From an optimization exercise on the open Yosys and OpenROAD flow, aimed at small area and a short achievable clock period; shortcuts taken in it are not production practice.
Where RTL was checked, it was by simulation tests only, not by an equivalence proof against the original.
Some runs may be left out. An edit can pass the tests and still lose a function that they never use.
Only the layout flow was run in runs 5, 6, 11 and 12; the RTL was not checked for function there.

==> flow/design.v, too long to show whole: its modules and the start of the top module <==
// module order_book_poc: 32 lines
// module hw_feature_engine: 2727 lines
// module fpga_inference_engine: 7 lines
// module fpga_trading_core: 57 lines
module fpga_trading_core (
    input  wire        clk,
    input  wire        rst_n,
    input  wire        market_data_valid,
    input  wire [31:0] market_data_price,
    input  wire [31:0] market_data_size,
    input  wire [1:0]  market_data_type,  
    output reg         send_order,
    output wire [31:0] best_bid_price,
    output wire [31:0] best_bid_size,
    output wire [31:0] best_ask_price,
    output wire [31:0] best_ask_size,
    output wire [15:0] book_imbalance_fixed,
    output wire [7:0]  trade_intensity,
    output wire        ai_prediction
);
  // ...
==> flow/flow/run.sh <==
#!/bin/bash
# The standard layout (bash standard.sh), with two settings passed to its make:
#  - the port buffers are buf_1 cells;
set -euo pipefail
bash standard.sh "BUFFER_PORTS_ARGS=-buffer_cell sky130_fd_sc_hd__buf_1" SETUP_SLACK_MARGIN=254 finish > standard_flow.log 2>&1
==> flow/standard.sh <==
#!/bin/bash
# synth_recipe.tcl (not shown) runs the flow's synth.tcl, then flattens the netlist and writes it again
# the make line also repeats each setting of config.mk as NAME=value (left out here)
make -C /OpenROAD-flow-scripts/flow DESIGN_CONFIG=/design/flow/config.mk WORK_HOME=/design/flow/orfs CLKGATE_MAP_FILE= SYNTH_SCRIPT=/design/flow/synth_recipe.tcl "${@:-finish}"
==> flow/config.mk <==
export PLATFORM = sky130hd
export DESIGN_NAME = fpga_trading_core
export DESIGN_NICKNAME = fpga_trading_core
export VERILOG_FILES = /design/flow/design.v
export SDC_FILE = /design/flow/constraint.sdc
export NUM_CORES = 4
export LEC_CHECK = 0
export CAP_MARGIN = 20
export CORE_MARGIN = 2
export CORE_UTILIZATION = 40
export CTS_BUF_LIST = sky130_fd_sc_hd__clkbuf_4
export SLEW_MARGIN = 20
export SYNTH_HIERARCHICAL = 1
==> flow/constraint.sdc <==
create_clock -name core_clock -period 320.0 [get_ports {clk}]
set_input_delay 64.0000 -clock core_clock [delete_from_list [all_inputs] [get_ports {clk}]]
set_output_delay 64.0000 -clock core_clock [all_outputs]
set_load 0.01 [all_outputs]
Fig. 1: run 1, routing view
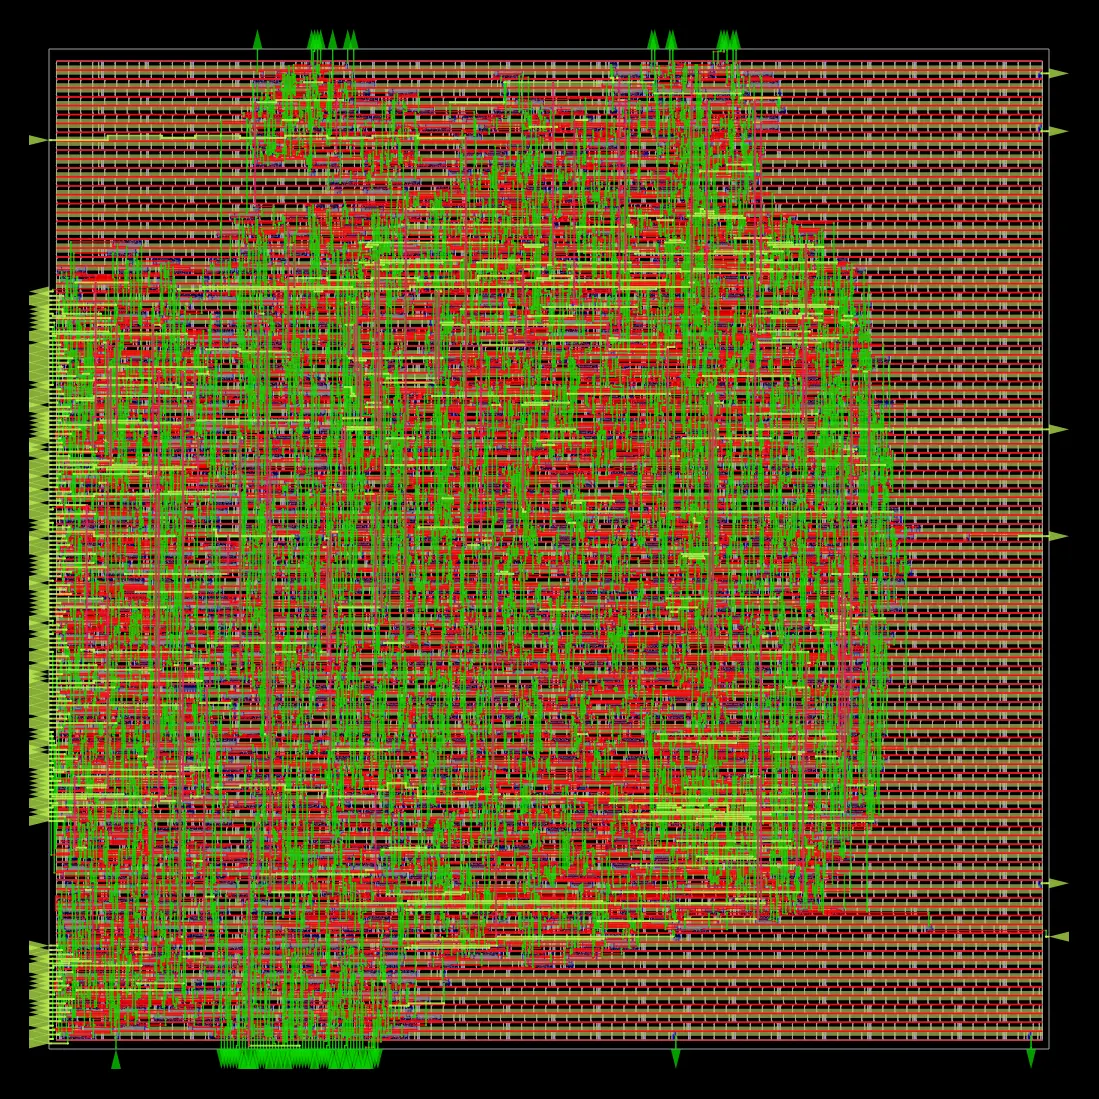
Top Layer Used: met4
total wire length: 99.12 mm
met2 wire len: 45.66 mm
met3 wire len: 6.000 mm

Fig. 2: run 1, port wiring
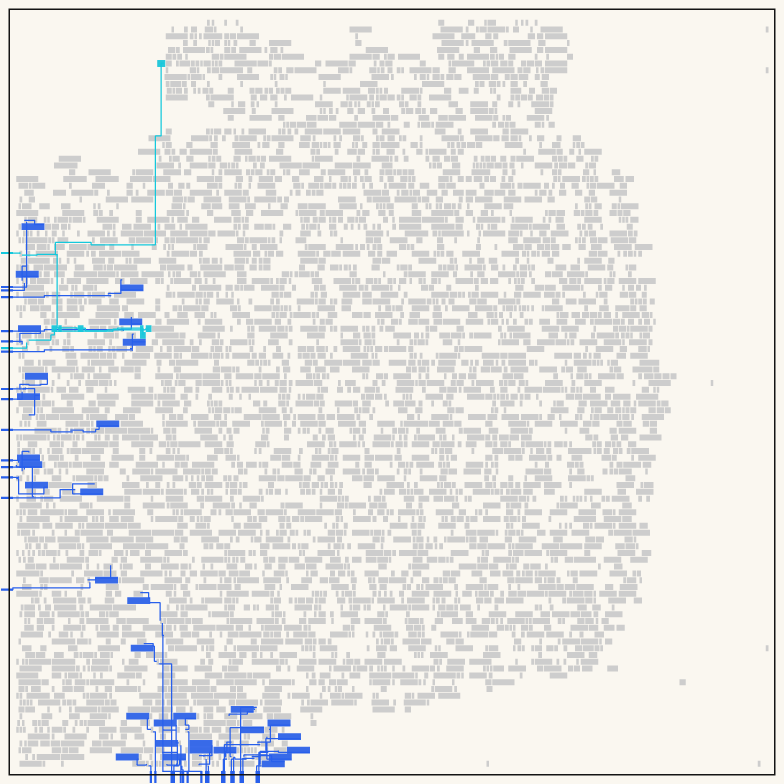
legend:
  blue:
    port: best_bid_size
    direction: output
    end_cells: 32
    wire: 1,110 µm
  cyan:
    port: market_data_type
    direction: input
    end_cells: 7
    wire: 271 µm
I/O Pins: 223
Port Buffers: 217

Fig. 3: run 1, zoomed window
Scale bar: 10 µm. Window x 138 to 168, y 77 to 107 µm. Cells in grey, sequential cells in the stronger grey; small squares are vias.
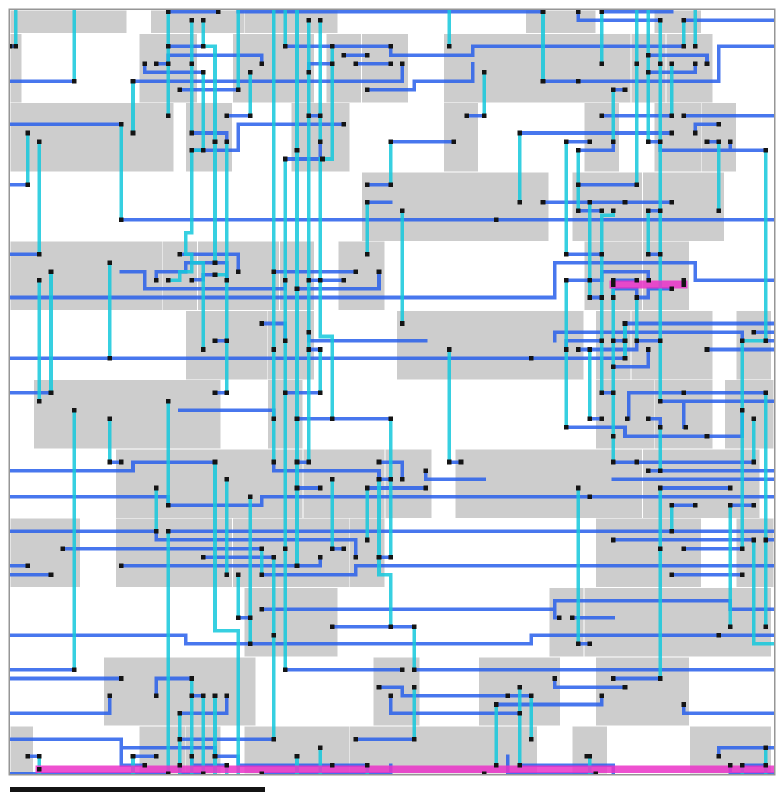
legend:
  magenta:
    layer: M3
  cyan:
    layer: M2
  blue:
    layer: M1
sequential cells in the window: 0
cells with their middle in the window: 58
most frequent: fa_1 (10), nand2_1 (9), o21ai_0 (6)

==> results.toml, run 1 <==
[run_status]
status = "finished clean"

[timing]
setup_tns_ps = 0
worst_pin_slew_ps = 1208
relSlewSlack_pct = 19.14
hold_viol_final = 0
skew_ps = 89.36
fin_crit_sh_pct = 20.70
fin_ws_ps = 253750
rsz0062_at_grt = "yes"
max_freq_mhz = 15.09
setup_viol = 0

[global_route]
grt_max_degree = 66
overflow = 0
grt_pass1_vias = 28920
grt_pass1_wl_mm = 159.0
antenna_found_initial = 3
track_usage_pct = 21.62

[placed_design]
dpl_cell_area_um2 = 38820
place_hpwl_mm = 80.11
dp_cells = 5089
gp_congestion = 0.8985
detailedPlace.worstSlack_ps = 252450

[critical_path]
critPathMaxFanout = 2
worstSetupEndpointType = "output pin"
r2r_cells = 210
worstSetupPathType = "register to output pin"
cp.required_ps = 256000
arrival_ps = 2250
start_kind = "register"
r2r_setup_slack_ps = 257500

[logic_synthesis]
synth_area_leaders = "fa_1, dfrtp_1, ha_1, mux2_2, xor2_1"
synth_top_area_share_pct = 27.01
synthMuxAreaShare_pct = 8.416
async_reset_ff_share_pct = 88.97
synth.most_common_cell = "fa_1"
synth_area_um2 = 36390
yosysTopAreaCell = "fa_1"
synth_cell_types = 102
synthXorXnorAreaFrac_pct = 9.410
syn_area_per_cell_um2 = 9.684
yosysSeqAreaShare_pct = 19.62
synthSimpleGateAreaFrac_pct = 14.44
ys_ff_latch = 290
synth_adder_area_share_pct = 33.78
synth_top_cells_by_count = "fa_1, inv_1, nand2_1, dfrtp_1, nor2_1"
synth_flop_cell = "dfrtp_1"
synth_enable_flop_cells = 0
synth-compound-area-share_pct = 8.523
yosys_warnings = 9
synth_top_family_by_area = "adder cells"
synth_cells = 3758

[die]
rows = 110
die_x_um = 305.6
start_util_pct = 40.37
core_area_um2 = 90150
die_y_um = 305.6
die_area_um2 = 93410

[finish]
fin_area_um2 = 40380
drive_gt1_share_pct = 12.64
syn2layout_area_growth_pct = 10.96
final_core_util_pct = 44.79
fin_nets = 4770
fill_cells = 8714
instances_no_fill = 5266

[clock_tree]
holdBufCountCts = 0
clk_pin_slew_ps = 60
clock-sinks = 290
cts_max_level = 3
cts-root-buf = "clkbuf_4"
insertion_delay_ps = 920
numCtsBuffers = 84
tritoncts = "built"
cts_buffer_depth = 3

[route]
wl_per_cell_um = 18.82
postRouteAntennaNets = 0
drc = 0
drt_pass1_iterations = 5
vias = 27700

[flow_run]
drv_cap = 0

[hold_path]
hold_depth = 1
-- run 1: cell usage in the layout, fill, tap and decap left out, types with 13 or more instances in the layout --
cell type	n
nor2b_1	22
mux2_4	26
or3_1	18
buf_4	39
inv_1	416
xor2_1	202
and3_1	37
and4_1	17
and2_1	45
mux2_1	13
a21oi_1	175
o21a_1	16
dfrtp_1	219
buf_1	215
fa_1	491
nand2b_1	22
xnor2_1	189
nand4b_1	14
nor2_1	222
dfxtp_1	32
clkinv_1	22
mux2_2	173
nor3_1	28
nand2_1	375
nand3_1	117
ha_4	16
nor4_1	21
ha_1	181
o21ai_1	39
o21ai_0	139
nand4_1	79
mux2i_1	63
dfstp_2	34
clkbuf_4	125
-- run 1: worst max-delay path: stages, from the launching register on --
cell,delay [ps]
dfrtp_2,410
o211a_1,240
nor4_4,380
a211oi_4,100
buf_12,170
buf_6,120
-- run 1: layer usage --
layer	wire, µm	global-route usage (%)	vias to the layer above	share of wire [%]
li1	-	-	13150	-
met1	43400	28.25	13690	44
met2	45660	34.99	687	46
met3	6000	4.402	174	6.1
met4	4058	8.924	0	4.1
met5	0	0	-	0
-- run 1: area by class of cell --
class	instances	area, µm²	area share [%]
timing repair buffer	269	1294	3.204
tap	1176	1471	3.644
inverter	419	1578	3.907
multi-input combinational	2949	27740	68.71
sequential	290	7146	17.70
antenna	7	17.52	0.04338
clock buffer	124	930.9	2.305
clock inverter	32	200.2	0.4958
-- run 1: cells by family after synthesis --
logic type	after synthesis
other	1
adders and majority gates	688
AOI/OAI and AO/OA	508
xor gates and xnor gates	391
buffers and inverters	525
and+or+nand+nor	1078
DFF	290
muxes	277
-- run 1: timing repair --
item	in CTS	in global routing
resized for setup	21	43
pin swaps	6	5
endpoints found under the hold margin	0	0
setup buffers	8	4
cloned	2	0
endpoints found under the setup margin	99	96
## Run 2: what changed since run 1
--- a/flow/config.mk
+++ b/flow/config.mk
@@ -12,2 +12 @@
 export SLEW_MARGIN = 20
-export SYNTH_HIERARCHICAL = 1
Fig. 4: run 2, zoomed window
Scale bar: 10 µm. Window x 138 to 168, y 77 to 107 µm. Cells in grey, sequential cells in the stronger grey; small squares are vias.
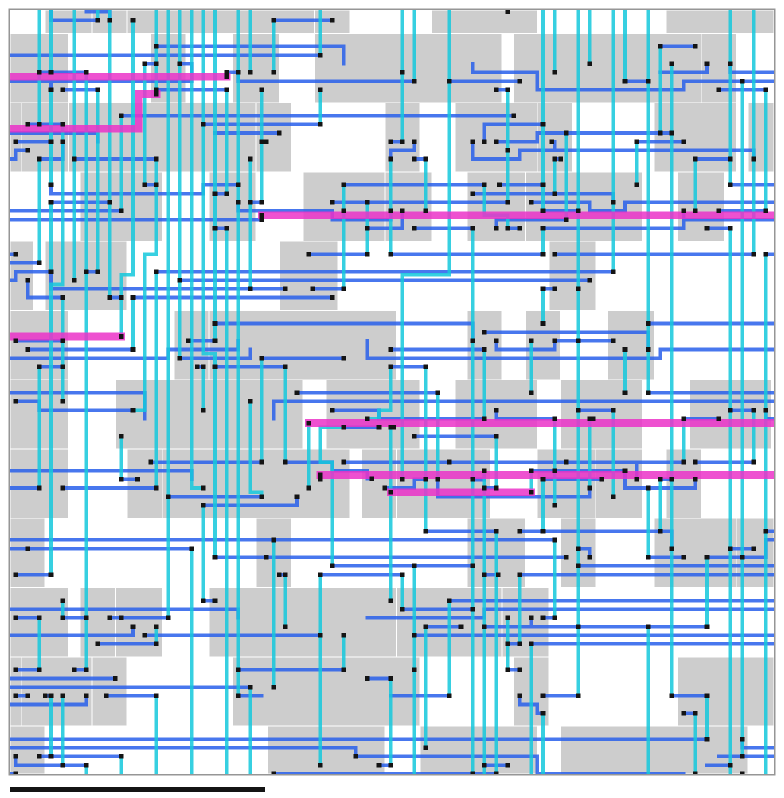
legend:
  blue:
    layer: M1
  magenta:
    layer: M3
  cyan:
    layer: M2
most frequent: fa_1 (10), inv_1 (7), nand2_1 (7)
sequential cells in the window: 0
cells with their middle in the window: 63

==> run 2 against run 1 <==
First-iteration DRC count shrank 14%. Clock skew grew 11 ps. Count of clock-buffer cells in the layout shrank 15. Sequential cell count is the same.
==> results.toml, run 2 <==
[die]
core_area_um2 = 90010
die_x_um = 305.4

[critical_path]
r2r_cells = 219
arrival_ps = 67560
critPathMaxFanout = 7
worstSetupEndpointType = "register"
crit_slowest_cell = "mux2_4"
cp_num_buf_inv = 3
start_kind = "input pin"
cp.depth = 22
cp.required_ps = 320680
cpPeakStageDelay_ps = 290

[timing]
setup_viol = 0
hold_viol_final = 0
fin_crit_sh_pct = 20.90
relSlewSlack_pct = 31.54
setup_tns_ps = 0
worst_pin_slew_ps = 1020
fin_ws_ps = 253120

[logic_synthesis]
synthXorXnorAreaFrac_pct = 9.205
synth_top_cells_by_count = "fa_1, inv_1, nand2_1, nor2_1, dfrtp_1"
ys_ff_latch = 290
yosys_warnings = 3
synthMuxAreaShare_pct = 8.486
syn_area_per_cell_um2 = 9.654
synth-compound-area-share_pct = 8.634
synth_cells = 3765
yosysTopAreaCell = "fa_1"
yosysSeqAreaShare_pct = 19.64
synth_area_leaders = "fa_1, dfrtp_1, mux2_2, ha_1, xnor2_1"
synth_adder_area_share_pct = 33.85

[clock_tree]
insertion_delay_ps = 870
numCtsBuffers = 83
tritoncts = "built"
cts_buffer_depth = 3
clk_pin_slew_ps = 60

[global_route]
grt_pass1_vias = 28550
grt_pass1_wl_mm = 156.0
grt_max_degree = 74
overflow = 0

[finish]
fin_nets = 4804
layout_commonest_cell = "fa_1"
fill_cells = 8744
drive_gt1_share_pct = 13.20
syn2layout_area_growth_pct = 12.35

[placed_design]
place_hpwl_mm = 77.20
numPortBuffers = 217
detailedPlace.worstSlack_ps = 251670

[route]
postRouteAntennaNets = 0
highest_layer = "met5"
wl_per_cell_um = 17.87
drc = 0
wl_met2_mm = 44.87

[hold_path]
hold_depth = 1

[flow_run]
drv_cap = 0

[run_status]
status = "finished clean"
Fig. 5: run 2, met2 routing
Scale bar: 100 µm.
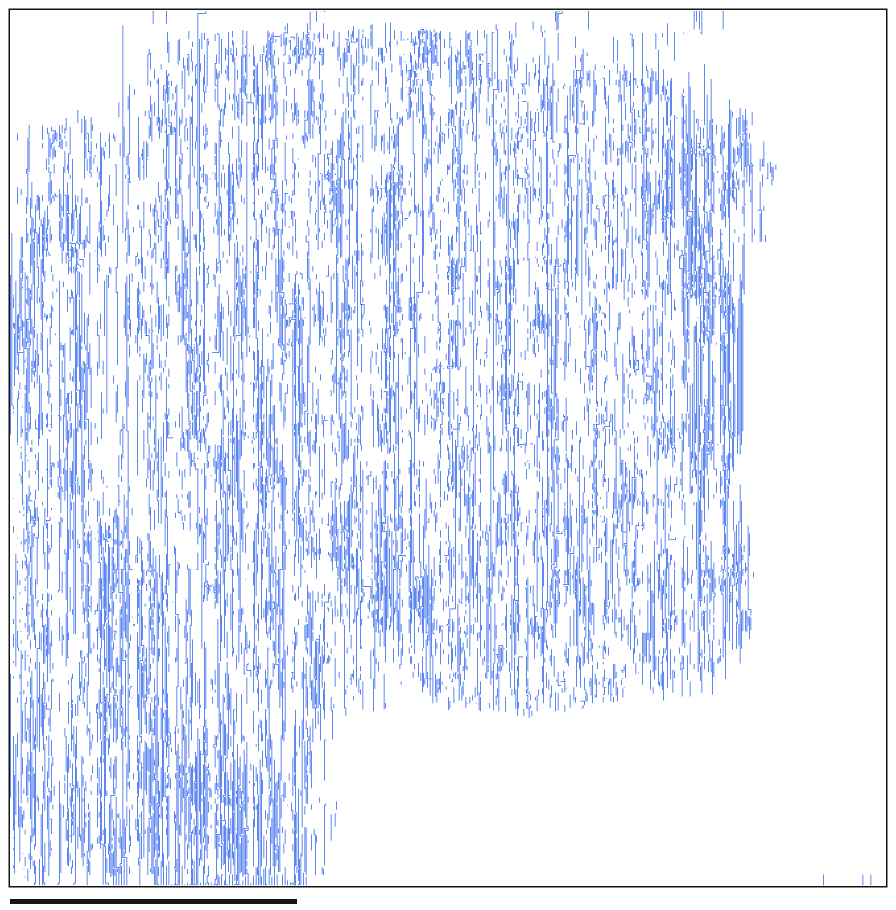
longest straight run: 140 µm
nets with wire on the layer: 4,077
wire length on this layer: 44.9 mm
share of all routed wire: 47%

-- run 2: layout make-up --
cell class	instances	area, µm²	area share (%)
Antenna cell	5	12.51	0.03064
Clock buffer	109	818.3	2.004
Clock inverter	43	220.2	0.5393
Inverter	441	1655	4.054
Multi-Input combinational cell	2933	27660	67.74
Sequential cell	290	7141	17.49
Tap cell	1176	1471	3.603
Timing Repair Buffer	298	1857	4.547
-- run 2: kinds of logic (layout without fill, tap and decap cells) --
family                   count (synthesis)  after routing
AO/OA/AOI/OAI                          513            513
XOR/XNOR                               382            382
adder cells (fa/ha/maj)                689            689
buffers and inverters                  547            891
flip-flops                             290            290
multiplexers                           279            279
other                                    1             10
AND/OR/NAND/NOR                       1064           1065
-- run 2: routing by layer --
metal | vias up | GRT usage [%]
met1 | 13600 | 28.73
li1 | 13220 | -
met5 | - | 0
met4 | 2 | 5.579
met2 | 625 | 34.75
met3 | 124 | 2.877
-- run 2: worst reg2reg max path: cells and delay by family (launching register included) --
kind            cells  cell delay (ps)
simple gates       60            14730
xor+xnor            1              170
flops               1              320
compound gates     50            13430
buf+inv            28             4490
fa+ha+maj          74            27560
mux                 6             2060
-- run 2: what timing repair did --
| item | CTS | global route |
|---|---|---|
| setup buffers | 19 | 2 |
| endpoints found under the setup margin | 129 | 179 |
| gates cloned | 10 | 2 |
| gates resized for setup | 43 | 27 |
| pin swaps | 5 | 12 |
-- run 2: per-stage QoR --
step	cell area, µm²	std cells	utilization (%)
finish	40840	5295	45.37
global route	40830	5294	45.36
CTS	40630	5286	45.13
detailed placement	38980	5105	43.30
global placement	38980	5105	43.30
floorplan	36830	3769	-
## Run 3: what changed since run 2
==> flow/flow/run.sh (replaced) <==
#!/bin/bash
# The standard layout (bash standard.sh), with these settings passed to its make:
#  - the port buffers are buf_1 cells;
#  - clock tree: clkbuf_8 cells, sink clusters of up to 20 flip-flops, no dummy loads.
# The make output goes to standard_flow.log; each tool's log is under orfs/logs/.
set -euo pipefail
MARGIN=254
bash standard.sh \
  "BUFFER_PORTS_ARGS=-buffer_cell sky130_fd_sc_hd__buf_1" \
  SETUP_SLACK_MARGIN=$MARGIN \
  "CTS_ARGS=-sink_clustering_enable -repair_clock_nets -buf_list sky130_fd_sc_hd__clkbuf_8 -sink_clustering_size 20 -sink_clustering_max_diameter 60 -dont_use_dummy_load" \
  finish > standard_flow.log 2>&1
--- a/flow/config.mk
+++ b/flow/config.mk
@@ -10,3 +10,3 @@
 export CORE_UTILIZATION = 40
-export CTS_BUF_LIST = sky130_fd_sc_hd__clkbuf_4
 export SLEW_MARGIN = 20
+export SYNTH_HIERARCHICAL = 1
Fig. 6: run 3, zoomed window
Scale bar: 10 µm. Window x 138 to 168, y 77 to 107 µm. Cells in grey, sequential cells in the stronger grey; small squares are vias.
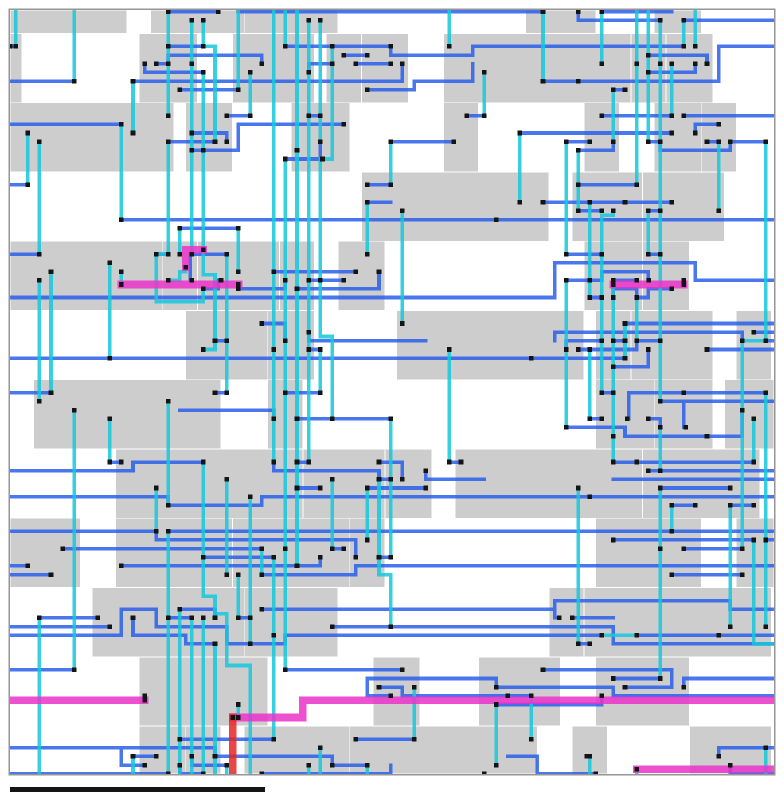
legend:
  red:
    layer: M4
  magenta:
    layer: M3
  cyan:
    layer: M2
  blue:
    layer: M1
most frequent: fa_1 (10), nand2_1 (9), o21ai_0 (6)
sequential cells in the window: 0
cells with their middle in the window: 59

==> run 3 against run 2 <==
Worst setup slack better by 870 ps. First-iteration DRC count is 13% higher. Count of clock-buffer cells in the layout is 75 lower. Critical path depth decreased by 17. Final area down 2.7%. Clock skew up 29 ps. Sequential share of layout area rose by 0.48 points. Via count down 0.63%. Maximum frequency is 1.3% higher. Routed wire length up 3.8%. Critical path type is now register to output pin. Critical endpoint is now ai_prediction. Highest routed layer is now met4.
==> results.toml, run 3 <==
[clock_tree]
cts_max_level = 2
tritoncts = "built"
clk_pin_slew_ps = 40
cts_buffer_depth = 3
cts-root-buf = "clkbuf_8"
insertion_delay_ps = 680
holdBufCountCts = 0
numCtsBuffers = 34
clock-sinks = 290

[flow_run]
drv_cap = 0

[finish]
layout_common_cells = "fa_1, inv_1, nand2_1"
fin_nets = 4718
fill_cells = 8706
multi_input_area_um2 = 27760
drive_gt1_share_pct = 10.48
layout_commonest_cell = "fa_1"
syn2layout_area_growth_pct = 9.224

[logic_synthesis]
synth_cell_types = 102
synth_top_cells_by_count = "fa_1, inv_1, nand2_1, dfrtp_1, nor2_1"
synth-compound-area-share_pct = 8.523
async_reset_ff_share_pct = 88.97
synthMuxAreaShare_pct = 8.416
synth_flop_cell = "dfrtp_1"
syn_area_per_cell_um2 = 9.684
synthSimpleGateAreaFrac_pct = 14.44
yosysTopAreaCell = "fa_1"
yosys_warnings = 9
synth_cells = 3758
yosysSeqAreaShare_pct = 19.62
synth_top_family_by_area = "adder cells"
ys_ff_latch = 290
synth_area_um2 = 36390
synthXorXnorAreaFrac_pct = 9.410
synth_enable_flop_cells = 0
synth_top_area_share_pct = 27.01
synth_adder_area_share_pct = 33.78
synth_area_leaders = "fa_1, dfrtp_1, ha_1, mux2_2, xor2_1"
synth.most_common_cell = "fa_1"

[route]
vias_per_cell = 5.332
postRouteAntennaNets = 0
drt_pass1_iterations = 5
drt-initial-drc-count = 1615
wl_per_cell_um = 19.11
routed_wl_mm = 98.19
drc = 0
vias = 27390

[critical_path]
r2r_cells = 211
start_kind = "register"
worstSetupPathType = "register to output pin"
worstSetupEndpointType = "output pin"
r2r_setup_slack_ps = 257490
arrival_ps = 2010
cp.required_ps = 256000
critPathMaxFanout = 2

[timing]
relSlewSlack_pct = 19.08
min_period_ps = 66010
hold_viol_final = 0
skew_ps = 129.6
max_freq_mhz = 15.15
finalMaxSlewViolations = 0
fin_crit_sh_pct = 20.63
rsz0062_at_grt = "yes"
fin_ws_ps = 253990
setup_viol = 0
setup_tns_ps = 0
holdWs_ps = 476.8
worst_pin_slew_ps = 1209

[global_route]
grt_pass1_vias = 28320
antenna_found_initial = 1
grt_pass1_wl_mm = 157.5
grt_max_degree = 66
overflow = 0
track_usage_pct = 21.38

[die]
die_x_um = 305.6
core_area_um2 = 90150
rows = 110
start_util_pct = 40.37
die_y_um = 305.6
die_area_um2 = 93410
ios = 223

[hold_path]
hold_class = "register to register"
hold_depth = 1

[placed_design]
numPortBuffers = 217
place_hpwl_mm = 80.11
detailedPlace.worstSlack_ps = 252450
gp_congestion = 0.8985

[run_status]
status = "finished clean"

[power_and_ir_drop]
Fig. 7: run 3, sequential cells grouped by signal name
Scale bar: 100 µm.
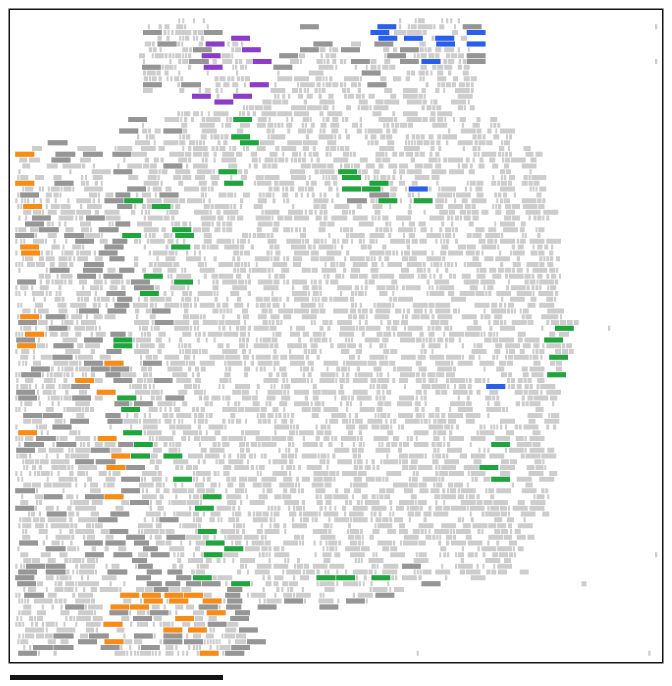
legend:
  blue:
    netlist_name: feature_engine.book_imbalance
    sequential_cells: 11
  orange:
    netlist_name: order_book.best_ask_size
    sequential_cells: 32
  purple:
    netlist_name: feature_engine.decay_timer
    sequential_cells: 10
  green:
    netlist_name: feature_engine.tot_vol
    sequential_cells: 48
not coloured: 189
fin util: 44.09%
Reg area: 7143 µm²

## run 3: cell type report
type / count / area share [%]
diodes: 2 / 0.01259
clock buffers: 34 / 1.177
inverters: 419 / 3.969
multi-input cells: 2949 / 69.83
flip-flops and latches: 290 / 17.97
well taps: 1176 / 3.702
repair buffers: 267 / 3.340
## run 3: layer usage
layer	vias up	share of wire, %	track usage, %
li1	12960	-	-
met1	13600	44	28.21
met2	684	46	34.84
met3	151	6.0	4.160
met4	0	3.9	7.893
met5	-	0	0
## run 3: cells by family (layout without fill, tap and decap cells)
group | after synthesis | after routing
simple gates | 1078 | 1078
fa+ha+maj | 688 | 688
buf+inv | 525 | 720
compound gates | 508 | 510
xor+xnor | 391 | 391
flops | 290 | 290
mux | 277 | 277
other cells | 1 | 7
## run 3: critical path, stage by stage, from the launching register on
cell      delay (ps)
dfrtp_1          580
nor3_1            90
and4_2           270
a211oi_4         240
buf_12           170
buf_6            100
## run 3: through the flow
step                cell area, µm²  utilization, %  instances
floorplan                    36750               -       3762
global placement             38820           43.06       5089
detailed placement           38820           43.06       5089
CTS                          39540           43.86       5133
global route                 39750           44.09       5137
finish                       39750           44.09       5137
## run 3: repair_timing
| action | 4_1_cts | 5_1_grt |
|---|---|---|
| cloned | 3 | 0 |
| endpoints found under the hold margin | 0 | 0 |
| setup endpoints to repair | 186 | 130 |
| setup buffers | 7 | 2 |
| resized for setup | 25 | 45 |
| pin swaps | 7 | 5 |
## Run 4: what changed since run 3
==> flow/flow/run.sh (replaced) <==
#!/bin/bash
# The standard layout (bash standard.sh), with these settings passed to its make:
#  - the port buffers are buf_1 cells;
#  - clock tree: clkbuf_8 cells, sink clusters of up to 16 flip-flops, no dummy loads.
# The make output goes to standard_flow.log; each tool's log is under orfs/logs/.
set -euo pipefail
MARGIN=254
bash standard.sh \
  "BUFFER_PORTS_ARGS=-buffer_cell sky130_fd_sc_hd__buf_1" \
  SETUP_SLACK_MARGIN=$MARGIN \
  "CTS_ARGS=-sink_clustering_enable -repair_clock_nets -buf_list sky130_fd_sc_hd__clkbuf_8 -sink_clustering_size 16 -sink_clustering_max_diameter 50 -dont_use_dummy_load" \
  finish > standard_flow.log 2>&1
Fig. 8: run 4, zoomed window
Scale bar: 10 µm. Window x 138 to 168, y 77 to 107 µm. Cells in grey, sequential cells in the stronger grey; small squares are vias.
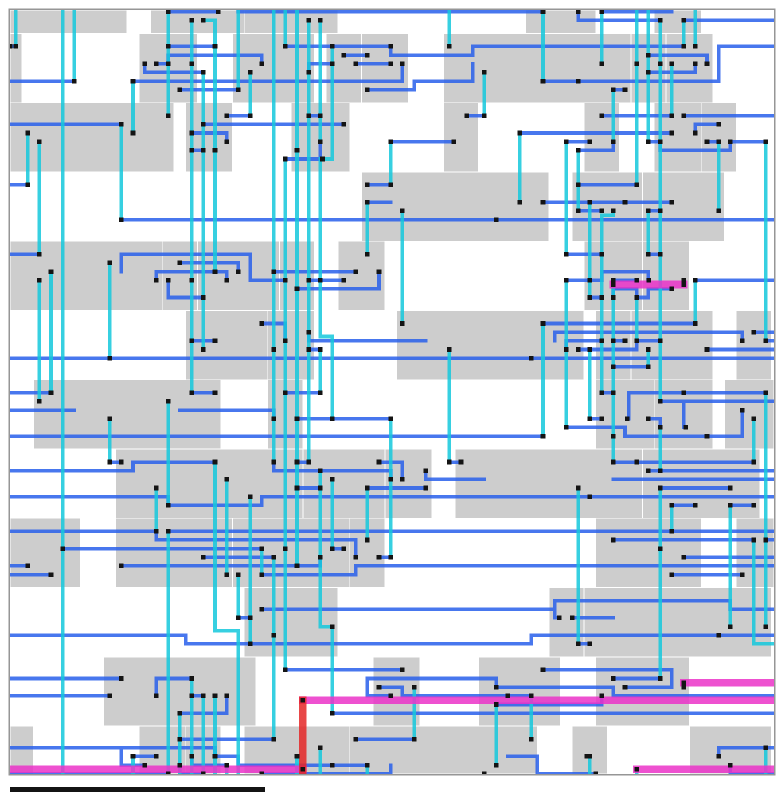
legend:
  magenta:
    layer: M3
  red:
    layer: M4
  cyan:
    layer: M2
  blue:
    layer: M1
most frequent: fa_1 (10), nand2_1 (9), o21ai_0 (6)
sequential cells in the window: 0
cells with their middle in the window: 58

==> run 4 against run 3 <==
Critical path depth did not move. Area after synthesis stayed put. Synthesized cell count is the same. Clock skew shrank 35 ps. Largest cell class unchanged. Non-clock buffer count did not move. Global-route usage barely moved. Count of clock-buffer cells in the layout grew 8. Maximum frequency about the same. Sequential cell count is the same. Register-to-register slack better by 80 ps. Cell count rose by 0.14%. Via count fell by 0.26%.
==> results.toml, run 4 <==
[run_status]
status = "finished clean"

[hold_path]
hold_class = "register to register"
hold_depth = 1

[timing]
setup_tns_ps = 0
rsz0062_at_grt = "yes"
skew_ps = 94.24
hold_viol_final = 0
max_freq_mhz = 15.16
relSlewSlack_pct = 23.18
setup_viol = 0
min_period_ps = 65980
fin_ws_ps = 254020
worst_pin_slew_ps = 1148
fin_crit_sh_pct = 20.62
finalMaxSlewViolations = 0

[route]
drt-initial-drc-count = 1638
vias_per_cell = 5.311
wl_per_cell_um = 19.11
drt_pass1_iterations = 5
drc = 0
postRouteAntennaNets = 0

[logic_synthesis]
synth_enable_flop_cells = 0
syn_area_per_cell_um2 = 9.684
ys_ff_latch = 290
yosys_warnings = 9
yosysTopAreaCell = "fa_1"
synth_area_um2 = 36390
synth_top_area_share_pct = 27.01
yosysSeqAreaShare_pct = 19.62
synth_top_cells_by_count = "fa_1, inv_1, nand2_1, dfrtp_1, nor2_1"
synth_area_leaders = "fa_1, dfrtp_1, ha_1, mux2_2, xor2_1"
synth_flop_cell = "dfrtp_1"
synth_cell_types = 102
synth_cells = 3758
synth.most_common_cell = "fa_1"
async_reset_ff_share_pct = 88.97

[clock_tree]
tritoncts = "built"
insertion_delay_ps = 670
cts-root-buf = "clkbuf_8"
cts_buffer_depth = 3
numCtsBuffers = 42
clk_pin_slew_ps = 70
clock-sinks = 290
cts_max_level = 2

[critical_path]
cp.required_ps = 256000
worstSetupEndpointType = "output pin"
arrival_ps = 1980
crit_slowest_cell = "dfrtp_2"
crit_path_cell_trace = "o211a_1, nor4_4, a211oi_4, buf_12, buf_6"
worstSetupPathType = "register to output pin"
critPathMaxFanout = 2
start_kind = "register"
r2r_setup_slack_ps = 257570
r2r_cells = 210
cpPeakStageDelay_ps = 420

[global_route]
track_usage_pct = 21.37
overflow = 0
antenna_found_initial = 1
grt_pass1_vias = 28290
grt_pass1_wl_mm = 157.6
grt_max_degree = 66

[die]
rows = 110
die_x_um = 305.6
start_util_pct = 40.37
core_area_um2 = 90150
die_y_um = 305.6
ios = 223
die_area_um2 = 93410

[finish]
drive_gt1_share_pct = 10.64
fill_cells = 8706
layout_commonest_cell = "fa_1"
multi_input_area_um2 = 27760
fin_nets = 4726
layout_common_cells = "fa_1, inv_1, nand2_1"
seqCellArea_um2 = 7144
syn2layout_area_growth_pct = 9.499
fin_area_um2 = 39850

[placed_design]
detailedPlace.worstSlack_ps = 252450
place_hpwl_mm = 80.11
dpl_cell_area_um2 = 38820
numPortBuffers = 217
gp_congestion = 0.8985

[flow_run]
drv_cap = 0
Fig. 9: run 4, met2 routing
Scale bar: 100 µm.
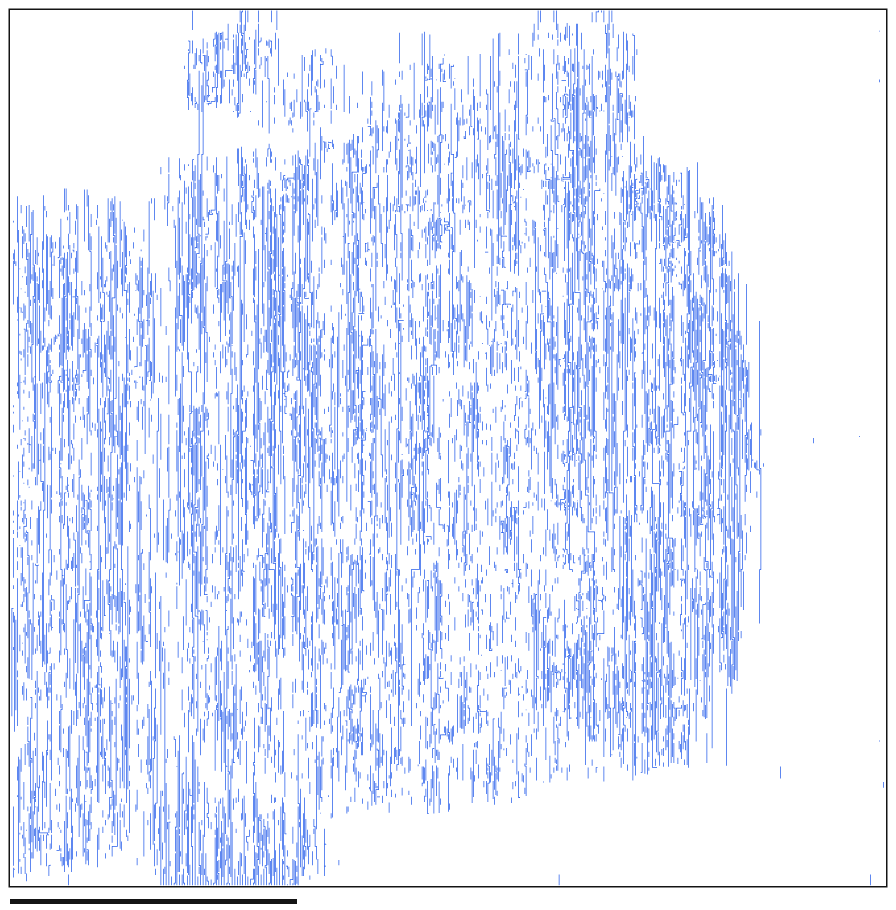
main direction: vertical
wire length on this layer: 45.8 mm
share of all routed wire: 47%
longest straight run: 98.9 µm
total wire length: 98.29 mm
GR Util met2: 35.18%
total number of vias: 27,320

[run 4: cell families (layout without fill, tap and decap cells)]
| family | after synthesis | count (layout) | share of synthesized area, % |
|---|---|---|---|
| simple gates | 1078 | 1078 | 14.44 |
| fa+ha+maj | 688 | 688 | 33.78 |
| buf+inv | 525 | 728 | 5.800 |
| compound gates | 508 | 510 | 8.523 |
| xor+xnor | 391 | 391 | 9.410 |
| flops | 290 | 290 | 19.62 |
| mux | 277 | 277 | 8.416 |
| other cells | 1 | 6 | 0.01030 |
[run 4: critical path: cells and delay by family (launching register included)]
kind	cells	cell delay (ps)
AOI/OAI and AO/OA	2	310
buffers and inverters	2	290
and+or+nand+nor	1	350
DFF	1	420
[run 4: stage by stage]
| stage | util [%] | hold WS (ps) | instances |
|---|---|---|---|
| after floorplan | - | 444.5 | 3762 |
| after global placement | 43.06 | 468.8 | 5089 |
| after detailed placement | 43.06 | 475.6 | 5089 |
| after CTS | 43.94 | 482.7 | 5140 |
| after global routing | 44.21 | 504.2 | 5144 |
| final | 44.21 | 477.8 | 5144 |
[run 4: per-layer routing]
layer	vias to the layer above	GRT usage (%)	share of wire [%]
li1	12970	-	-
met1	13560	28.36	44
met2	646	35.18	47
met3	137	3.959	5.8
met4	0	7.023	3.4
met5	-	0	0
[run 4: what timing repair did]
item                       in CTS  in global routing
cloned                          2                  1
setup buffers                   7                  2
setup endpoints to repair     186                131
gates resized for setup        25                 42
pin swaps                       6                  6
hold buffers                    0                  0
[run 4: area by class of cell]
type                            instances  area share, %
Antenna cell                            1       0.006279
Clock buffer                           42          1.451
Inverter                              419          3.959
Multi-Input combinational cell       2949          69.65
Sequential cell                       290          17.93
Tap cell                             1176          3.692
Timing Repair Buffer                  267          3.309
--- run 5: outline of the changes from run 4 ---
flow/design.v: 2823 -> 2823 lines; modules unchanged: 3
  hw_feature_engine: edited, 2727 -> 2727 lines
==> flow/flow/run.sh (replaced) <==
#!/bin/bash
# The standard layout (bash standard.sh), with these settings passed to its make:
#  - the port buffers are buf_1 cells;
#  - clock tree: clkbuf_8 cells, sink clusters of up to 20 flip-flops, no dummy loads.
# The make output goes to standard_flow.log; each tool's log is under orfs/logs/.
set -euo pipefail
MARGIN=254
bash standard.sh \
  "BUFFER_PORTS_ARGS=-buffer_cell sky130_fd_sc_hd__buf_1" \
  SETUP_SLACK_MARGIN=$MARGIN \
  "CTS_ARGS=-sink_clustering_enable -repair_clock_nets -buf_list sky130_fd_sc_hd__clkbuf_8 -sink_clustering_size 20 -sink_clustering_max_diameter 60 -dont_use_dummy_load" \
  finish > standard_flow.log 2>&1
--- a/flow/config.mk
+++ b/flow/config.mk
@@ -8,5 +8,5 @@
 export CAP_MARGIN = 20
 export CORE_MARGIN = 2
-export CORE_UTILIZATION = 40
+export CORE_UTILIZATION = 55
 export SLEW_MARGIN = 20
 export SYNTH_HIERARCHICAL = 1
Fig. 10: run 5, routing view
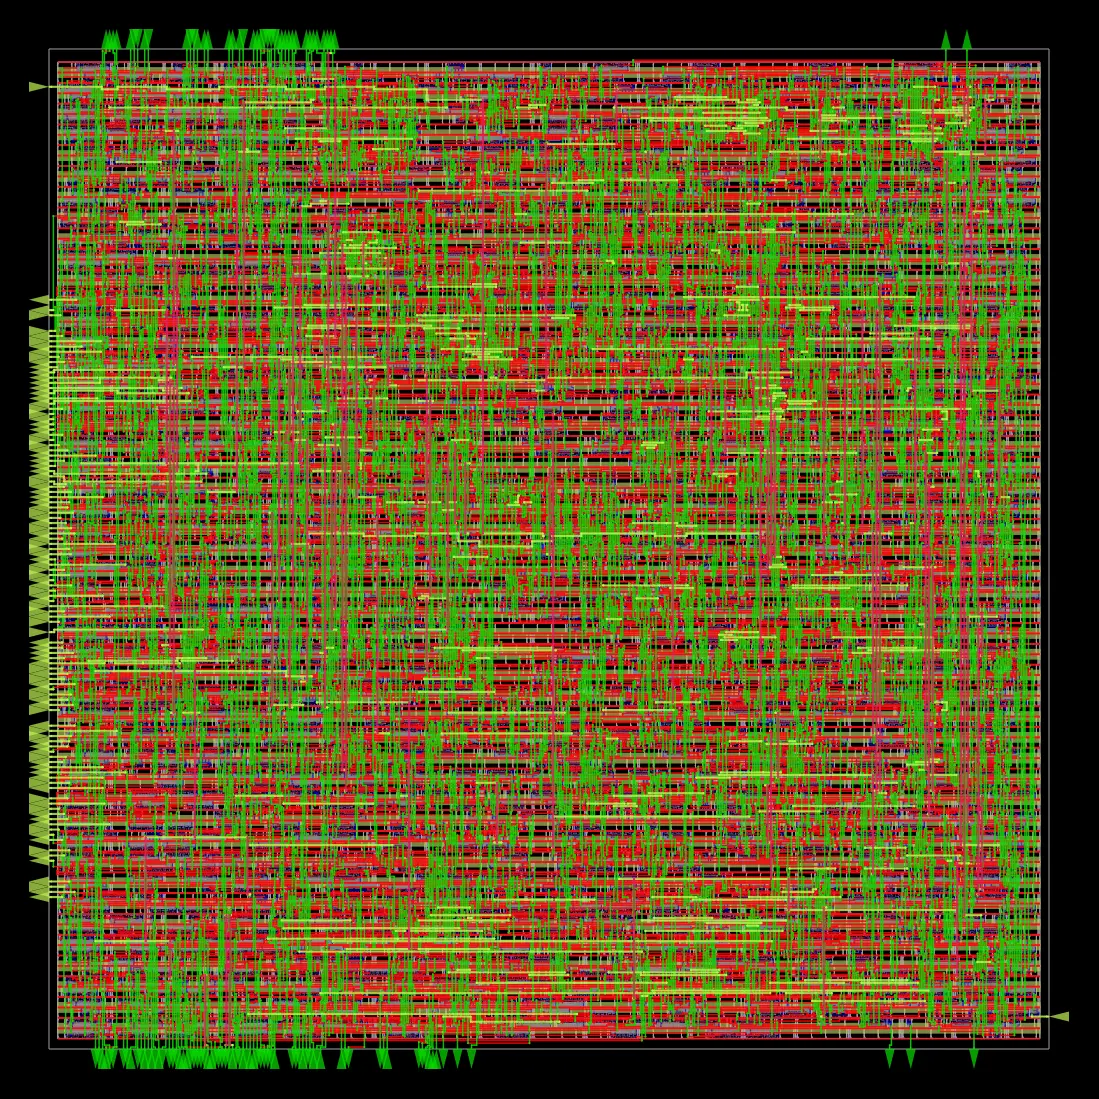
met3 wire len: 5.607 mm
met2 wire len: 50.75 mm
DR WL/cell: 21.75 µm
overall routing resource usage: 31.45%
met1 wire length: 45.26 mm

==> run 5 against run 4 <==
Still clean. Synthesized cell count up 1.2%. Count of clock-buffer cells in the layout down 7. Routed wire length up 8.0%. Register-to-register slack worse by 450 ps. Critical endpoint is now order_book.best_bid_price[3]. Largest cell class unchanged.
==> results.toml, run 5 <==
[route]
drt-initial-drc-count = 1748
drc = 0
vias_per_cell = 5.821
drt_pass1_iterations = 5
routed_wl_mm = 106.1
vias = 28410
postRouteAntennaNets = 0

[critical_path]
worstSetupPathType = "input pin to register"
critPathMaxFanout = 64
cp.required_ps = 320480
arrival_ps = 66430
worstSetupEndpointType = "register"
r2r_cells = 214
r2r_setup_slack_ps = 257120
start_kind = "input pin"

[timing]
min_period_ps = 65950
max_freq_mhz = 15.16
finalMaxSlewViolations = 0
fin_crit_sh_pct = 20.61
setup_viol = 0
relSlewSlack_pct = 37.77
skew_ps = 128.4
worst_pin_slew_ps = 932.5
holdWs_ps = 478.0
rsz0062_at_grt = "yes"
hold_viol_final = 0
setup_tns_ps = 0

[die]
die_y_um = 261.8
die_x_um = 261.8
core_area_um2 = 65750
rows = 94
start_util_pct = 55.61
die_area_um2 = 68550
ios = 223

[logic_synthesis]
syn_area_per_cell_um2 = 9.617
yosys_warnings = 9
yosysSeqAreaShare_pct = 19.53
synth_enable_flop_cells = 0
synth_flop_cell = "dfrtp_1"
synth_cell_types = 105
synth_area_um2 = 36560
synth.most_common_cell = "fa_1"
synth_top_cells_by_count = "fa_1, inv_1, nand2_1, nor2_1, dfrtp_1"
ys_ff_latch = 290
synth_cells = 3802
synth_top_area_share_pct = 26.83
yosysTopAreaCell = "fa_1"
synth_area_leaders = "fa_1, dfrtp_1, ha_1, mux2_2, xnor2_1"
async_reset_ff_share_pct = 88.97

[global_route]
antenna_found_initial = 1
grt_pass1_wl_mm = 167.1
grt_max_degree = 74
overflow = 0
grt_pass1_vias = 30050

[finish]
fin_nets = 4775
drive_gt1_share_pct = 11.33
syn2layout_area_growth_pct = 8.764
layout_common_cells = "fa_1, inv_1, nand2_1"
final_core_util_pct = 60.49
layout_commonest_cell = "fa_1"

[hold_path]
hold_class = "register to register"
hold_depth = 1

[clock_tree]
cts_max_level = 2
clock-sinks = 290
tritoncts = "built"
cts_buffer_depth = 3
insertion_delay_ps = 660
numCtsBuffers = 35
clk_pin_slew_ps = 60
cts-root-buf = "clkbuf_8"

[placed_design]
numPortBuffers = 217
gp_congestion = 0.9394
place_hpwl_mm = 85.57

[run_status]
status = "finished clean"

[flow_run]
drv_cap = 0
Fig. 11: run 5, sequential cells grouped by signal name
Scale bar: 100 µm.
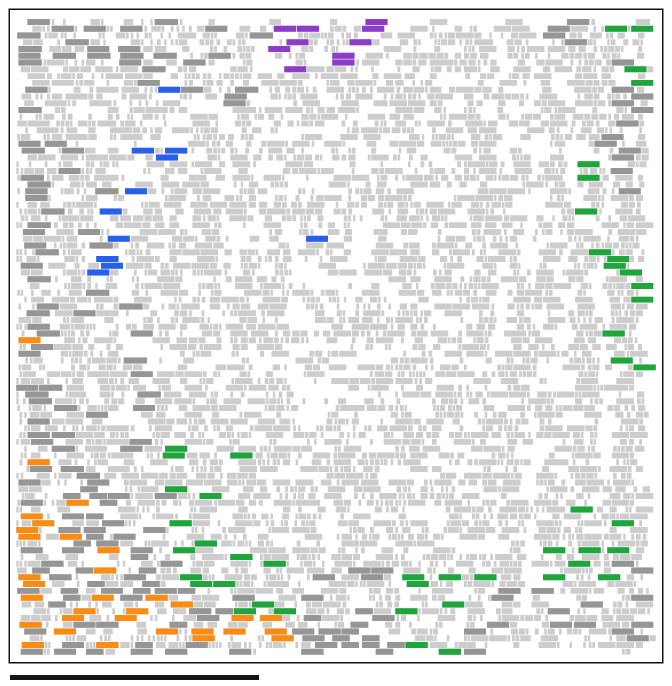
legend:
  orange:
    netlist_name: order_book.best_ask_size
    sequential_cells: 32
    where: lower left
  purple:
    netlist_name: feature_engine.decay_timer
    sequential_cells: 10
    where: top centre
  blue:
    netlist_name: feature_engine.book_imbalance
    sequential_cells: 11
  green:
    netlist_name: feature_engine.tot_vol
    sequential_cells: 48
    where: all over the die
Reg area: 7142 µm²
fraction of area in registers: 17.96%

[run 5: cell count changes after synthesis, moves of 10 or more]
cell,delta
xnor2_1,+21
nand3_1,-15
and4_1,-10
xor2_1,-31
mux2_2,+14
nand4_1,-13
nor2_1,+50
o21ai_1,-27
nand2_1,-29
inv_1,+64
a21oi_1,+24
[run 5: cell families after synthesis]
logic type	count (synthesis)	synth area share [%]
xor gates and xnor gates	381	9.127
buffers and inverters	584	6.338
adders and majority gates	689	33.64
other	1	0.01026
AOI/OAI and AO/OA	523	9.117
DFF	290	19.53
muxes	277	8.357
and+or+nand+nor	1057	13.89
[run 5: final cells by class]
| class | instances | area, µm² |
|---|---|---|
| Multi-Input combinational cell | 2933 | 27820 |
| Fill cell | 5747 | 25980 |
| Sequential cell | 290 | 7142 |
| Inverter | 483 | 1818 |
| Timing Repair Buffer | 275 | 1421 |
| Tap cell | 864 | 1081 |
| Clock buffer | 35 | 481.7 |
| Antenna cell | 1 | 2.502 |
[run 5: through the flow]
step	cells	worst slack (ps)	cell area [µm²]
2_1_floorplan	3806	253980	36910
3_3_place_gp	4828	251300	38660
3_5_place_dp	4828	249910	38660
4_1_cts	4869	253910	39400
5_1_grt	4881	253790	39770
6_report	4881	254050	39770
[run 5: layer usage]
layer	track usage (%)	up-vias	wire length [µm]
li1	-	13050	-
met1	41.61	14350	45260
met2	52.79	802	50750
met3	3.983	203	5607
met4	12.29	0	4528
met5	0	-	0
[run 5: what timing repair did]
action                     4_1_cts  5_1_grt
cloned                           1        3
pin swaps                        3        7
gates resized for setup         36       59
hold buffers                     0        0
buffers inserted                 5        8
setup endpoints to repair      202       88
[run 5: worst max-delay path, cell delays in order]
cell	delay, ps
buf_1	230
ha_4	250
nand4_1	200
nor2_1	70
a221o_1	340
a211o_1	310
a31oi_4	230
clkbuf_16	370
mux2_2	390
## Run 6: large edit since run 5, in outline
flow/design.v: 2823 -> 2255 lines; modules unchanged: 3
  hw_feature_engine: edited, 2727 -> 2159 lines
==> flow/flow/run.sh (replaced) <==
#!/bin/bash
# The standard layout (bash standard.sh), with these settings passed to its make:
#  - the port buffers are buf_1 cells;
#  - clock tree: clkbuf_8 cells, sink clusters of up to 16 flip-flops, no dummy loads.
# The make output goes to standard_flow.log; each tool's log is under orfs/logs/.
set -euo pipefail
MARGIN=254
bash standard.sh \
  "BUFFER_PORTS_ARGS=-buffer_cell sky130_fd_sc_hd__buf_1" \
  SETUP_SLACK_MARGIN=$MARGIN \
  "CTS_ARGS=-sink_clustering_enable -repair_clock_nets -buf_list sky130_fd_sc_hd__clkbuf_8 -sink_clustering_size 16 -sink_clustering_max_diameter 50 -dont_use_dummy_load" \
  finish > standard_flow.log 2>&1
--- a/flow/config.mk
+++ b/flow/config.mk
@@ -8,5 +8,5 @@
 export CAP_MARGIN = 20
 export CORE_MARGIN = 2
-export CORE_UTILIZATION = 55
+export CORE_UTILIZATION = 40
 export SLEW_MARGIN = 20
 export SYNTH_HIERARCHICAL = 1
Fig. 12: run 6, met2 routing
Scale bar: 100 µm.
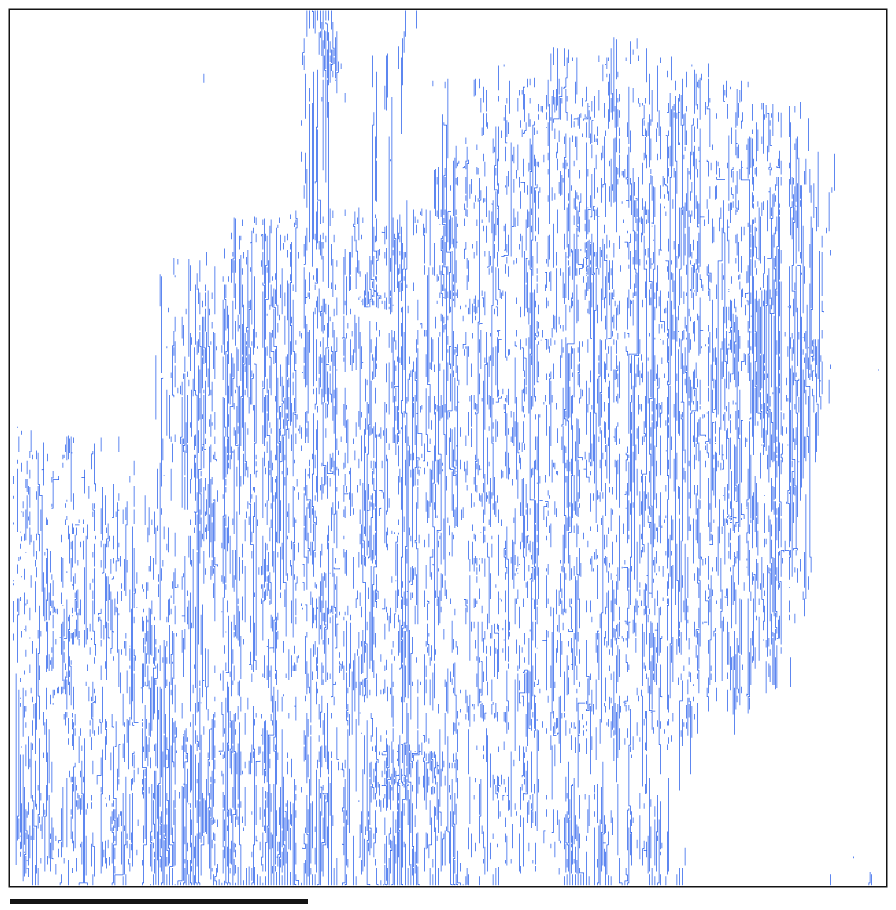
share of all routed wire: 48%
nets with wire on the layer: 3,387
main direction: vertical
longest straight run: 146 µm
wire length on this layer: 40.8 mm

==> run 6 against run 5 <==
Utilization decreased by 16 points. Die area increased by 26%. Routed wire length decreased by 20%. Worst setup slack got worse by 55 ps. Maximum frequency about the same. Global-route usage decreased by 11 points. Sequential cell count increased by 7. Critical path type is now register to output pin.
==> results.toml, run 6 <==
[critical_path]
cpPeakStageDelay_ps = 460
start_kind = "register"
cp.required_ps = 256000
cp.depth = 4
cpLargestDelayFamily = "simple AND/OR/NAND/NOR gates"
worstSetupPathType = "register to output pin"
crit_slowest_cell = "nor4_4"
cp_num_buf_inv = 1
worstSetupEndpointType = "output pin"
arrival_ps = 2010
crit_path_cell_trace = "o211a_1, nor4_4, a211oi_2, buf_2"
critPathMaxFanout = 2
r2r_setup_slack_ps = 257620
r2r_cells = 190

[placed_design]
place_hpwl_mm = 70.55
numPortBuffers = 217
dpl_cell_area_um2 = 35950
dp_cells = 4164
gp_congestion = 0.8652

[logic_synthesis]
yosys_warnings = 9
synth_area_um2 = 33630
synth.most_common_cell = "fa_1"
synth_cell_types = 97
synth_area_leaders = "fa_1, dfrtp_1, mux2_2, inv_1, ha_1"
async_reset_ff_share_pct = 89.23
yosysTopAreaCell = "fa_1"
syn_area_per_cell_um2 = 11.52
synth_top_area_share_pct = 32.86
synth_cells = 2919
yosysSeqAreaShare_pct = 21.75
synth_enable_flop_cells = 0
synth_top_cells_by_count = "fa_1, mux2_2, inv_1, dfrtp_1, nand2_1"
ys_ff_latch = 297
synth_flop_cell = "dfrtp_1"

[global_route]
overflow = 0
grt_pass1_vias = 24230
track_usage_pct = 20.32
grt_max_degree = 77
grt_pass1_wl_mm = 137.9
antenna_found_initial = 3

[timing]
setup_viol = 0
relSlewSlack_pct = 25.65
skew_ps = 135.6
worst_pin_slew_ps = 1087
hold_viol_final = 0
setup_tns_ps = 0
holdWs_ps = 488.3
fin_crit_sh_pct = 20.63
finalMaxSlewViolations = 0
min_period_ps = 66010
max_freq_mhz = 15.15
rsz0062_at_grt = "yes"

[finish]
instances_no_fill = 4226
fill_cells = 7880
syn2layout_area_growth_pct = 9.405
fin_nets = 3870
fin_area_um2 = 36790
drive_gt1_share_pct = 21.19
layout_commonest_cell = "fa_1"
layout_common_cells = "fa_1, mux2_2, inv_1"

[flow_run]
drv_cap = 0

[die]
start_util_pct = 40.31
rows = 106
ios = 223
die_y_um = 294.0
die_x_um = 294.0
core_area_um2 = 83420
die_area_um2 = 86410

[route]
drt-initial-drc-count = 1229
vias_per_cell = 5.280
wl_per_cell_um = 19.99
drt_pass1_iterations = 6
postRouteAntennaNets = 0
vias = 22320
drc = 0
routed_wl_mm = 84.47

[clock_tree]
clk_pin_slew_ps = 80
insertion_delay_ps = 700
numCtsBuffers = 48
cts_max_level = 2
clock-sinks = 297
cts_buffer_depth = 3
tritoncts = "built"
holdBufCountCts = 0
cts-root-buf = "clkbuf_8"

[hold_path]
hold_class = "register to register"
hold_depth = 1

[run_status]
status = "finished clean"
Fig. 13: run 6, zoomed window
Scale bar: 10 µm. Window x 132 to 162, y 73 to 103 µm. Cells in grey, sequential cells in the stronger grey; small squares are vias.
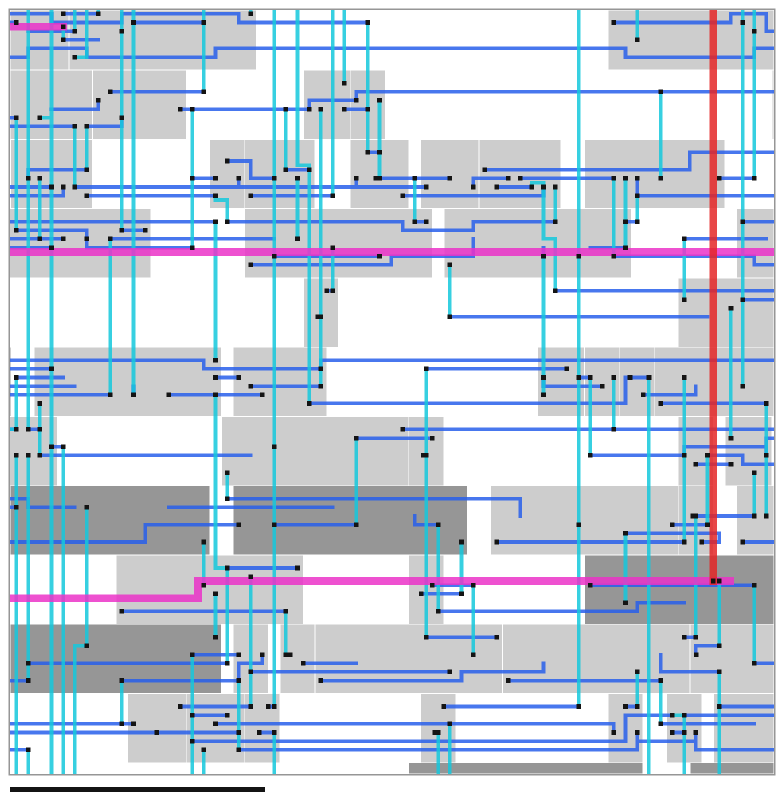
legend:
  cyan:
    layer: M2
  red:
    layer: M4
  magenta:
    layer: M3
  blue:
    layer: M1
sequential cells in the window: 4
most frequent: fa_1 (12), inv_1 (8), nand2_1 (5)
cells with their middle in the window: 47

==> run 6: cell count changes after synthesis, sizes merged, moves of 116 or more <==
cell   previous run  this run
nand2           347       158
xnor2           210        28
mux2            220       484
a21oi           203        87
nor2            273       154
xor2            171        19
==> run 6: what timing repair did <==
item | in CTS | in global routing
pin swaps | 4 | 2
endpoints found under the setup margin | 129 | 46
resized for setup | 12 | 6
buffers inserted | 5 | 4
gates cloned | 1 | 1
==> run 6: worst reg2reg max path, delay by kind of cell (launching register included) <==
kind,cells,cell delay (ps)
mux,7,2690
simple gates,41,9130
xor+xnor,1,430
fa+ha+maj,78,32870
compound gates,37,10720
flops,1,340
buf+inv,26,6040
==> run 6: area by class of cell <==
| cell class | count | area [µm²] | area share, % |
|---|---|---|---|
| multi-input combinational | 2158 | 24830 | 67.49 |
| sequential | 297 | 7323 | 19.90 |
| inverter | 382 | 1434 | 3.897 |
| tap | 1080 | 1351 | 3.673 |
| timing repair buffer | 258 | 1184 | 3.217 |
| clock buffer | 48 | 660.6 | 1.796 |
| antenna | 3 | 7.507 | 0.02040 |
==> run 6: kinds of logic (layout without fill, tap and decap cells) <==
| logic type | after synthesis | after routing | synth area share (%) |
|---|---|---|---|
| fa+ha+maj | 670 | 670 | 37.16 |
| other cells | 1 | 8 | 0.01115 |
| xor+xnor | 47 | 47 | 1.224 |
| mux | 560 | 560 | 19.24 |
| buf+inv | 469 | 688 | 5.767 |
| compound gates | 289 | 290 | 5.949 |
| simple gates | 586 | 586 | 8.896 |
| flops | 297 | 297 | 21.75 |
==> run 6: per-layer routing <==
layer | wire length, µm | global-route usage (%) | part of all wire, %
met1 | 37470 | 27.34 | 44
met2 | 40790 | 33.79 | 48
met3 | 3198 | 2.689 | 3.8
met4 | 3013 | 6.969 | 3.6
met5 | 0 | 0 | 0
==> run 6: stage by stage <==
stage | setup WS [ps] | utilization (%)
floorplan | 253980 | -
global placement | 252440 | 43.09
detailed placement | 252410 | 43.09
CTS | 253730 | 43.99
global route | 253860 | 44.10
finish | 254000 | 44.10
--- run 7: outline of the changes from run 6 ---
flow/design.v: 2255 -> 2338 lines; modules unchanged: 3
  hw_feature_engine: edited, 2159 -> 2242 lines
Fig. 14: run 7, met2 routing
Scale bar: 100 µm.
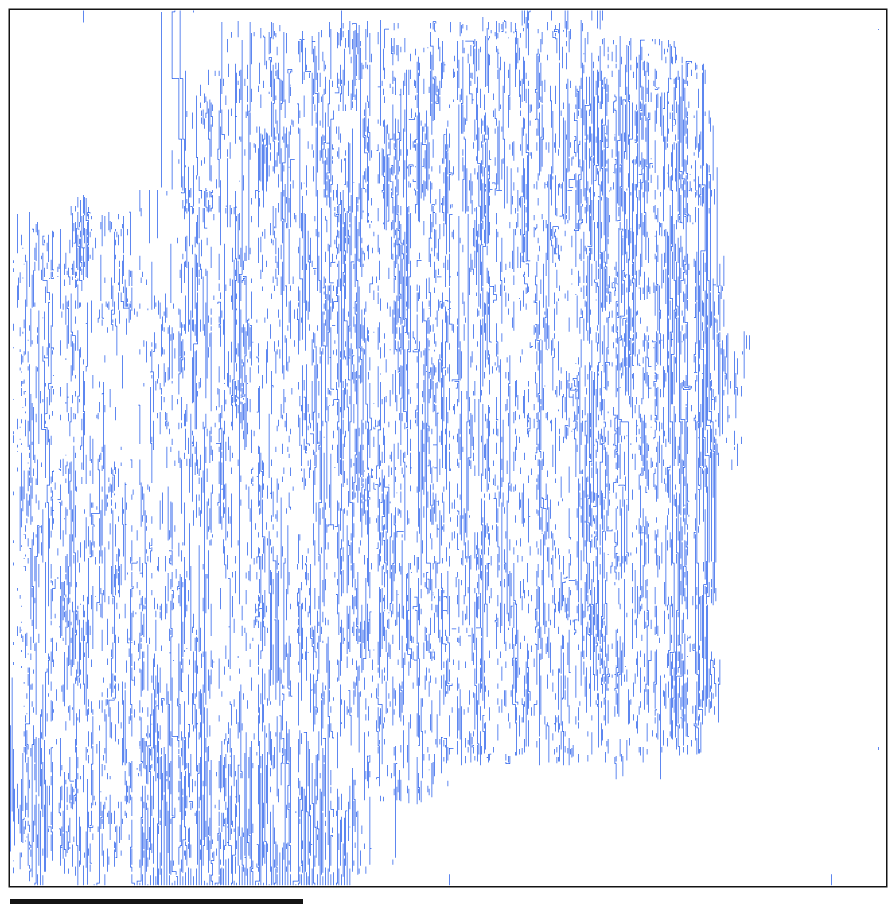
main direction: vertical
share of all routed wire: 47%
nets with wire on the layer: 3,692
wire length on this layer: 41.8 mm

==> run 7 against run 6 <==
Still clean. Register-to-register slack worse by 640 ps. Routed wire length grew 6.2%. Via count up 13%. Clock skew fell by 35 ps. Sequential share of layout area down 0.96 points. Cell count up 12%. Final area grew 2.5%. Critical path type unchanged.
==> results.toml, run 7 <==
[run_status]
status = "finished clean"

[placed_design]
numPortBuffers = 217
place_hpwl_mm = 75.30
gp_congestion = 0.8842

[clock_tree]
cts_buffer_depth = 3
cts_max_level = 1
cts-root-buf = "clkbuf_8"
clock-sinks = 290
tritoncts = "built"
numCtsBuffers = 30
clk_pin_slew_ps = 100
insertion_delay_ps = 660
holdBufCountCts = 0

[critical_path]
worstSetupPathType = "register to output pin"
start_kind = "register"
worstSetupEndpointType = "output pin"
critPathMaxFanout = 8
r2r_setup_slack_ps = 256980
cp.required_ps = 256000
r2r_cells = 190
arrival_ps = 2140

[global_route]
grt_pass1_wl_mm = 147.7
track_usage_pct = 20.42
antenna_found_initial = 4
grt_pass1_vias = 26440
grt_max_degree = 72
overflow = 0

[hold_path]
hold_class = "register to register"
hold_depth = 1

[logic_synthesis]
ys_ff_latch = 290
synth_enable_flop_cells = 0
synth.most_common_cell = "fa_1"
synthMuxAreaShare_pct = 12.01
synth_flop_cell = "dfrtp_1"
synthXorXnorAreaFrac_pct = 2.007
synth_area_leaders = "fa_1, dfrtp_1, mux2_2, inv_1, nand2_1"
synth_cell_types = 104
syn_area_per_cell_um2 = 10.29
synth_area_um2 = 34920
synth-compound-area-share_pct = 10.12
synth_top_family_by_area = "adder cells"
synth_top_cells_by_count = "fa_1, inv_1, nand2_1, mux2_2, dfrtp_1"
synth_cells = 3394
synth_adder_area_share_pct = 35.30
yosys_warnings = 9
async_reset_ff_share_pct = 88.97
synth_top_area_share_pct = 31.02
yosysTopAreaCell = "fa_1"
synthSimpleGateAreaFrac_pct = 13.76
yosysSeqAreaShare_pct = 20.45

[die]
die_area_um2 = 89680
die_y_um = 299.5
ios = 223
core_area_um2 = 86620
die_x_um = 299.5
start_util_pct = 40.31
rows = 108

[finish]
layout_commonest_cell = "fa_1"
fill_cells = 8285
layout_common_cells = "fa_1, inv_1, nand2_1"
fin_nets = 4277
syn2layout_area_growth_pct = 8.008
final_core_util_pct = 43.54
drive_gt1_share_pct = 14.24

[timing]
skew_ps = 100.9
setup_viol = 0
min_period_ps = 66130
setup_tns_ps = 0
relSlewSlack_pct = 37.83
holdWs_ps = 488.3
fin_crit_sh_pct = 20.67
worst_pin_slew_ps = 929.4
rsz0062_at_grt = "yes"
finalMaxSlewViolations = 0
max_freq_mhz = 15.12
hold_viol_final = 0

[route]
drc = 0
drt-initial-drc-count = 1300
vias = 25310
vias_per_cell = 5.364
postRouteAntennaNets = 0
drt_pass1_iterations = 6

[flow_run]
drv_cap = 0
Fig. 15: run 7, routing view
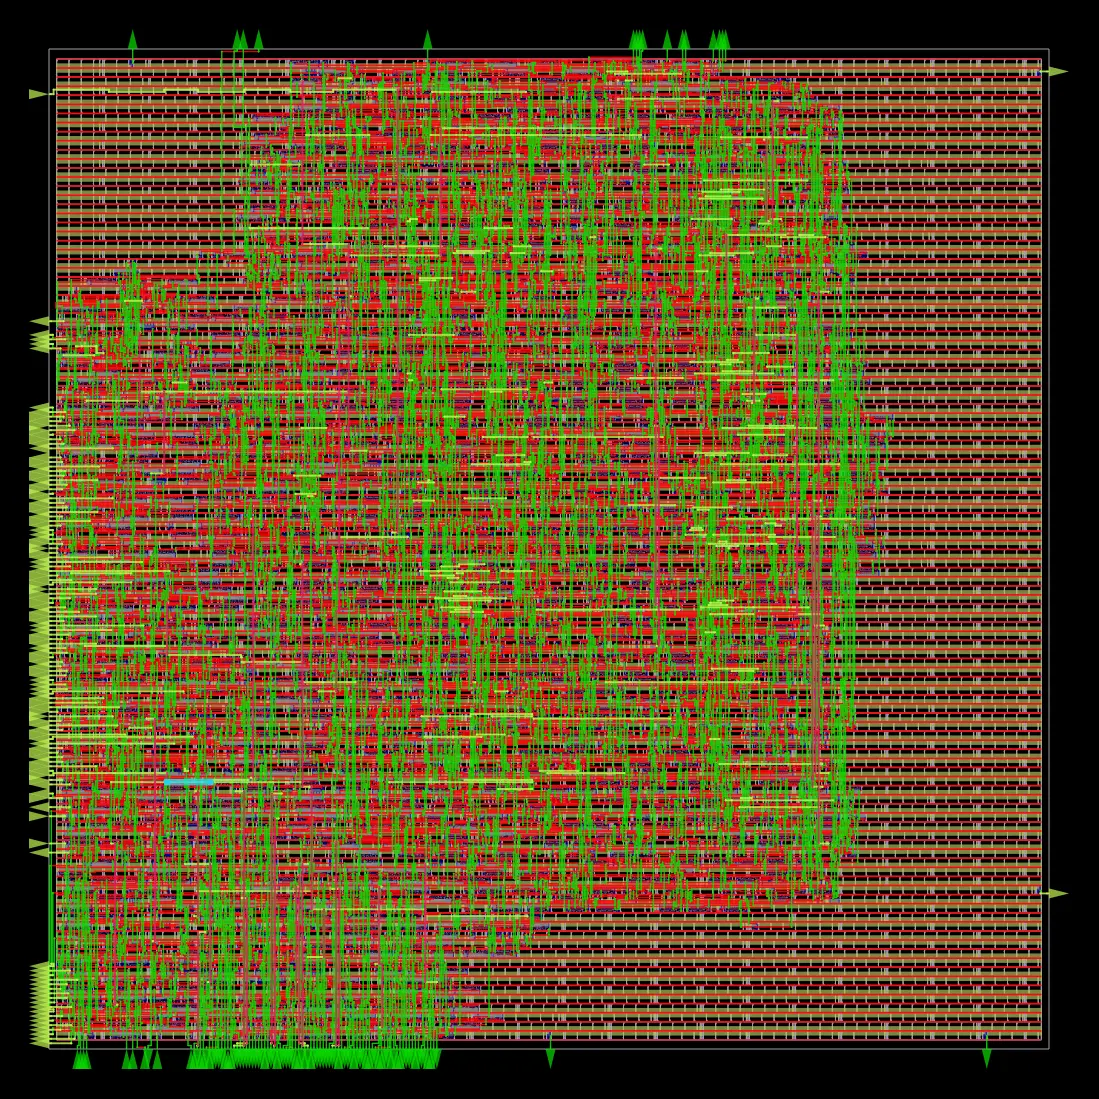
total wire length: 89.68 mm
met1 wire length: 42.31 mm
DR WL/cell: 19.00 µm

-- run 7: kinds of logic after synthesis --
kind of cell    count (synthesis)
fa+ha+maj                     664
buf+inv                       527
other cells                     1
flops                         290
mux                           368
compound gates                488
simple gates                  976
xor+xnor                       80
-- run 7: critical path, cell delays in order, from the launching register on --
cell and delay (ps):
dfrtp_2 460, o211a_1 250, nor4_4 530, a211oi_4 90, buf_2 180
-- run 7: layout make-up --
class                   count  area, µm²  share of cell area, %
repair buffers            264       1224                  3.244
diodes                      3      7.507                0.01990
well taps                1155       1445                  3.832
flip-flops and latches    290       7144                  18.94
multi-input cells        2581      26000                  68.93
inverters                 396       1486                  3.941
clock buffers              30      412.9                  1.095
-- run 7: layer usage --
layer	global-route usage (%)	wire length, µm
met1	29.40	42310
met2	33.50	41780
met3	1.725	3377
met4	4.810	2199
met5	0	12
-- run 7: per-stage QoR --
step                      instance area (µm²)  worst slack, ps  std cells
after detailed placement                37200           252800       4682
after floorplan                         35270           253980       3398
after global routing                    37720           253770       4719
after global placement                  37180           252370       4681
after CTS                               37650           253770       4714
final                                   37720           253870       4719
-- run 7: what timing repair did --
item | in CTS | in global routing
buffers inserted | 2 | 2
endpoints found under the setup margin | 54 | 53
pin swaps | 1 | 3
gates resized for setup | 4 | 15
==> run 8: too many edits to list; what changed since run 7 <==
flow/design.v: 2338 -> 2273 lines; modules unchanged: 3
  hw_feature_engine: edited, 2242 -> 2177 lines
Fig. 16: run 8, port wiring
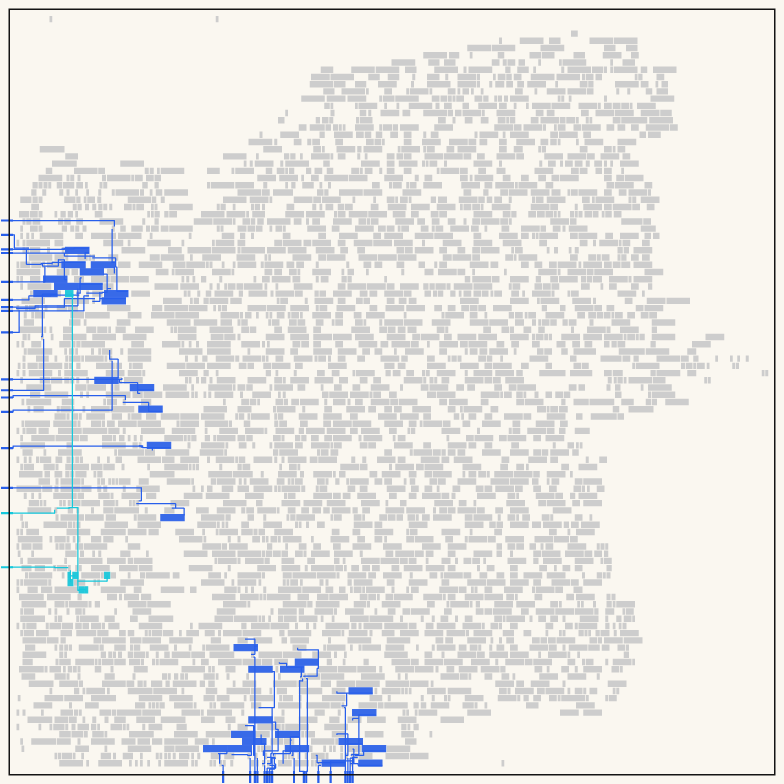
legend:
  cyan:
    port: market_data_type
    direction: input
    end_cells: 7
    wire: 182 µm
  blue:
    port: best_bid_size
    direction: output
    end_cells: 32
    wire: 1,350 µm

==> run 8 against run 7 <==
Still clean. Sequential cell count grew 7. Die area shrank 7.7%. Maximum frequency shrank 0.14%. Largest cell class unchanged.
==> results.toml, run 8 <==
[placed_design]
place_hpwl_mm = 64.28
numPortBuffers = 217
dp_cells = 4134

[route]
postRouteAntennaNets = 0
vias_per_cell = 4.991
vias = 20910
drt_pass1_iterations = 5
wl_per_cell_um = 18.62
drc = 0
drt-initial-drc-count = 826
routed_wl_mm = 78.03

[critical_path]
r2r_setup_slack_ps = 262750
cp.required_ps = 256000
crit_slowest_cell = "nor4_4"
r2r_cells = 193
worstSetupEndpointType = "output pin"
critPathMaxFanout = 2
cp.depth = 5
start_kind = "register"
arrival_ps = 2230
crit_path_cell_trace = "o211a_1, nor4_4, a211oi_4, buf_12, buf_6"
cp_num_buf_inv = 2
cpLargestDelayFamily = "simple AND/OR/NAND/NOR gates"
worstSetupPathType = "register to output pin"

[logic_synthesis]
async_reset_ff_share_pct = 89.23
synth_cells = 2877
synth_flop_cell = "dfrtp_1"
ys_ff_latch = 297
synth_area_leaders = "fa_1, dfrtp_1, xnor2_1, inv_1, mux2_2"
synth_top_area_share_pct = 34.14
synth_top_cells_by_count = "fa_1, inv_1, xnor2_1, dfrtp_1, mux2_2"
synth.most_common_cell = "fa_1"
synth_cell_types = 94
yosys_warnings = 9
yosysSeqAreaShare_pct = 22.72
synth_enable_flop_cells = 0

[clock_tree]
cts-root-buf = "clkbuf_8"
clk_pin_slew_ps = 50
numCtsBuffers = 42
insertion_delay_ps = 670
clock-sinks = 297
holdBufCountCts = 0
cts_max_level = 2

[finish]
final_core_util_pct = 44.51
instances_no_fill = 4190
fin_nets = 3844
drive_gt1_share_pct = 10.90
layout_commonest_cell = "fa_1"
seqCellArea_um2 = 7318
syn2layout_area_growth_pct = 10.84
multi_input_area_um2 = 22970

[timing]
hold_viol_final = 0
setup_viol = 0
rsz0062_at_grt = "yes"
holdWs_ps = 468.8
min_period_ps = 66230
relSlewSlack_pct = 26.39
skew_ps = 102.0
finalMaxSlewViolations = 0
setup_tns_ps = 0

[global_route]
grt_pass1_wl_mm = 128.2
grt_pass1_vias = 22860
antenna_found_initial = 2
track_usage_pct = 19.70
grt_max_degree = 72

[die]
die_x_um = 287.7
die_y_um = 287.7
die_area_um2 = 82770
core_area_um2 = 80160
ios = 223
start_util_pct = 40.16

[hold_path]
hold_depth = 1
hold_class = "register to register"

[run_status]
status = "finished clean"

[flow_run]
drv_cap = 0
Fig. 17: run 8, sequential cells grouped by signal name
Scale bar: 100 µm.
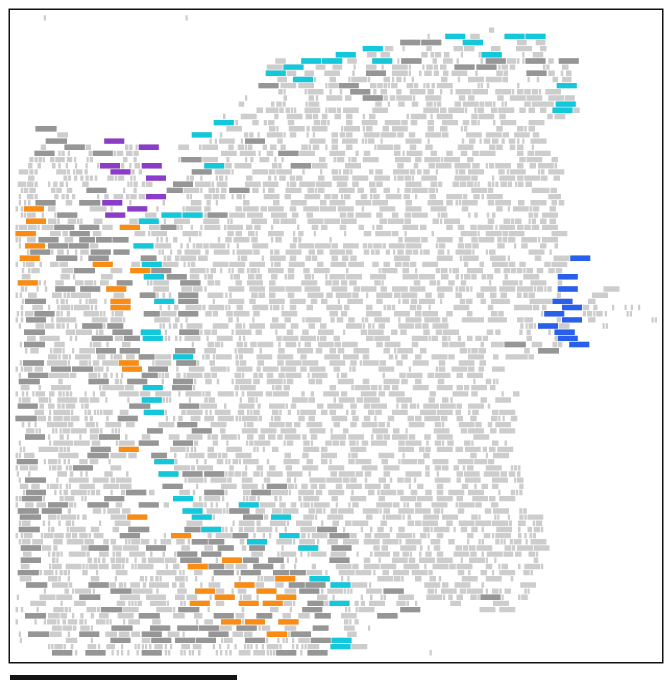
legend:
  orange:
    netlist_name: order_book.best_ask_size
    sequential_cells: 32
  purple:
    netlist_name: feature_engine.decay_timer
    sequential_cells: 10
    where: upper left
  blue:
    netlist_name: feature_engine.book_imbalance
    sequential_cells: 11
    where: middle right
  cyan:
    netlist_name: feature_engine.bid_s
    sequential_cells: 48
not coloured: 196

-- run 8: changes by cell type after synthesis, sizes merged, moves of 37 or more --
cell and change:
mux2 -176, nor2 -148, xnor2 +344, a31oi -42
o21ai -57, inv +122, nor4b +48, mux2i -61
xor2 +72, nand2 -240, nand4 -37
-- run 8: cells by family after synthesis --
| kind of cell | count (synthesis) | synth area share [%] |
|---|---|---|
| flip-flops | 297 | 22.72 |
| AND/OR/NAND/NOR | 443 | 7.847 |
| AO/OA/AOI/OAI | 237 | 5.259 |
| buffers and inverters | 610 | 7.486 |
| adder cells (fa/ha/maj) | 658 | 38.28 |
| XOR/XNOR | 500 | 13.82 |
| other | 1 | 0.01165 |
| multiplexers | 131 | 4.575 |
-- run 8: per-stage QoR --
| step | area (µm²) | worst slack [ps] |
|---|---|---|
| detailed placement | 34810 | 252240 |
| global placement | 34810 | 252280 |
| global route | 35680 | 253590 |
| finish | 35680 | 253770 |
| floorplan | 32540 | 253980 |
| CTS | 35560 | 253690 |
-- run 8: final cells by class --
| class | instances | share of cell area, % |
|---|---|---|
| diodes | 2 | 0.01403 |
| clock buffers | 42 | 1.620 |
| inverters | 523 | 5.502 |
| multi-input cells | 1975 | 64.37 |
| flip-flops and latches | 297 | 20.51 |
| well taps | 1060 | 3.717 |
| repair buffers | 291 | 4.271 |
-- run 8: metal layers --
layer	global-route usage, %	part of all wire [%]
met5	0	0.017
met4	5.259	2.6
met3	3.994	5.5
met2	31.55	46
met1	27.29	46
-- run 8: repair_timing --
item,in CTS,in global routing
pin swaps,0,2
resized for setup,21,9
setup buffers,6,3
endpoints found under the setup margin,242,152
cloned,1,2
-- run 8: worst register-to-register path, delay by kind of cell, from the launching register on --
kind | cells | cell delay, ps
and+or+nand+nor | 29 | 8780
xor gates and xnor gates | 26 | 7780
adders and majority gates | 62 | 22380
buffers and inverters | 41 | 8420
AOI/OAI and AO/OA | 35 | 9390
DFF | 1 | 320
## Run 9: large edit since run 8, in outline
flow/design.v: 2273 -> 2141 lines; modules unchanged: 3
  hw_feature_engine: edited, 2177 -> 2045 lines
--- a/flow/config.mk
+++ b/flow/config.mk
@@ -8,5 +8,5 @@
 export CAP_MARGIN = 20
 export CORE_MARGIN = 2
-export CORE_UTILIZATION = 40
+export CORE_UTILIZATION = 55
 export SLEW_MARGIN = 20
 export SYNTH_HIERARCHICAL = 1
Fig. 18: run 9, sequential cells grouped by signal name
Scale bar: 50 µm.
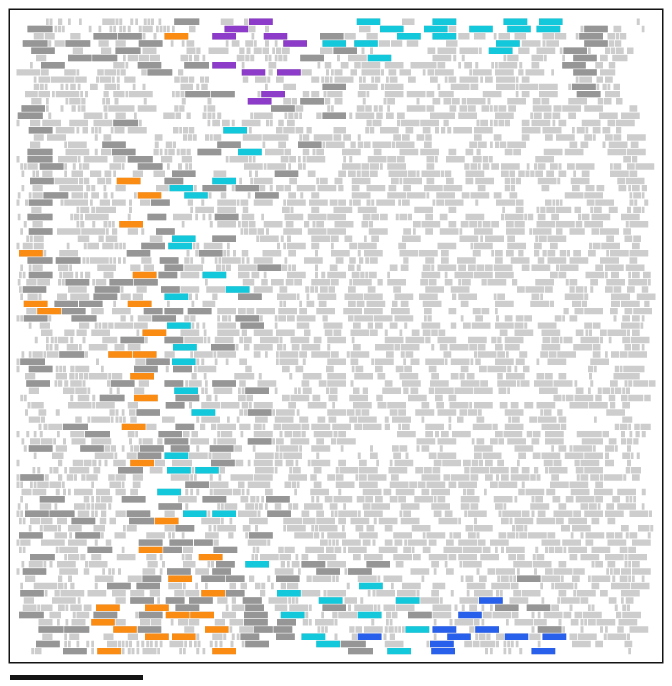
legend:
  blue:
    netlist_name: feature_engine.book_imbalance
    sequential_cells: 11
  cyan:
    netlist_name: feature_engine.bid_s
    sequential_cells: 48
  orange:
    netlist_name: order_book.best_ask_size
    sequential_cells: 32
    where: a column on the left
  purple:
    netlist_name: feature_engine.decay_timer
    sequential_cells: 10
    where: top centre
not coloured: 195
fin util: 60.48%
Reg area: 7295 µm²

==> run 9 against run 8 <==
Still clean. Maximum frequency up 0.35%. Die area down 27%. Non-clock buffer count down 13. Global-route usage up 7.8 points. Worst hold slack better by 9.6 ps. Synthesized cell count down 0.63%. Sequential cell count down 1. Clock skew down 22 ps. Critical endpoint unchanged.
==> results.toml, run 9 <==
[die]
die_area_um2 = 60090
core_area_um2 = 57590
die_x_um = 245.1
ios = 223
start_util_pct = 55.54

[logic_synthesis]
synth_enable_flop_cells = 0
yosysSeqAreaShare_pct = 22.79
synth_flop_cell = "dfrtp_1"
synth_top_area_share_pct = 34.49
ys_ff_latch = 296

[clock_tree]
clk_pin_slew_ps = 80
clock-sinks = 296
holdBufCountCts = 0
cts-root-buf = "clkbuf_8"
insertion_delay_ps = 620
cts_max_level = 2

[route]
routed_wl_mm = 78.58
vias_per_cell = 5.418
drc = 0
wl_per_cell_um = 20.43

[critical_path]
crit_path_cell_trace = "and4_1, and4_2, a211oi_4, buf_2"
arrival_ps = 2000
crit_slowest_cell = "dfrtp_1"

[global_route]
grt_pass1_wl_mm = 128.6
antenna_found_initial = 2
grt_pass1_vias = 23220
grt_max_degree = 69

[finish]
instances_no_fill = 3846
fin_nets = 3797
layout_commonest_cell = "fa_1"

[timing]
rsz0062_at_grt = "yes"
finalMaxSlewViolations = 0
hold_viol_final = 0
setup_tns_ps = 0
relSlewSlack_pct = 28.11
holdWs_ps = 478.4

[placed_design]
numPortBuffers = 217

[run_status]
status = "finished clean"

[hold_path]
hold_depth = 1
hold_class = "register to register"
Fig. 19: run 9, zoomed window
Scale bar: 10 µm. Window x 108 to 138, y 59 to 89 µm. Cells in grey, sequential cells in the stronger grey; small squares are vias.
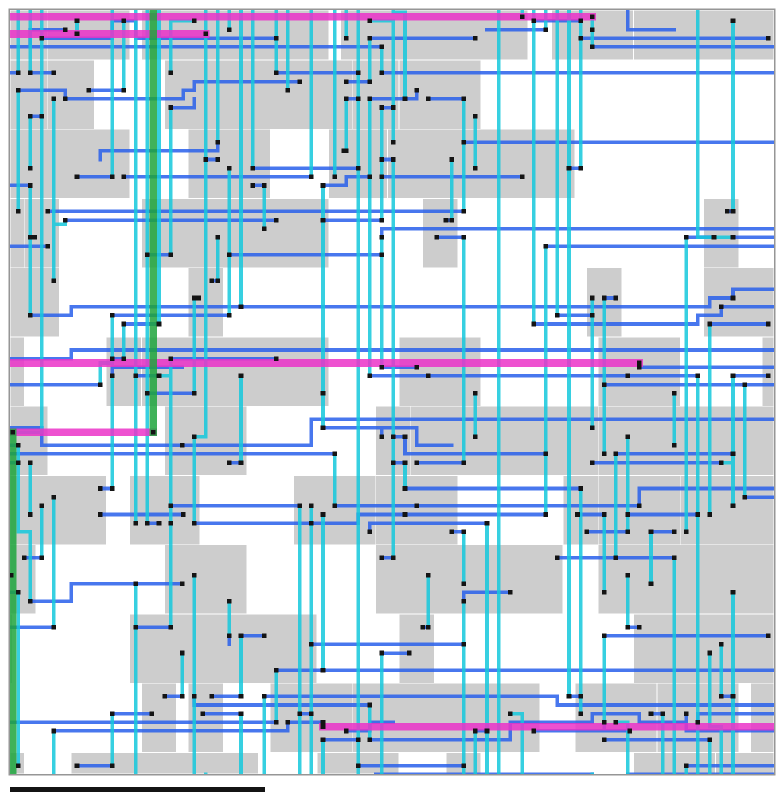
legend:
  blue:
    layer: M1
  green:
    layer: M4
  magenta:
    layer: M3
  cyan:
    layer: M2
cells with their middle in the window: 47
most frequent: fa_1 (16), xnor2_1 (14), inv_1 (9)
sequential cells in the window: 0

## run 9: cell types whose count changed after synthesis, moves of 6 or more
cell and change:
nor2b_1 -9, xnor2_1 +10, o21a_1 -7, o2111ai_1 -15, nor2_1 +24, nor4b_1 -40, o21ai_0 +13, o41ai_1 +6
a21oi_1 -12, buf_2 +9, xor2_1 -13, nor4_1 +18, inv_1 -22
## run 9: cells by family (layout without fill, tap and decap cells)
group | count (synthesis) | after routing | share of synthesized area (%)
AND/OR/NAND/NOR | 452 | 452 | 7.719
buffers and inverters | 603 | 819 | 7.500
other | 1 | 6 | 0.01173
AO/OA/AOI/OAI | 221 | 222 | 4.894
XOR/XNOR | 499 | 499 | 13.95
adder cells (fa/ha/maj) | 657 | 657 | 38.55
flip-flops | 296 | 296 | 22.79
multiplexers | 130 | 130 | 4.577
## run 9: layer usage
metal  GRT usage, %  up-vias  routed length [µm]
met5              0        -                  13
met4          5.631        2                1446
met3          5.062       83                4140
met2          46.12      388               38210
met1          37.46    10920               34770
li1               -     9445                   -
## run 9: worst max-delay path: cells and delay by family (launching register included)
family	cells	cell delay, ps
AND/OR/NAND/NOR	2	440
buffers and inverters	1	210
AO/OA/AOI/OAI	1	360
flip-flops	1	410
## run 9: repair_timing
action                                 4_1_cts  5_1_grt
endpoints found under the hold margin        0        0
pin swaps                                    5        4
setup endpoints to repair                  133      104
buffers inserted                             7        5
gates cloned                                 1        1
resized for setup                           20        5
## run 9: layout make-up
type                       count  area share, %
inverter                     504          5.432
timing repair buffer         278          3.923
clock buffer                  37          1.462
tap                          765          2.748
sequential                   296          20.94
antenna                        1       0.007185
multi-input combinational   1965          65.48
## run 9: per-stage QoR
stage	instance area [µm²]	setup WS [ps]
final	34830	254000
after global routing	34830	253930
after CTS	34740	253980
after detailed placement	34050	252030
after global placement	34050	252130
after floorplan	32330	253980
## Run 10: what changed since run 9
--- a/flow/config.mk
+++ b/flow/config.mk
@@ -9,3 +9,3 @@
 export CORE_MARGIN = 2
-export CORE_UTILIZATION = 55
+export CORE_UTILIZATION = 40
 export SLEW_MARGIN = 20
Fig. 20: run 10, met2 routing
Scale bar: 100 µm.
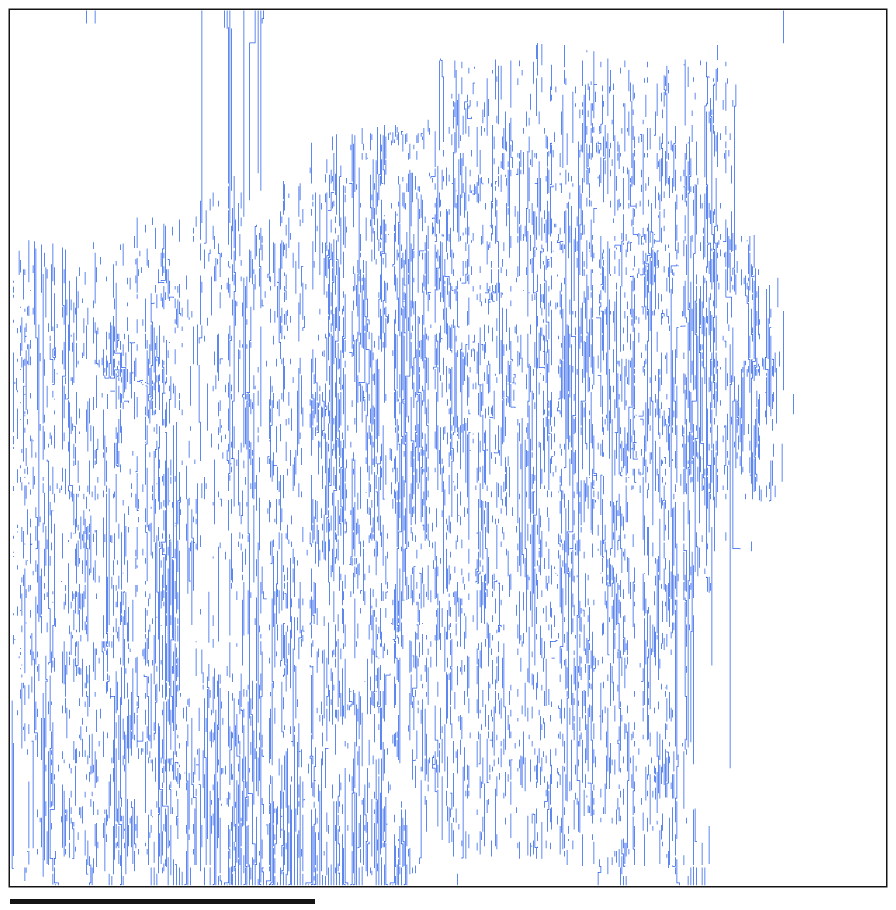
longest straight run: 155 µm
nets with wire on the layer: 3,346
share of all routed wire: 49%

==> run 10 against run 9 <==
Still clean. Global-route usage decreased by 8.3 points. Worst setup slack improved by 4.0 ps. Clock skew increased by 20 ps. Register-to-register slack improved by 1300 ps. Cell count increased by 7.3%. Critical endpoint unchanged. Largest cell class unchanged. Highest routed layer is now met4.
==> results.toml, run 10 <==
[clock_tree]
insertion_delay_ps = 620
cts_buffer_depth = 3
tritoncts = "built"
clock-sinks = 296
cts-root-buf = "clkbuf_8"
holdBufCountCts = 0
cts_max_level = 2
clk_pin_slew_ps = 90
numCtsBuffers = 38

[run_status]
status = "finished clean"

[logic_synthesis]
synth_top_area_share_pct = 34.49
ys_ff_latch = 296
async_reset_ff_share_pct = 89.19
synth_cells = 2859
syn_area_per_cell_um2 = 11.19
yosysTopAreaCell = "fa_1"
synth.most_common_cell = "fa_1"
synth_flop_cell = "dfrtp_1"
yosysSeqAreaShare_pct = 22.79
synth_area_um2 = 31980
synth_area_leaders = "fa_1, dfrtp_1, xnor2_1, inv_1, mux2_2"
synth_cell_types = 94
yosys_warnings = 9
synth_enable_flop_cells = 0
synth_top_cells_by_count = "fa_1, inv_1, xnor2_1, dfrtp_1, mux2_2"

[route]
routed_wl_mm = 75.07
drt_pass1_iterations = 8
drt-initial-drc-count = 1012
vias_per_cell = 4.964
drc = 0
postRouteAntennaNets = 0

[timing]
holdWs_ps = 474.1
max_freq_mhz = 15.15
relSlewSlack_pct = 26.44
finalMaxSlewViolations = 0
setup_viol = 0
setup_tns_ps = 0
hold_viol_final = 0
fin_ws_ps = 254010
fin_crit_sh_pct = 20.62
worst_pin_slew_ps = 1101
skew_ps = 100.2
min_period_ps = 65990
rsz0062_at_grt = "yes"

[global_route]
grt_pass1_wl_mm = 125.4
antenna_found_initial = 3
grt_pass1_vias = 22370
grt_max_degree = 174
overflow = 0

[die]
die_area_um2 = 82230
core_area_um2 = 79130
die_x_um = 286.8
ios = 223
start_util_pct = 40.42
rows = 103
die_y_um = 286.8

[critical_path]
r2r_setup_slack_ps = 258650
worstSetupPathType = "register to output pin"
arrival_ps = 1990
critPathMaxFanout = 8
worstSetupEndpointType = "output pin"
crit_slowest_cell = "dfrtp_2"
cp.required_ps = 256000
r2r_cells = 212
crit_path_cell_trace = "o211a_1, nor4_2, buf_4, a211oi_4, clkbuf_2"
start_kind = "register"
cpPeakStageDelay_ps = 440

[placed_design]
dp_cells = 4080
dpl_cell_area_um2 = 34440
detailedPlace.worstSlack_ps = 253330
place_hpwl_mm = 62.38
gp_congestion = 0.8459
numPortBuffers = 217

[finish]
syn2layout_area_growth_pct = 9.632
fin_area_um2 = 35060
layout_common_cells = "fa_1, inv_1, xnor2_1"
fin_nets = 3791
final_core_util_pct = 44.31
layout_commonest_cell = "fa_1"
drive_gt1_share_pct = 10.67
instances_no_fill = 4127

[hold_path]
hold_depth = 1
hold_class = "register to register"

[flow_run]
drv_cap = 0
Fig. 21: run 10, routing view
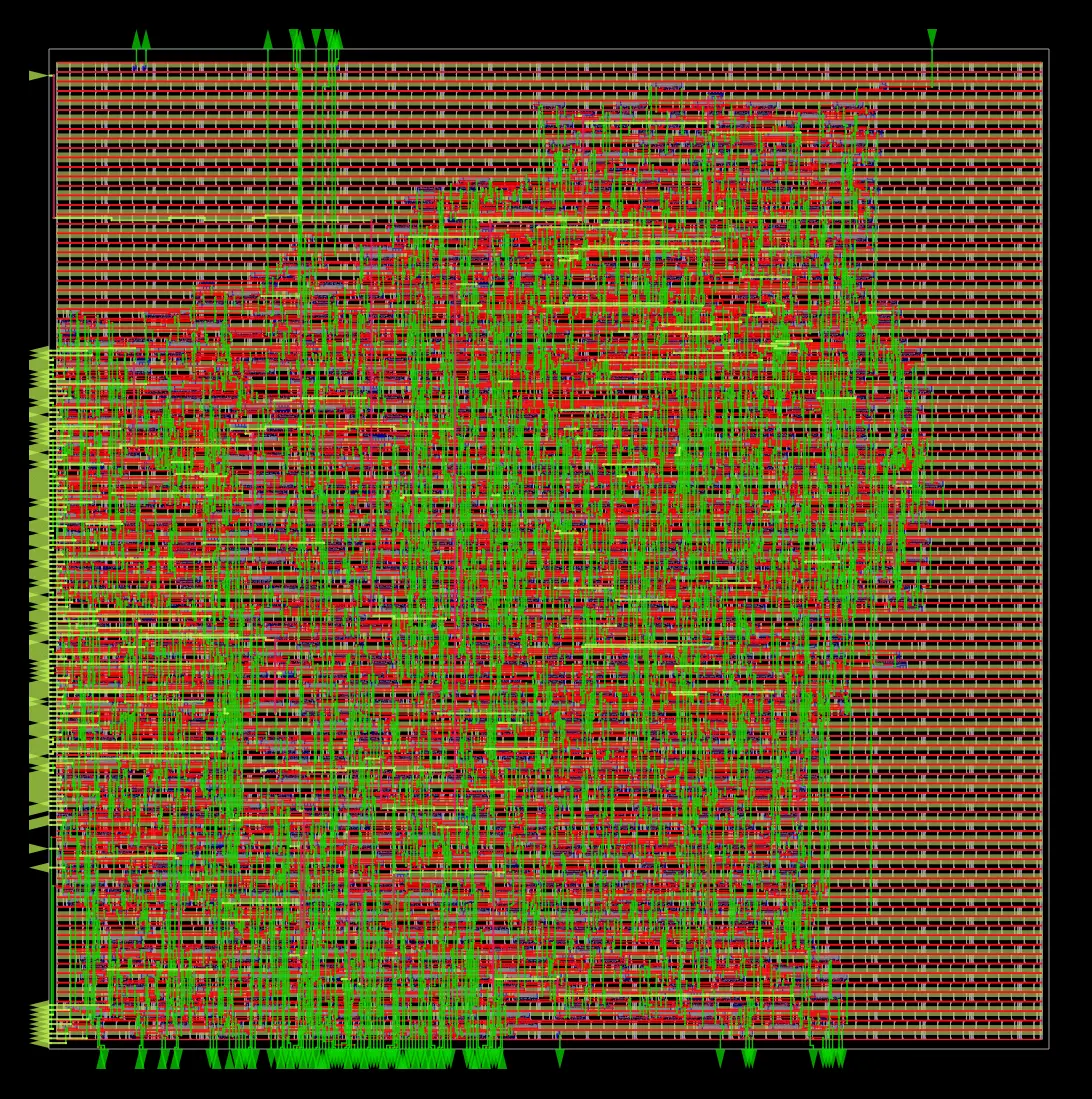
total number of vias: 20,490
met3 wire len: 3.069 mm
overall routing resource usage: 19.19%
met2 wire len: 36.43 mm
DR WL/cell: 18.19 µm

-- run 10: cell counts after synthesis --
Identical to the previous run, type by type.
-- run 10: layer usage --
metal,GRT usage [%],part of all wire (%)
met5,0,0
met4,3.151,1.2
met3,2.719,4.1
met2,32.31,49
met1,26.79,46
-- run 10: cells by family (layout without fill, tap and decap cells) --
logic type / Yosys count / in the layout / share of synthesized area (%)
buf+inv: 603 / 814 / 7.500
mux: 130 / 130 / 4.577
fa+ha+maj: 657 / 657 / 38.55
flops: 296 / 296 / 22.79
xor+xnor: 499 / 499 / 13.95
compound gates: 221 / 221 / 4.894
simple gates: 452 / 452 / 7.719
other cells: 1 / 8 / 0.01173
-- run 10: critical path, delay by kind of cell (launching register included) --
| kind | cells | cell delay, ps |
|---|---|---|
| AND/OR/NAND/NOR | 1 | 40 |
| flip-flops | 1 | 440 |
| AO/OA/AOI/OAI | 2 | 480 |
| buffers and inverters | 2 | 400 |
-- run 10: what timing repair did --
action | 4_1_cts | 5_1_grt
buffers inserted | 2 | 4
setup endpoints to repair | 7 | 89
gates resized for setup | 6 | 12
pin swaps | 1 | 0
-- run 10: cell type report --
type | count | area, µm²
inverters | 504 | 1892
repair buffers | 272 | 1276
clock buffers | 38 | 523.0
well taps | 1050 | 1314
diodes | 3 | 7.507
fillers | 7631 | 44070
multi-input cells | 1964 | 22760
flip-flops and latches | 296 | 7295
## Run 11: what changed since run 10
--- a/flow/design.v
+++ b/flow/design.v
@@ -42,3 +42,3 @@
     reg [9:0] decay_timer;
-    wire decay = (decay_timer == 10'd999);
+    wire decay = (decay_timer == 10'b1010110010);
     wire trade = event_valid && (event_type == 2'b10);
@@ -49,3 +49,3 @@
         end else begin
-            decay_timer <= decay ? 10'd0 : decay_timer + 10'd1;
+            decay_timer <= decay ? 10'd0 : {decay_timer[8:0], ~(decay_timer[9] ^ decay_timer[6])};
             if (decay)
Fig. 22: run 11, routing view
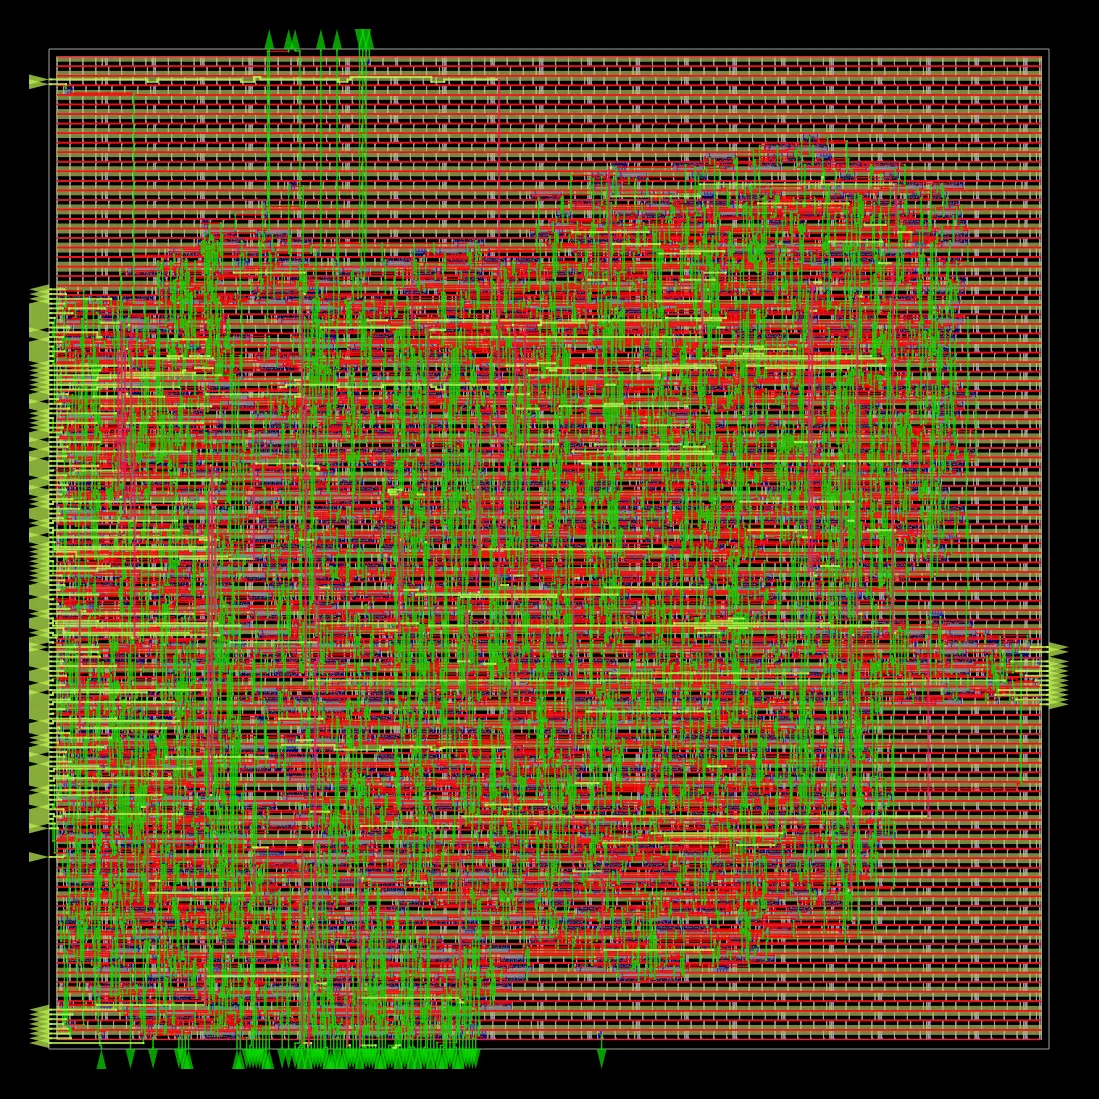
overall routing resource usage: 19.76%
met2 wire len: 35.48 mm
DR WL/cell: 18.85 µm

==> run 11 against run 10 <==
Sequential share of layout area is essentially flat. Register-to-register slack worse by 780 ps. Non-clock buffer count rose by 12. Cell count shrank 0.48%. Clock skew rose by 2.7 ps. Sequential cell count is the same. Synthesized cell count shrank 1.5%. Via count down 0.14%. Worst setup slack worse by 13 ps. Global-route usage is 0.57 points higher. Critical path type unchanged.
==> results.toml, run 11 <==
[run_status]
status = "finished clean"

[logic_synthesis]
synth.most_common_cell = "fa_1"
yosys_warnings = 9
synth_flop_cell = "dfrtp_1"
synth_adder_area_share_pct = 38.94
syn_area_per_cell_um2 = 11.22
synth_cells = 2816
synthXorXnorAreaFrac_pct = 13.90
synth_top_cells_by_count = "fa_1, inv_1, xnor2_1, dfrtp_1, nand2_1"
yosysTopAreaCell = "fa_1"
ys_ff_latch = 296
synthSimpleGateAreaFrac_pct = 7.411
yosysSeqAreaShare_pct = 23.06
synth_top_area_share_pct = 34.90
synth_top_family_by_area = "adder cells"
synth-compound-area-share_pct = 4.588
synth_cell_types = 88
synth_area_um2 = 31610

[die]
rows = 103
die_x_um = 285.1
die_y_um = 285.1
start_util_pct = 40.20
die_area_um2 = 81280
core_area_um2 = 78610
ios = 223

[timing]
skew_ps = 102.8
rsz0062_at_grt = "yes"
setup_viol = 0
hold_viol_final = 0
finalMaxSlewViolations = 0
min_period_ps = 66010
worst_pin_slew_ps = 939.2
setup_tns_ps = 0
relSlewSlack_pct = 36.73

[route]
drt_pass1_iterations = 5
drt-initial-drc-count = 885
vias = 20460
postRouteAntennaNets = 0
routed_wl_mm = 77.41

[critical_path]
critPathMaxFanout = 2
arrival_ps = 2010
r2r_cells = 212
worstSetupEndpointType = "output pin"
worstSetupPathType = "register to output pin"
crit_path_cell_trace = "o211a_1, nor4_2, buf_4, a211oi_4, buf_12, buf_6"
cpLargestDelayFamily = "buffers and inverters"
cpPeakStageDelay_ps = 420
crit_slowest_cell = "dfrtp_2"
start_kind = "register"

[clock_tree]
numCtsBuffers = 43
cts_max_level = 2
tritoncts = "built"
insertion_delay_ps = 650
clk_pin_slew_ps = 70
cts_buffer_depth = 3
cts-root-buf = "clkbuf_8"

[finish]
fin_area_um2 = 34980
layout_common_cells = "fa_1, inv_1, xnor2_1"
fin_nets = 3771
final_core_util_pct = 44.50
drive_gt1_share_pct = 11.00
syn2layout_area_growth_pct = 10.68
layout_commonest_cell = "fa_1"

[placed_design]
gp_congestion = 0.8570
numPortBuffers = 217
place_hpwl_mm = 63.58
dpl_cell_area_um2 = 34140

[global_route]
grt_pass1_vias = 22570
antenna_found_initial = 2

[hold_path]
hold_depth = 0

[flow_run]
drv_cap = 0
Fig. 23: run 11, port wiring
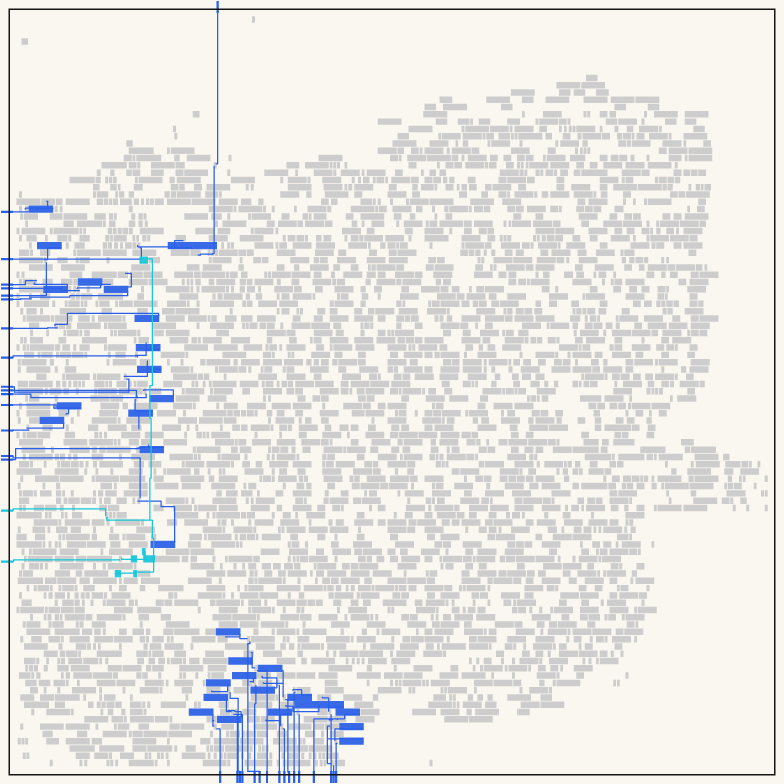
legend:
  blue:
    port: best_bid_size
    direction: output
    end_cells: 32
    wire: 1,510 µm
  cyan:
    port: market_data_type
    direction: input
    end_cells: 7
    wire: 249 µm

-- run 11: cell type report --
type	instances	area [µm²]
fill	7578	43630
timing repair buffer	284	1421
tap	1050	1314
multi-input combinational	1926	22460
clock buffer	43	591.8
inverter	506	1899
antenna	2	5.005
sequential	296	7295
-- run 11: per-stage QoR --
step	setup slack, ps	std cells	hold slack, ps
after floorplan	253980	2820	429.3
after global placement	252360	4049	361.0
after detailed placement	252350	4049	365.2
after CTS	253910	4099	385.9
after global routing	253870	4106	399.3
final	253990	4107	383.1
-- run 11: kinds of logic (layout without fill, tap and decap cells) --
kind of cell / Yosys count / in the layout
adders and majority gates: 655 / 655
and+or+nand+nor: 438 / 438
DFF: 296 / 296
buffers and inverters: 599 / 833
xor gates and xnor gates: 494 / 494
muxes: 129 / 129
AOI/OAI and AO/OA: 204 / 205
other: 1 / 7
-- run 11: worst register-to-register path, delay by kind of cell (launching register included) --
family	cells	cell delay, ps
buf+inv	39	7530
fa+ha+maj	78	28640
compound gates	37	9540
simple gates	32	9300
flops	1	320
xor+xnor	26	6620
-- run 11: per-layer routing --
metal	track usage [%]	wire [µm]	share of wire [%]	up-vias
met3	4.448	4786	6.2	108
li1	-	-	-	9349
met4	5.654	2250	2.9	0
met2	31.65	35480	46	442
met5	0	0	0	-
met1	26.97	34890	45	10560
-- run 11: timing repair --
item / 4_1_cts / 5_1_grt
setup endpoints to repair: 128 / 73
resized for setup: 12 / 8
pin swaps: 2 / 5
hold buffers: 0 / 0
gates cloned: 1 / 2
setup buffers: 6 / 4
## Run 12: what changed since run 11
--- a/flow/config.mk
+++ b/flow/config.mk
@@ -7,2 +7,3 @@
 export LEC_CHECK = 0
+export ABC_AREA = 1
 export CAP_MARGIN = 20
Fig. 24: run 12, routing view
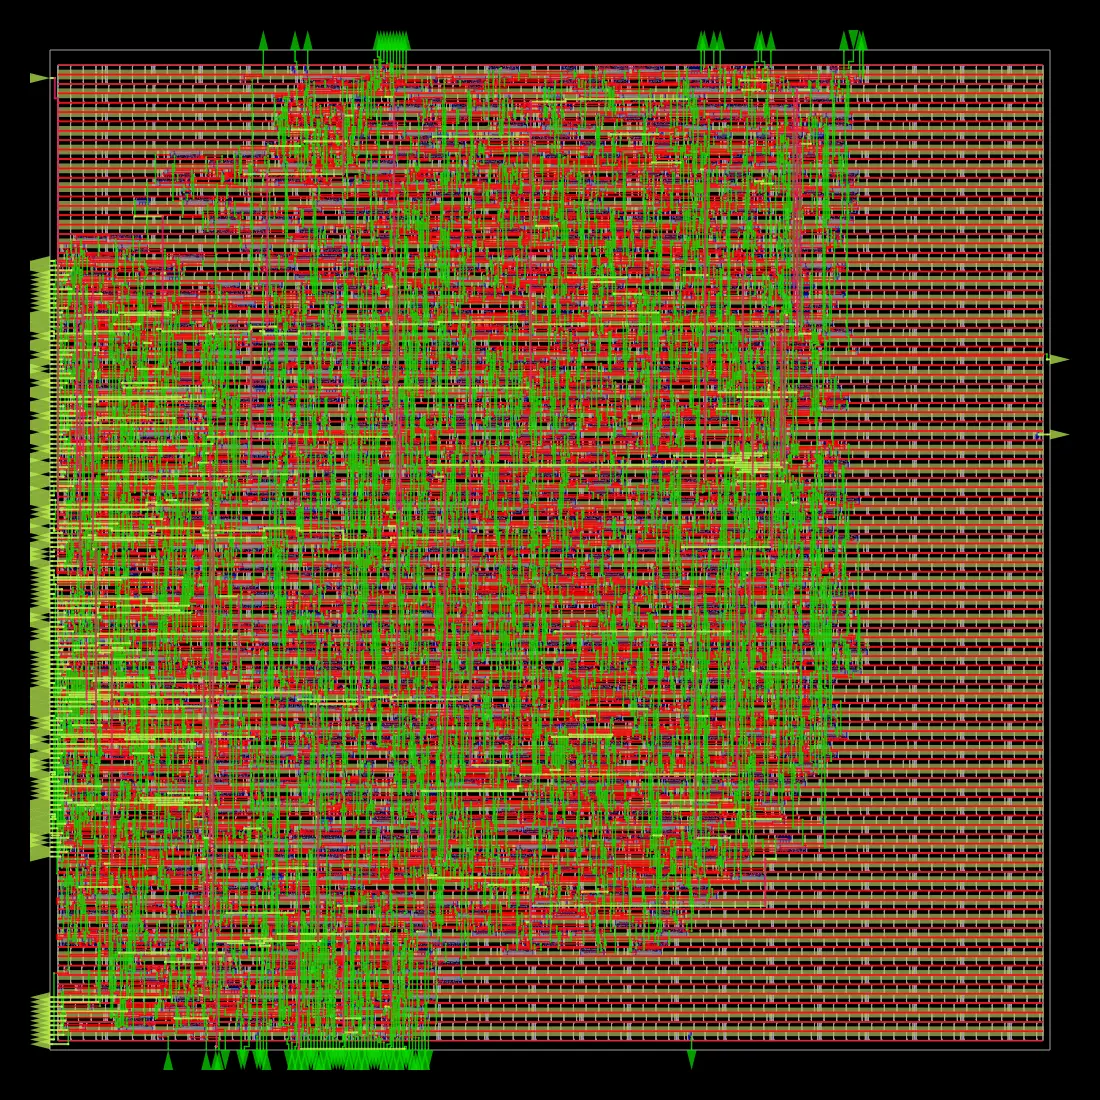
DR WL/cell: 17.27 µm
total wire length: 81.58 mm
met1 wire length: 36.56 mm
met2 wire len: 38.65 mm
overall routing resource usage: 19.80%

==> run 12 against run 11 <==
Still clean on timing, DRC and antenna. Utilization is 0.96 points lower. Non-clock buffer count decreased by 34. Critical path depth increased by 2. Routed wire length rose by 5.4%. Register-to-register slack improved by 380 ps. Via count grew 12%.
==> results.toml, run 12 <==
[timing]
holdWs_ps = 383.4
max_freq_mhz = 15.18
min_period_ps = 65860
finalMaxSlewViolations = 0
hold_viol_final = 0
rsz0062_at_grt = "no"
relSlewSlack_pct = 36.46
fin_crit_sh_pct = 20.58
worst_pin_slew_ps = 953.1
skew_ps = 97.82
setup_viol = 0
setup_tns_ps = 0

[clock_tree]
cts-root-buf = "clkbuf_8"
cts_buffer_depth = 3
clk_pin_slew_ps = 100
holdBufCountCts = 0
numCtsBuffers = 38
tritoncts = "built"
insertion_delay_ps = 650
clock-sinks = 296
cts_max_level = 2

[finish]
seqCellArea_um2 = 7289
fill_cells = 7884
layout_common_cells = "nand2_1, inv_1, fa_1"
syn2layout_area_growth_pct = 7.518
layout_commonest_cell = "nand2_1"
final_core_util_pct = 43.53
drive_gt1_share_pct = 6.963
multi_input_area_um2 = 22340
fin_nets = 4378

[critical_path]
r2r_cells = 324
arrival_ps = 1860
cp.required_ps = 256000
worstSetupEndpointType = "output pin"
r2r_setup_slack_ps = 258250
start_kind = "register"
critPathMaxFanout = 4
worstSetupPathType = "register to output pin"

[placed_design]
gp_congestion = 0.8690
numPortBuffers = 217
place_hpwl_mm = 65.13

[route]
drc = 0
postRouteAntennaNets = 0
vias = 22840
vias_per_cell = 4.834
drt-initial-drc-count = 1144
drt_pass1_iterations = 5

[die]
die_x_um = 290
die_y_um = 290
ios = 223
die_area_um2 = 84100
start_util_pct = 40.49
core_area_um2 = 80810
rows = 104

[global_route]
use_met2_pct = 32.52
grt_max_degree = 73
grt_pass1_vias = 24300
antenna_found_initial = 2
grt_use_met3_pct = 3.393
grt_pass1_wl_mm = 133.6
use_met1_pct = 26.69
overflow = 0
grt.busiest_layer = "met2"

[logic_synthesis]
synth_flop_cell = "dfrtp_1"
synth_enable_flop_cells = 0
synth_cells = 3484
synth_area_um2 = 32720
synth_area_leaders = "fa_1, dfrtp_1, xor2_1, nand2_1, inv_1"
synth_top_area_share_pct = 33.71
yosysTopAreaCell = "fa_1"
async_reset_ff_share_pct = 89.19
synth_top_cells_by_count = "nand2_1, inv_1, fa_1, xor2_1, dfrtp_1"
synth_cell_types = 61
yosys_warnings = 9
syn_area_per_cell_um2 = 9.391
ys_ff_latch = 296
yosysSeqAreaShare_pct = 22.28
synth.most_common_cell = "nand2_1"

[flow_run]
drv_cap = 0

[run_status]
status = "finished clean"

[hold_path]
hold_depth = 0
hold_class = "register to register"
Fig. 25: run 12, zoomed window
Scale bar: 10 µm. Window x 130 to 160, y 72 to 102 µm. Cells in grey, sequential cells in the stronger grey; small squares are vias.
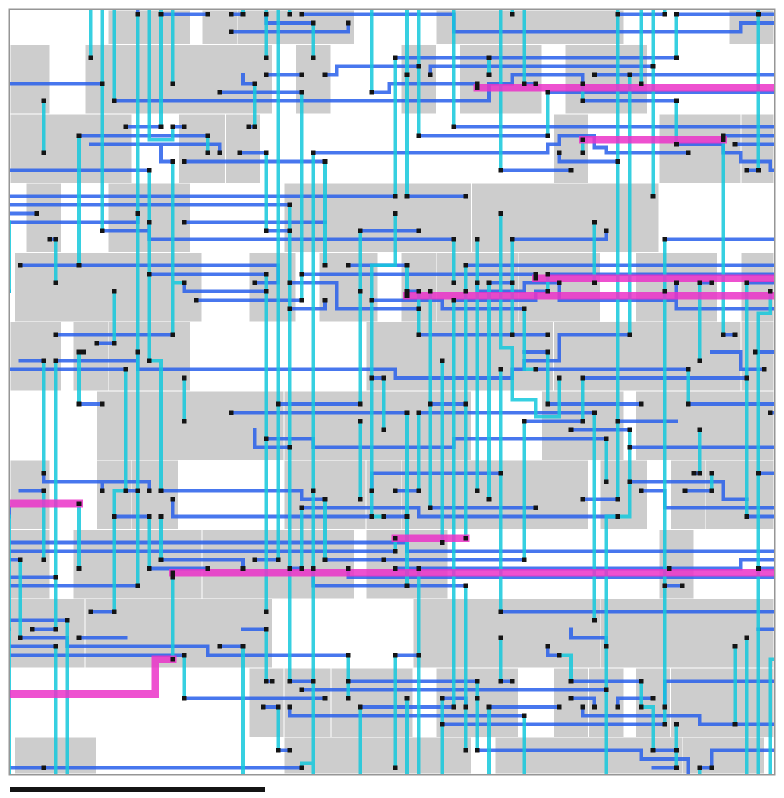
legend:
  cyan:
    layer: M2
  blue:
    layer: M1
  magenta:
    layer: M3
cells with their middle in the window: 57
sequential cells in the window: 0
most frequent: fa_1 (17), xor2_1 (16), inv_1 (7)

[run 12: cell types whose count changed after synthesis, sizes merged, moves of 15 or more]
cell,change
and2,-34
buf,+45
clkbuf,-21
inv,+174
mux2,-128
nand2,+572
nand3,+169
nand4,-16
nor2,+87
o21ai,+15
xnor2,-367
xor2,+323
[run 12: worst max-delay path: stages, from the launching register on]
cell and delay, ps:
dfrtp_1 420, inv_1 60, nand2_1 60, nor2_2 100, nand3_1 90, nand2_1 150, inv_1 70, nor2_2 110
buf_1 160
[run 12: kinds of logic after synthesis]
logic type               after synthesis  share of synthesized area [%]
AND/OR/NAND/NOR                     1157                          15.85
buffers and inverters                800                          9.996
adder cells (fa/ha/maj)              645                          37.31
XOR/XNOR                             448                          12.02
flip-flops                           296                          22.28
AO/OA/AOI/OAI                        137                          2.539
other                                  1                        0.01146
[run 12: layout make-up]
type	count	area share [%]
timing repair buffer	250	3.194
antenna	3	0.02134
clock buffer	38	1.487
tap	1060	3.770
inverter	683	7.295
sequential	296	20.72
multi-input combinational	2395	63.51
[run 12: per-layer routing]
| metal | up-vias | wire (µm) |
|---|---|---|
| met4 | 0 | 2556 |
| li1 | 10760 | - |
| met1 | 11530 | 36560 |
| met5 | - | 0 |
| met3 | 114 | 3811 |
| met2 | 438 | 38650 |
[run 12: metrics by stage]
step / setup slack [ps] / instance area [µm²] / instances
finish: 254140 / 35180 / 4725
global placement: 253730 / 34390 / 4675
floorplan: 254650 / 32730 / 3488
CTS: 254090 / 34910 / 4713
detailed placement: 253690 / 34390 / 4675
global route: 254010 / 35170 / 4723
[run 12: what timing repair did]
item | in CTS | in global routing
setup buffers | 0 | 6
setup endpoints to repair | 0 | 1
gates resized for setup | 0 | 39

==> screenshots <==
Port wiring.
image #1
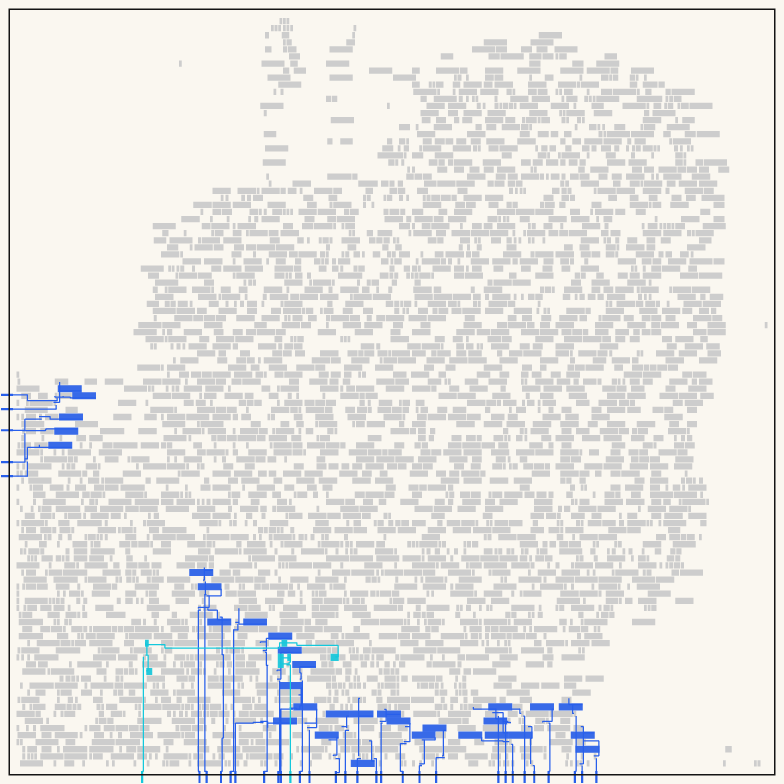
image #2
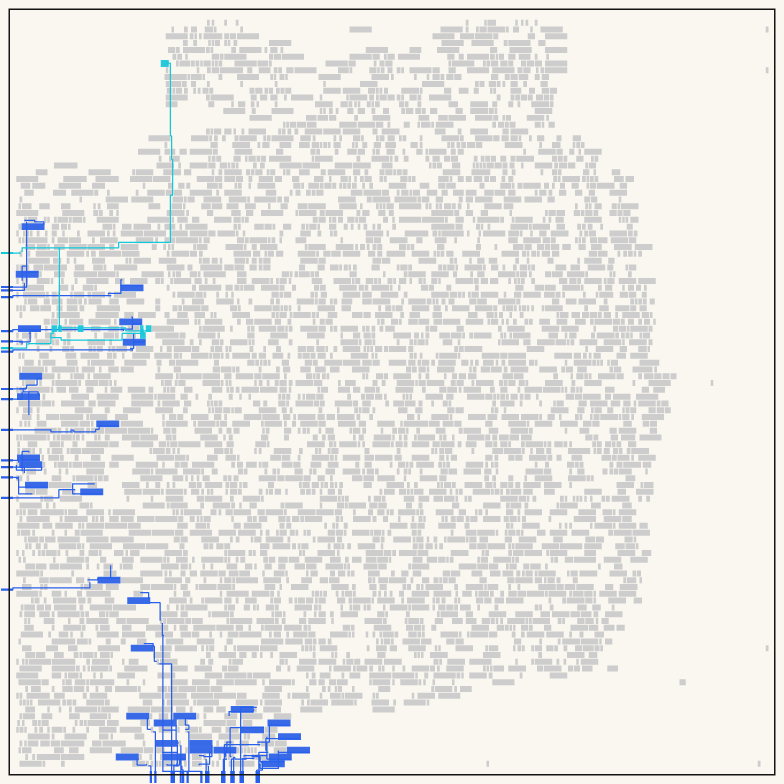
image #3
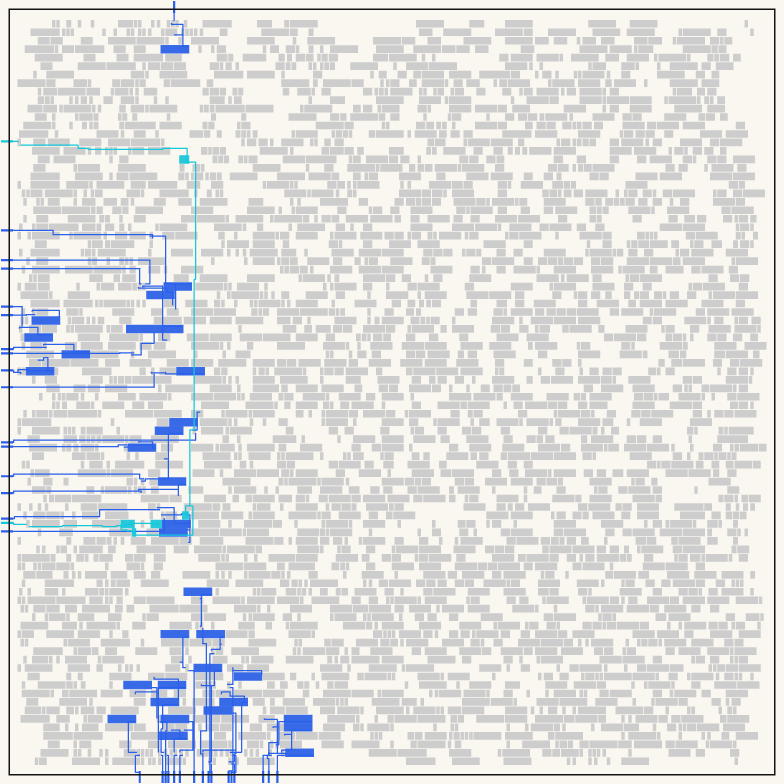
image #4
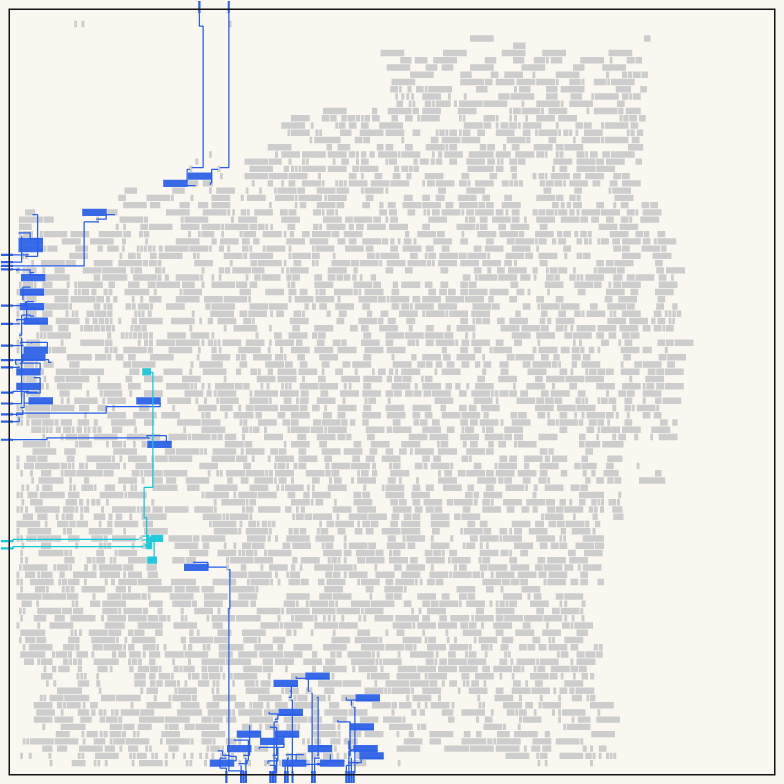
Image #3 is run 9.
Image #4 is run 10.
Image #1 is run 6.
Image #2 is run 3.

Key to image #2:
legend:
  blue:
    port: best_bid_size
    direction: output
    end_cells: 32
    wire: 1,110 µm
  cyan:
    port: market_data_type
    direction: input
    end_cells: 7
    wire: 280 µm

[afterwards: timing with drivers on the ports]
Ports are ideal in the flow. The routed layouts listed here were re-timed in OpenROAD.
Step 1 sets driving cells, clkbuf_16 on the clock port and buf_2 on the other inputs (assumed; they add their load-dependent delay and slew).
Step 2 times the ports against the registers' clock, not the clock port: input delays grow and output delays shrink by t, the midpoint of the rising clock arrivals with the driver on.
Slacks: no drivers / after step 1 / after step 2; pairs: no drivers / after step 1.
run | t (ns) | setup slack, ns | hold WS [ns] | slew at the worst register clock pin (ns) | worst slew at a driven data input, ns
run 1 | 0.933 | 253.746 / 253.684 / 253.154 | 0.482 / 0.482 / 0.482 | 0.08 / 0.08 | 0.06
run 2 | 0.875 | 253.124 / 253.138 / 252.263 | 0.476 / 0.476 / 0.476 | 0.08 / 0.08 | 0.07
run 3 | 0.672 | 253.991 / 253.930 / 253.419 | 0.477 / 0.477 / 0.477 | 0.12 / 0.12 | 0.07
run 4 | 0.691 | 254.019 / 253.955 / 253.375 | 0.478 / 0.478 / 0.478 | 0.10 / 0.10 | 0.06
run 5 | 0.659 | 254.050 / 253.984 / 253.431 | 0.478 / 0.478 / 0.478 | 0.11 / 0.11 | 0.05
run 6 | 0.692 | 253.995 / 253.934 / 253.375 | 0.488 / 0.488 / 0.488 | 0.09 / 0.09 | 0.09
run 7 | 0.670 | 253.865 / 253.805 / 253.360 | 0.488 / 0.488 / 0.488 | 0.10 / 0.10 | 0.08
run 8 | 0.674 | 253.770 / 253.710 / 253.339 | 0.469 / 0.469 / 0.469 | 0.10 / 0.10 | 0.07
run 9 | 0.644 | 254.002 / 253.943 / 253.452 | 0.478 / 0.478 / 0.478 | 0.10 / 0.10 | 0.07
run 10 | 0.627 | 254.006 / 253.948 / 253.485 | 0.474 / 0.474 / 0.474 | 0.10 / 0.10 | 0.06
run 11 | 0.654 | 253.993 / 253.933 / 253.422 | 0.383 / 0.383 / 0.383 | 0.09 / 0.09 | 0.08
run 12 | 0.667 | 254.143 / 254.080 / 253.786 | 0.383 / 0.383 / 0.383 | 0.10 / 0.10 | 0.08
After both steps every run listed still meets setup and hold. The setup slack of run 2, which loses most, moves by +0.014 ns with the drivers and by -0.861 ns with both steps.
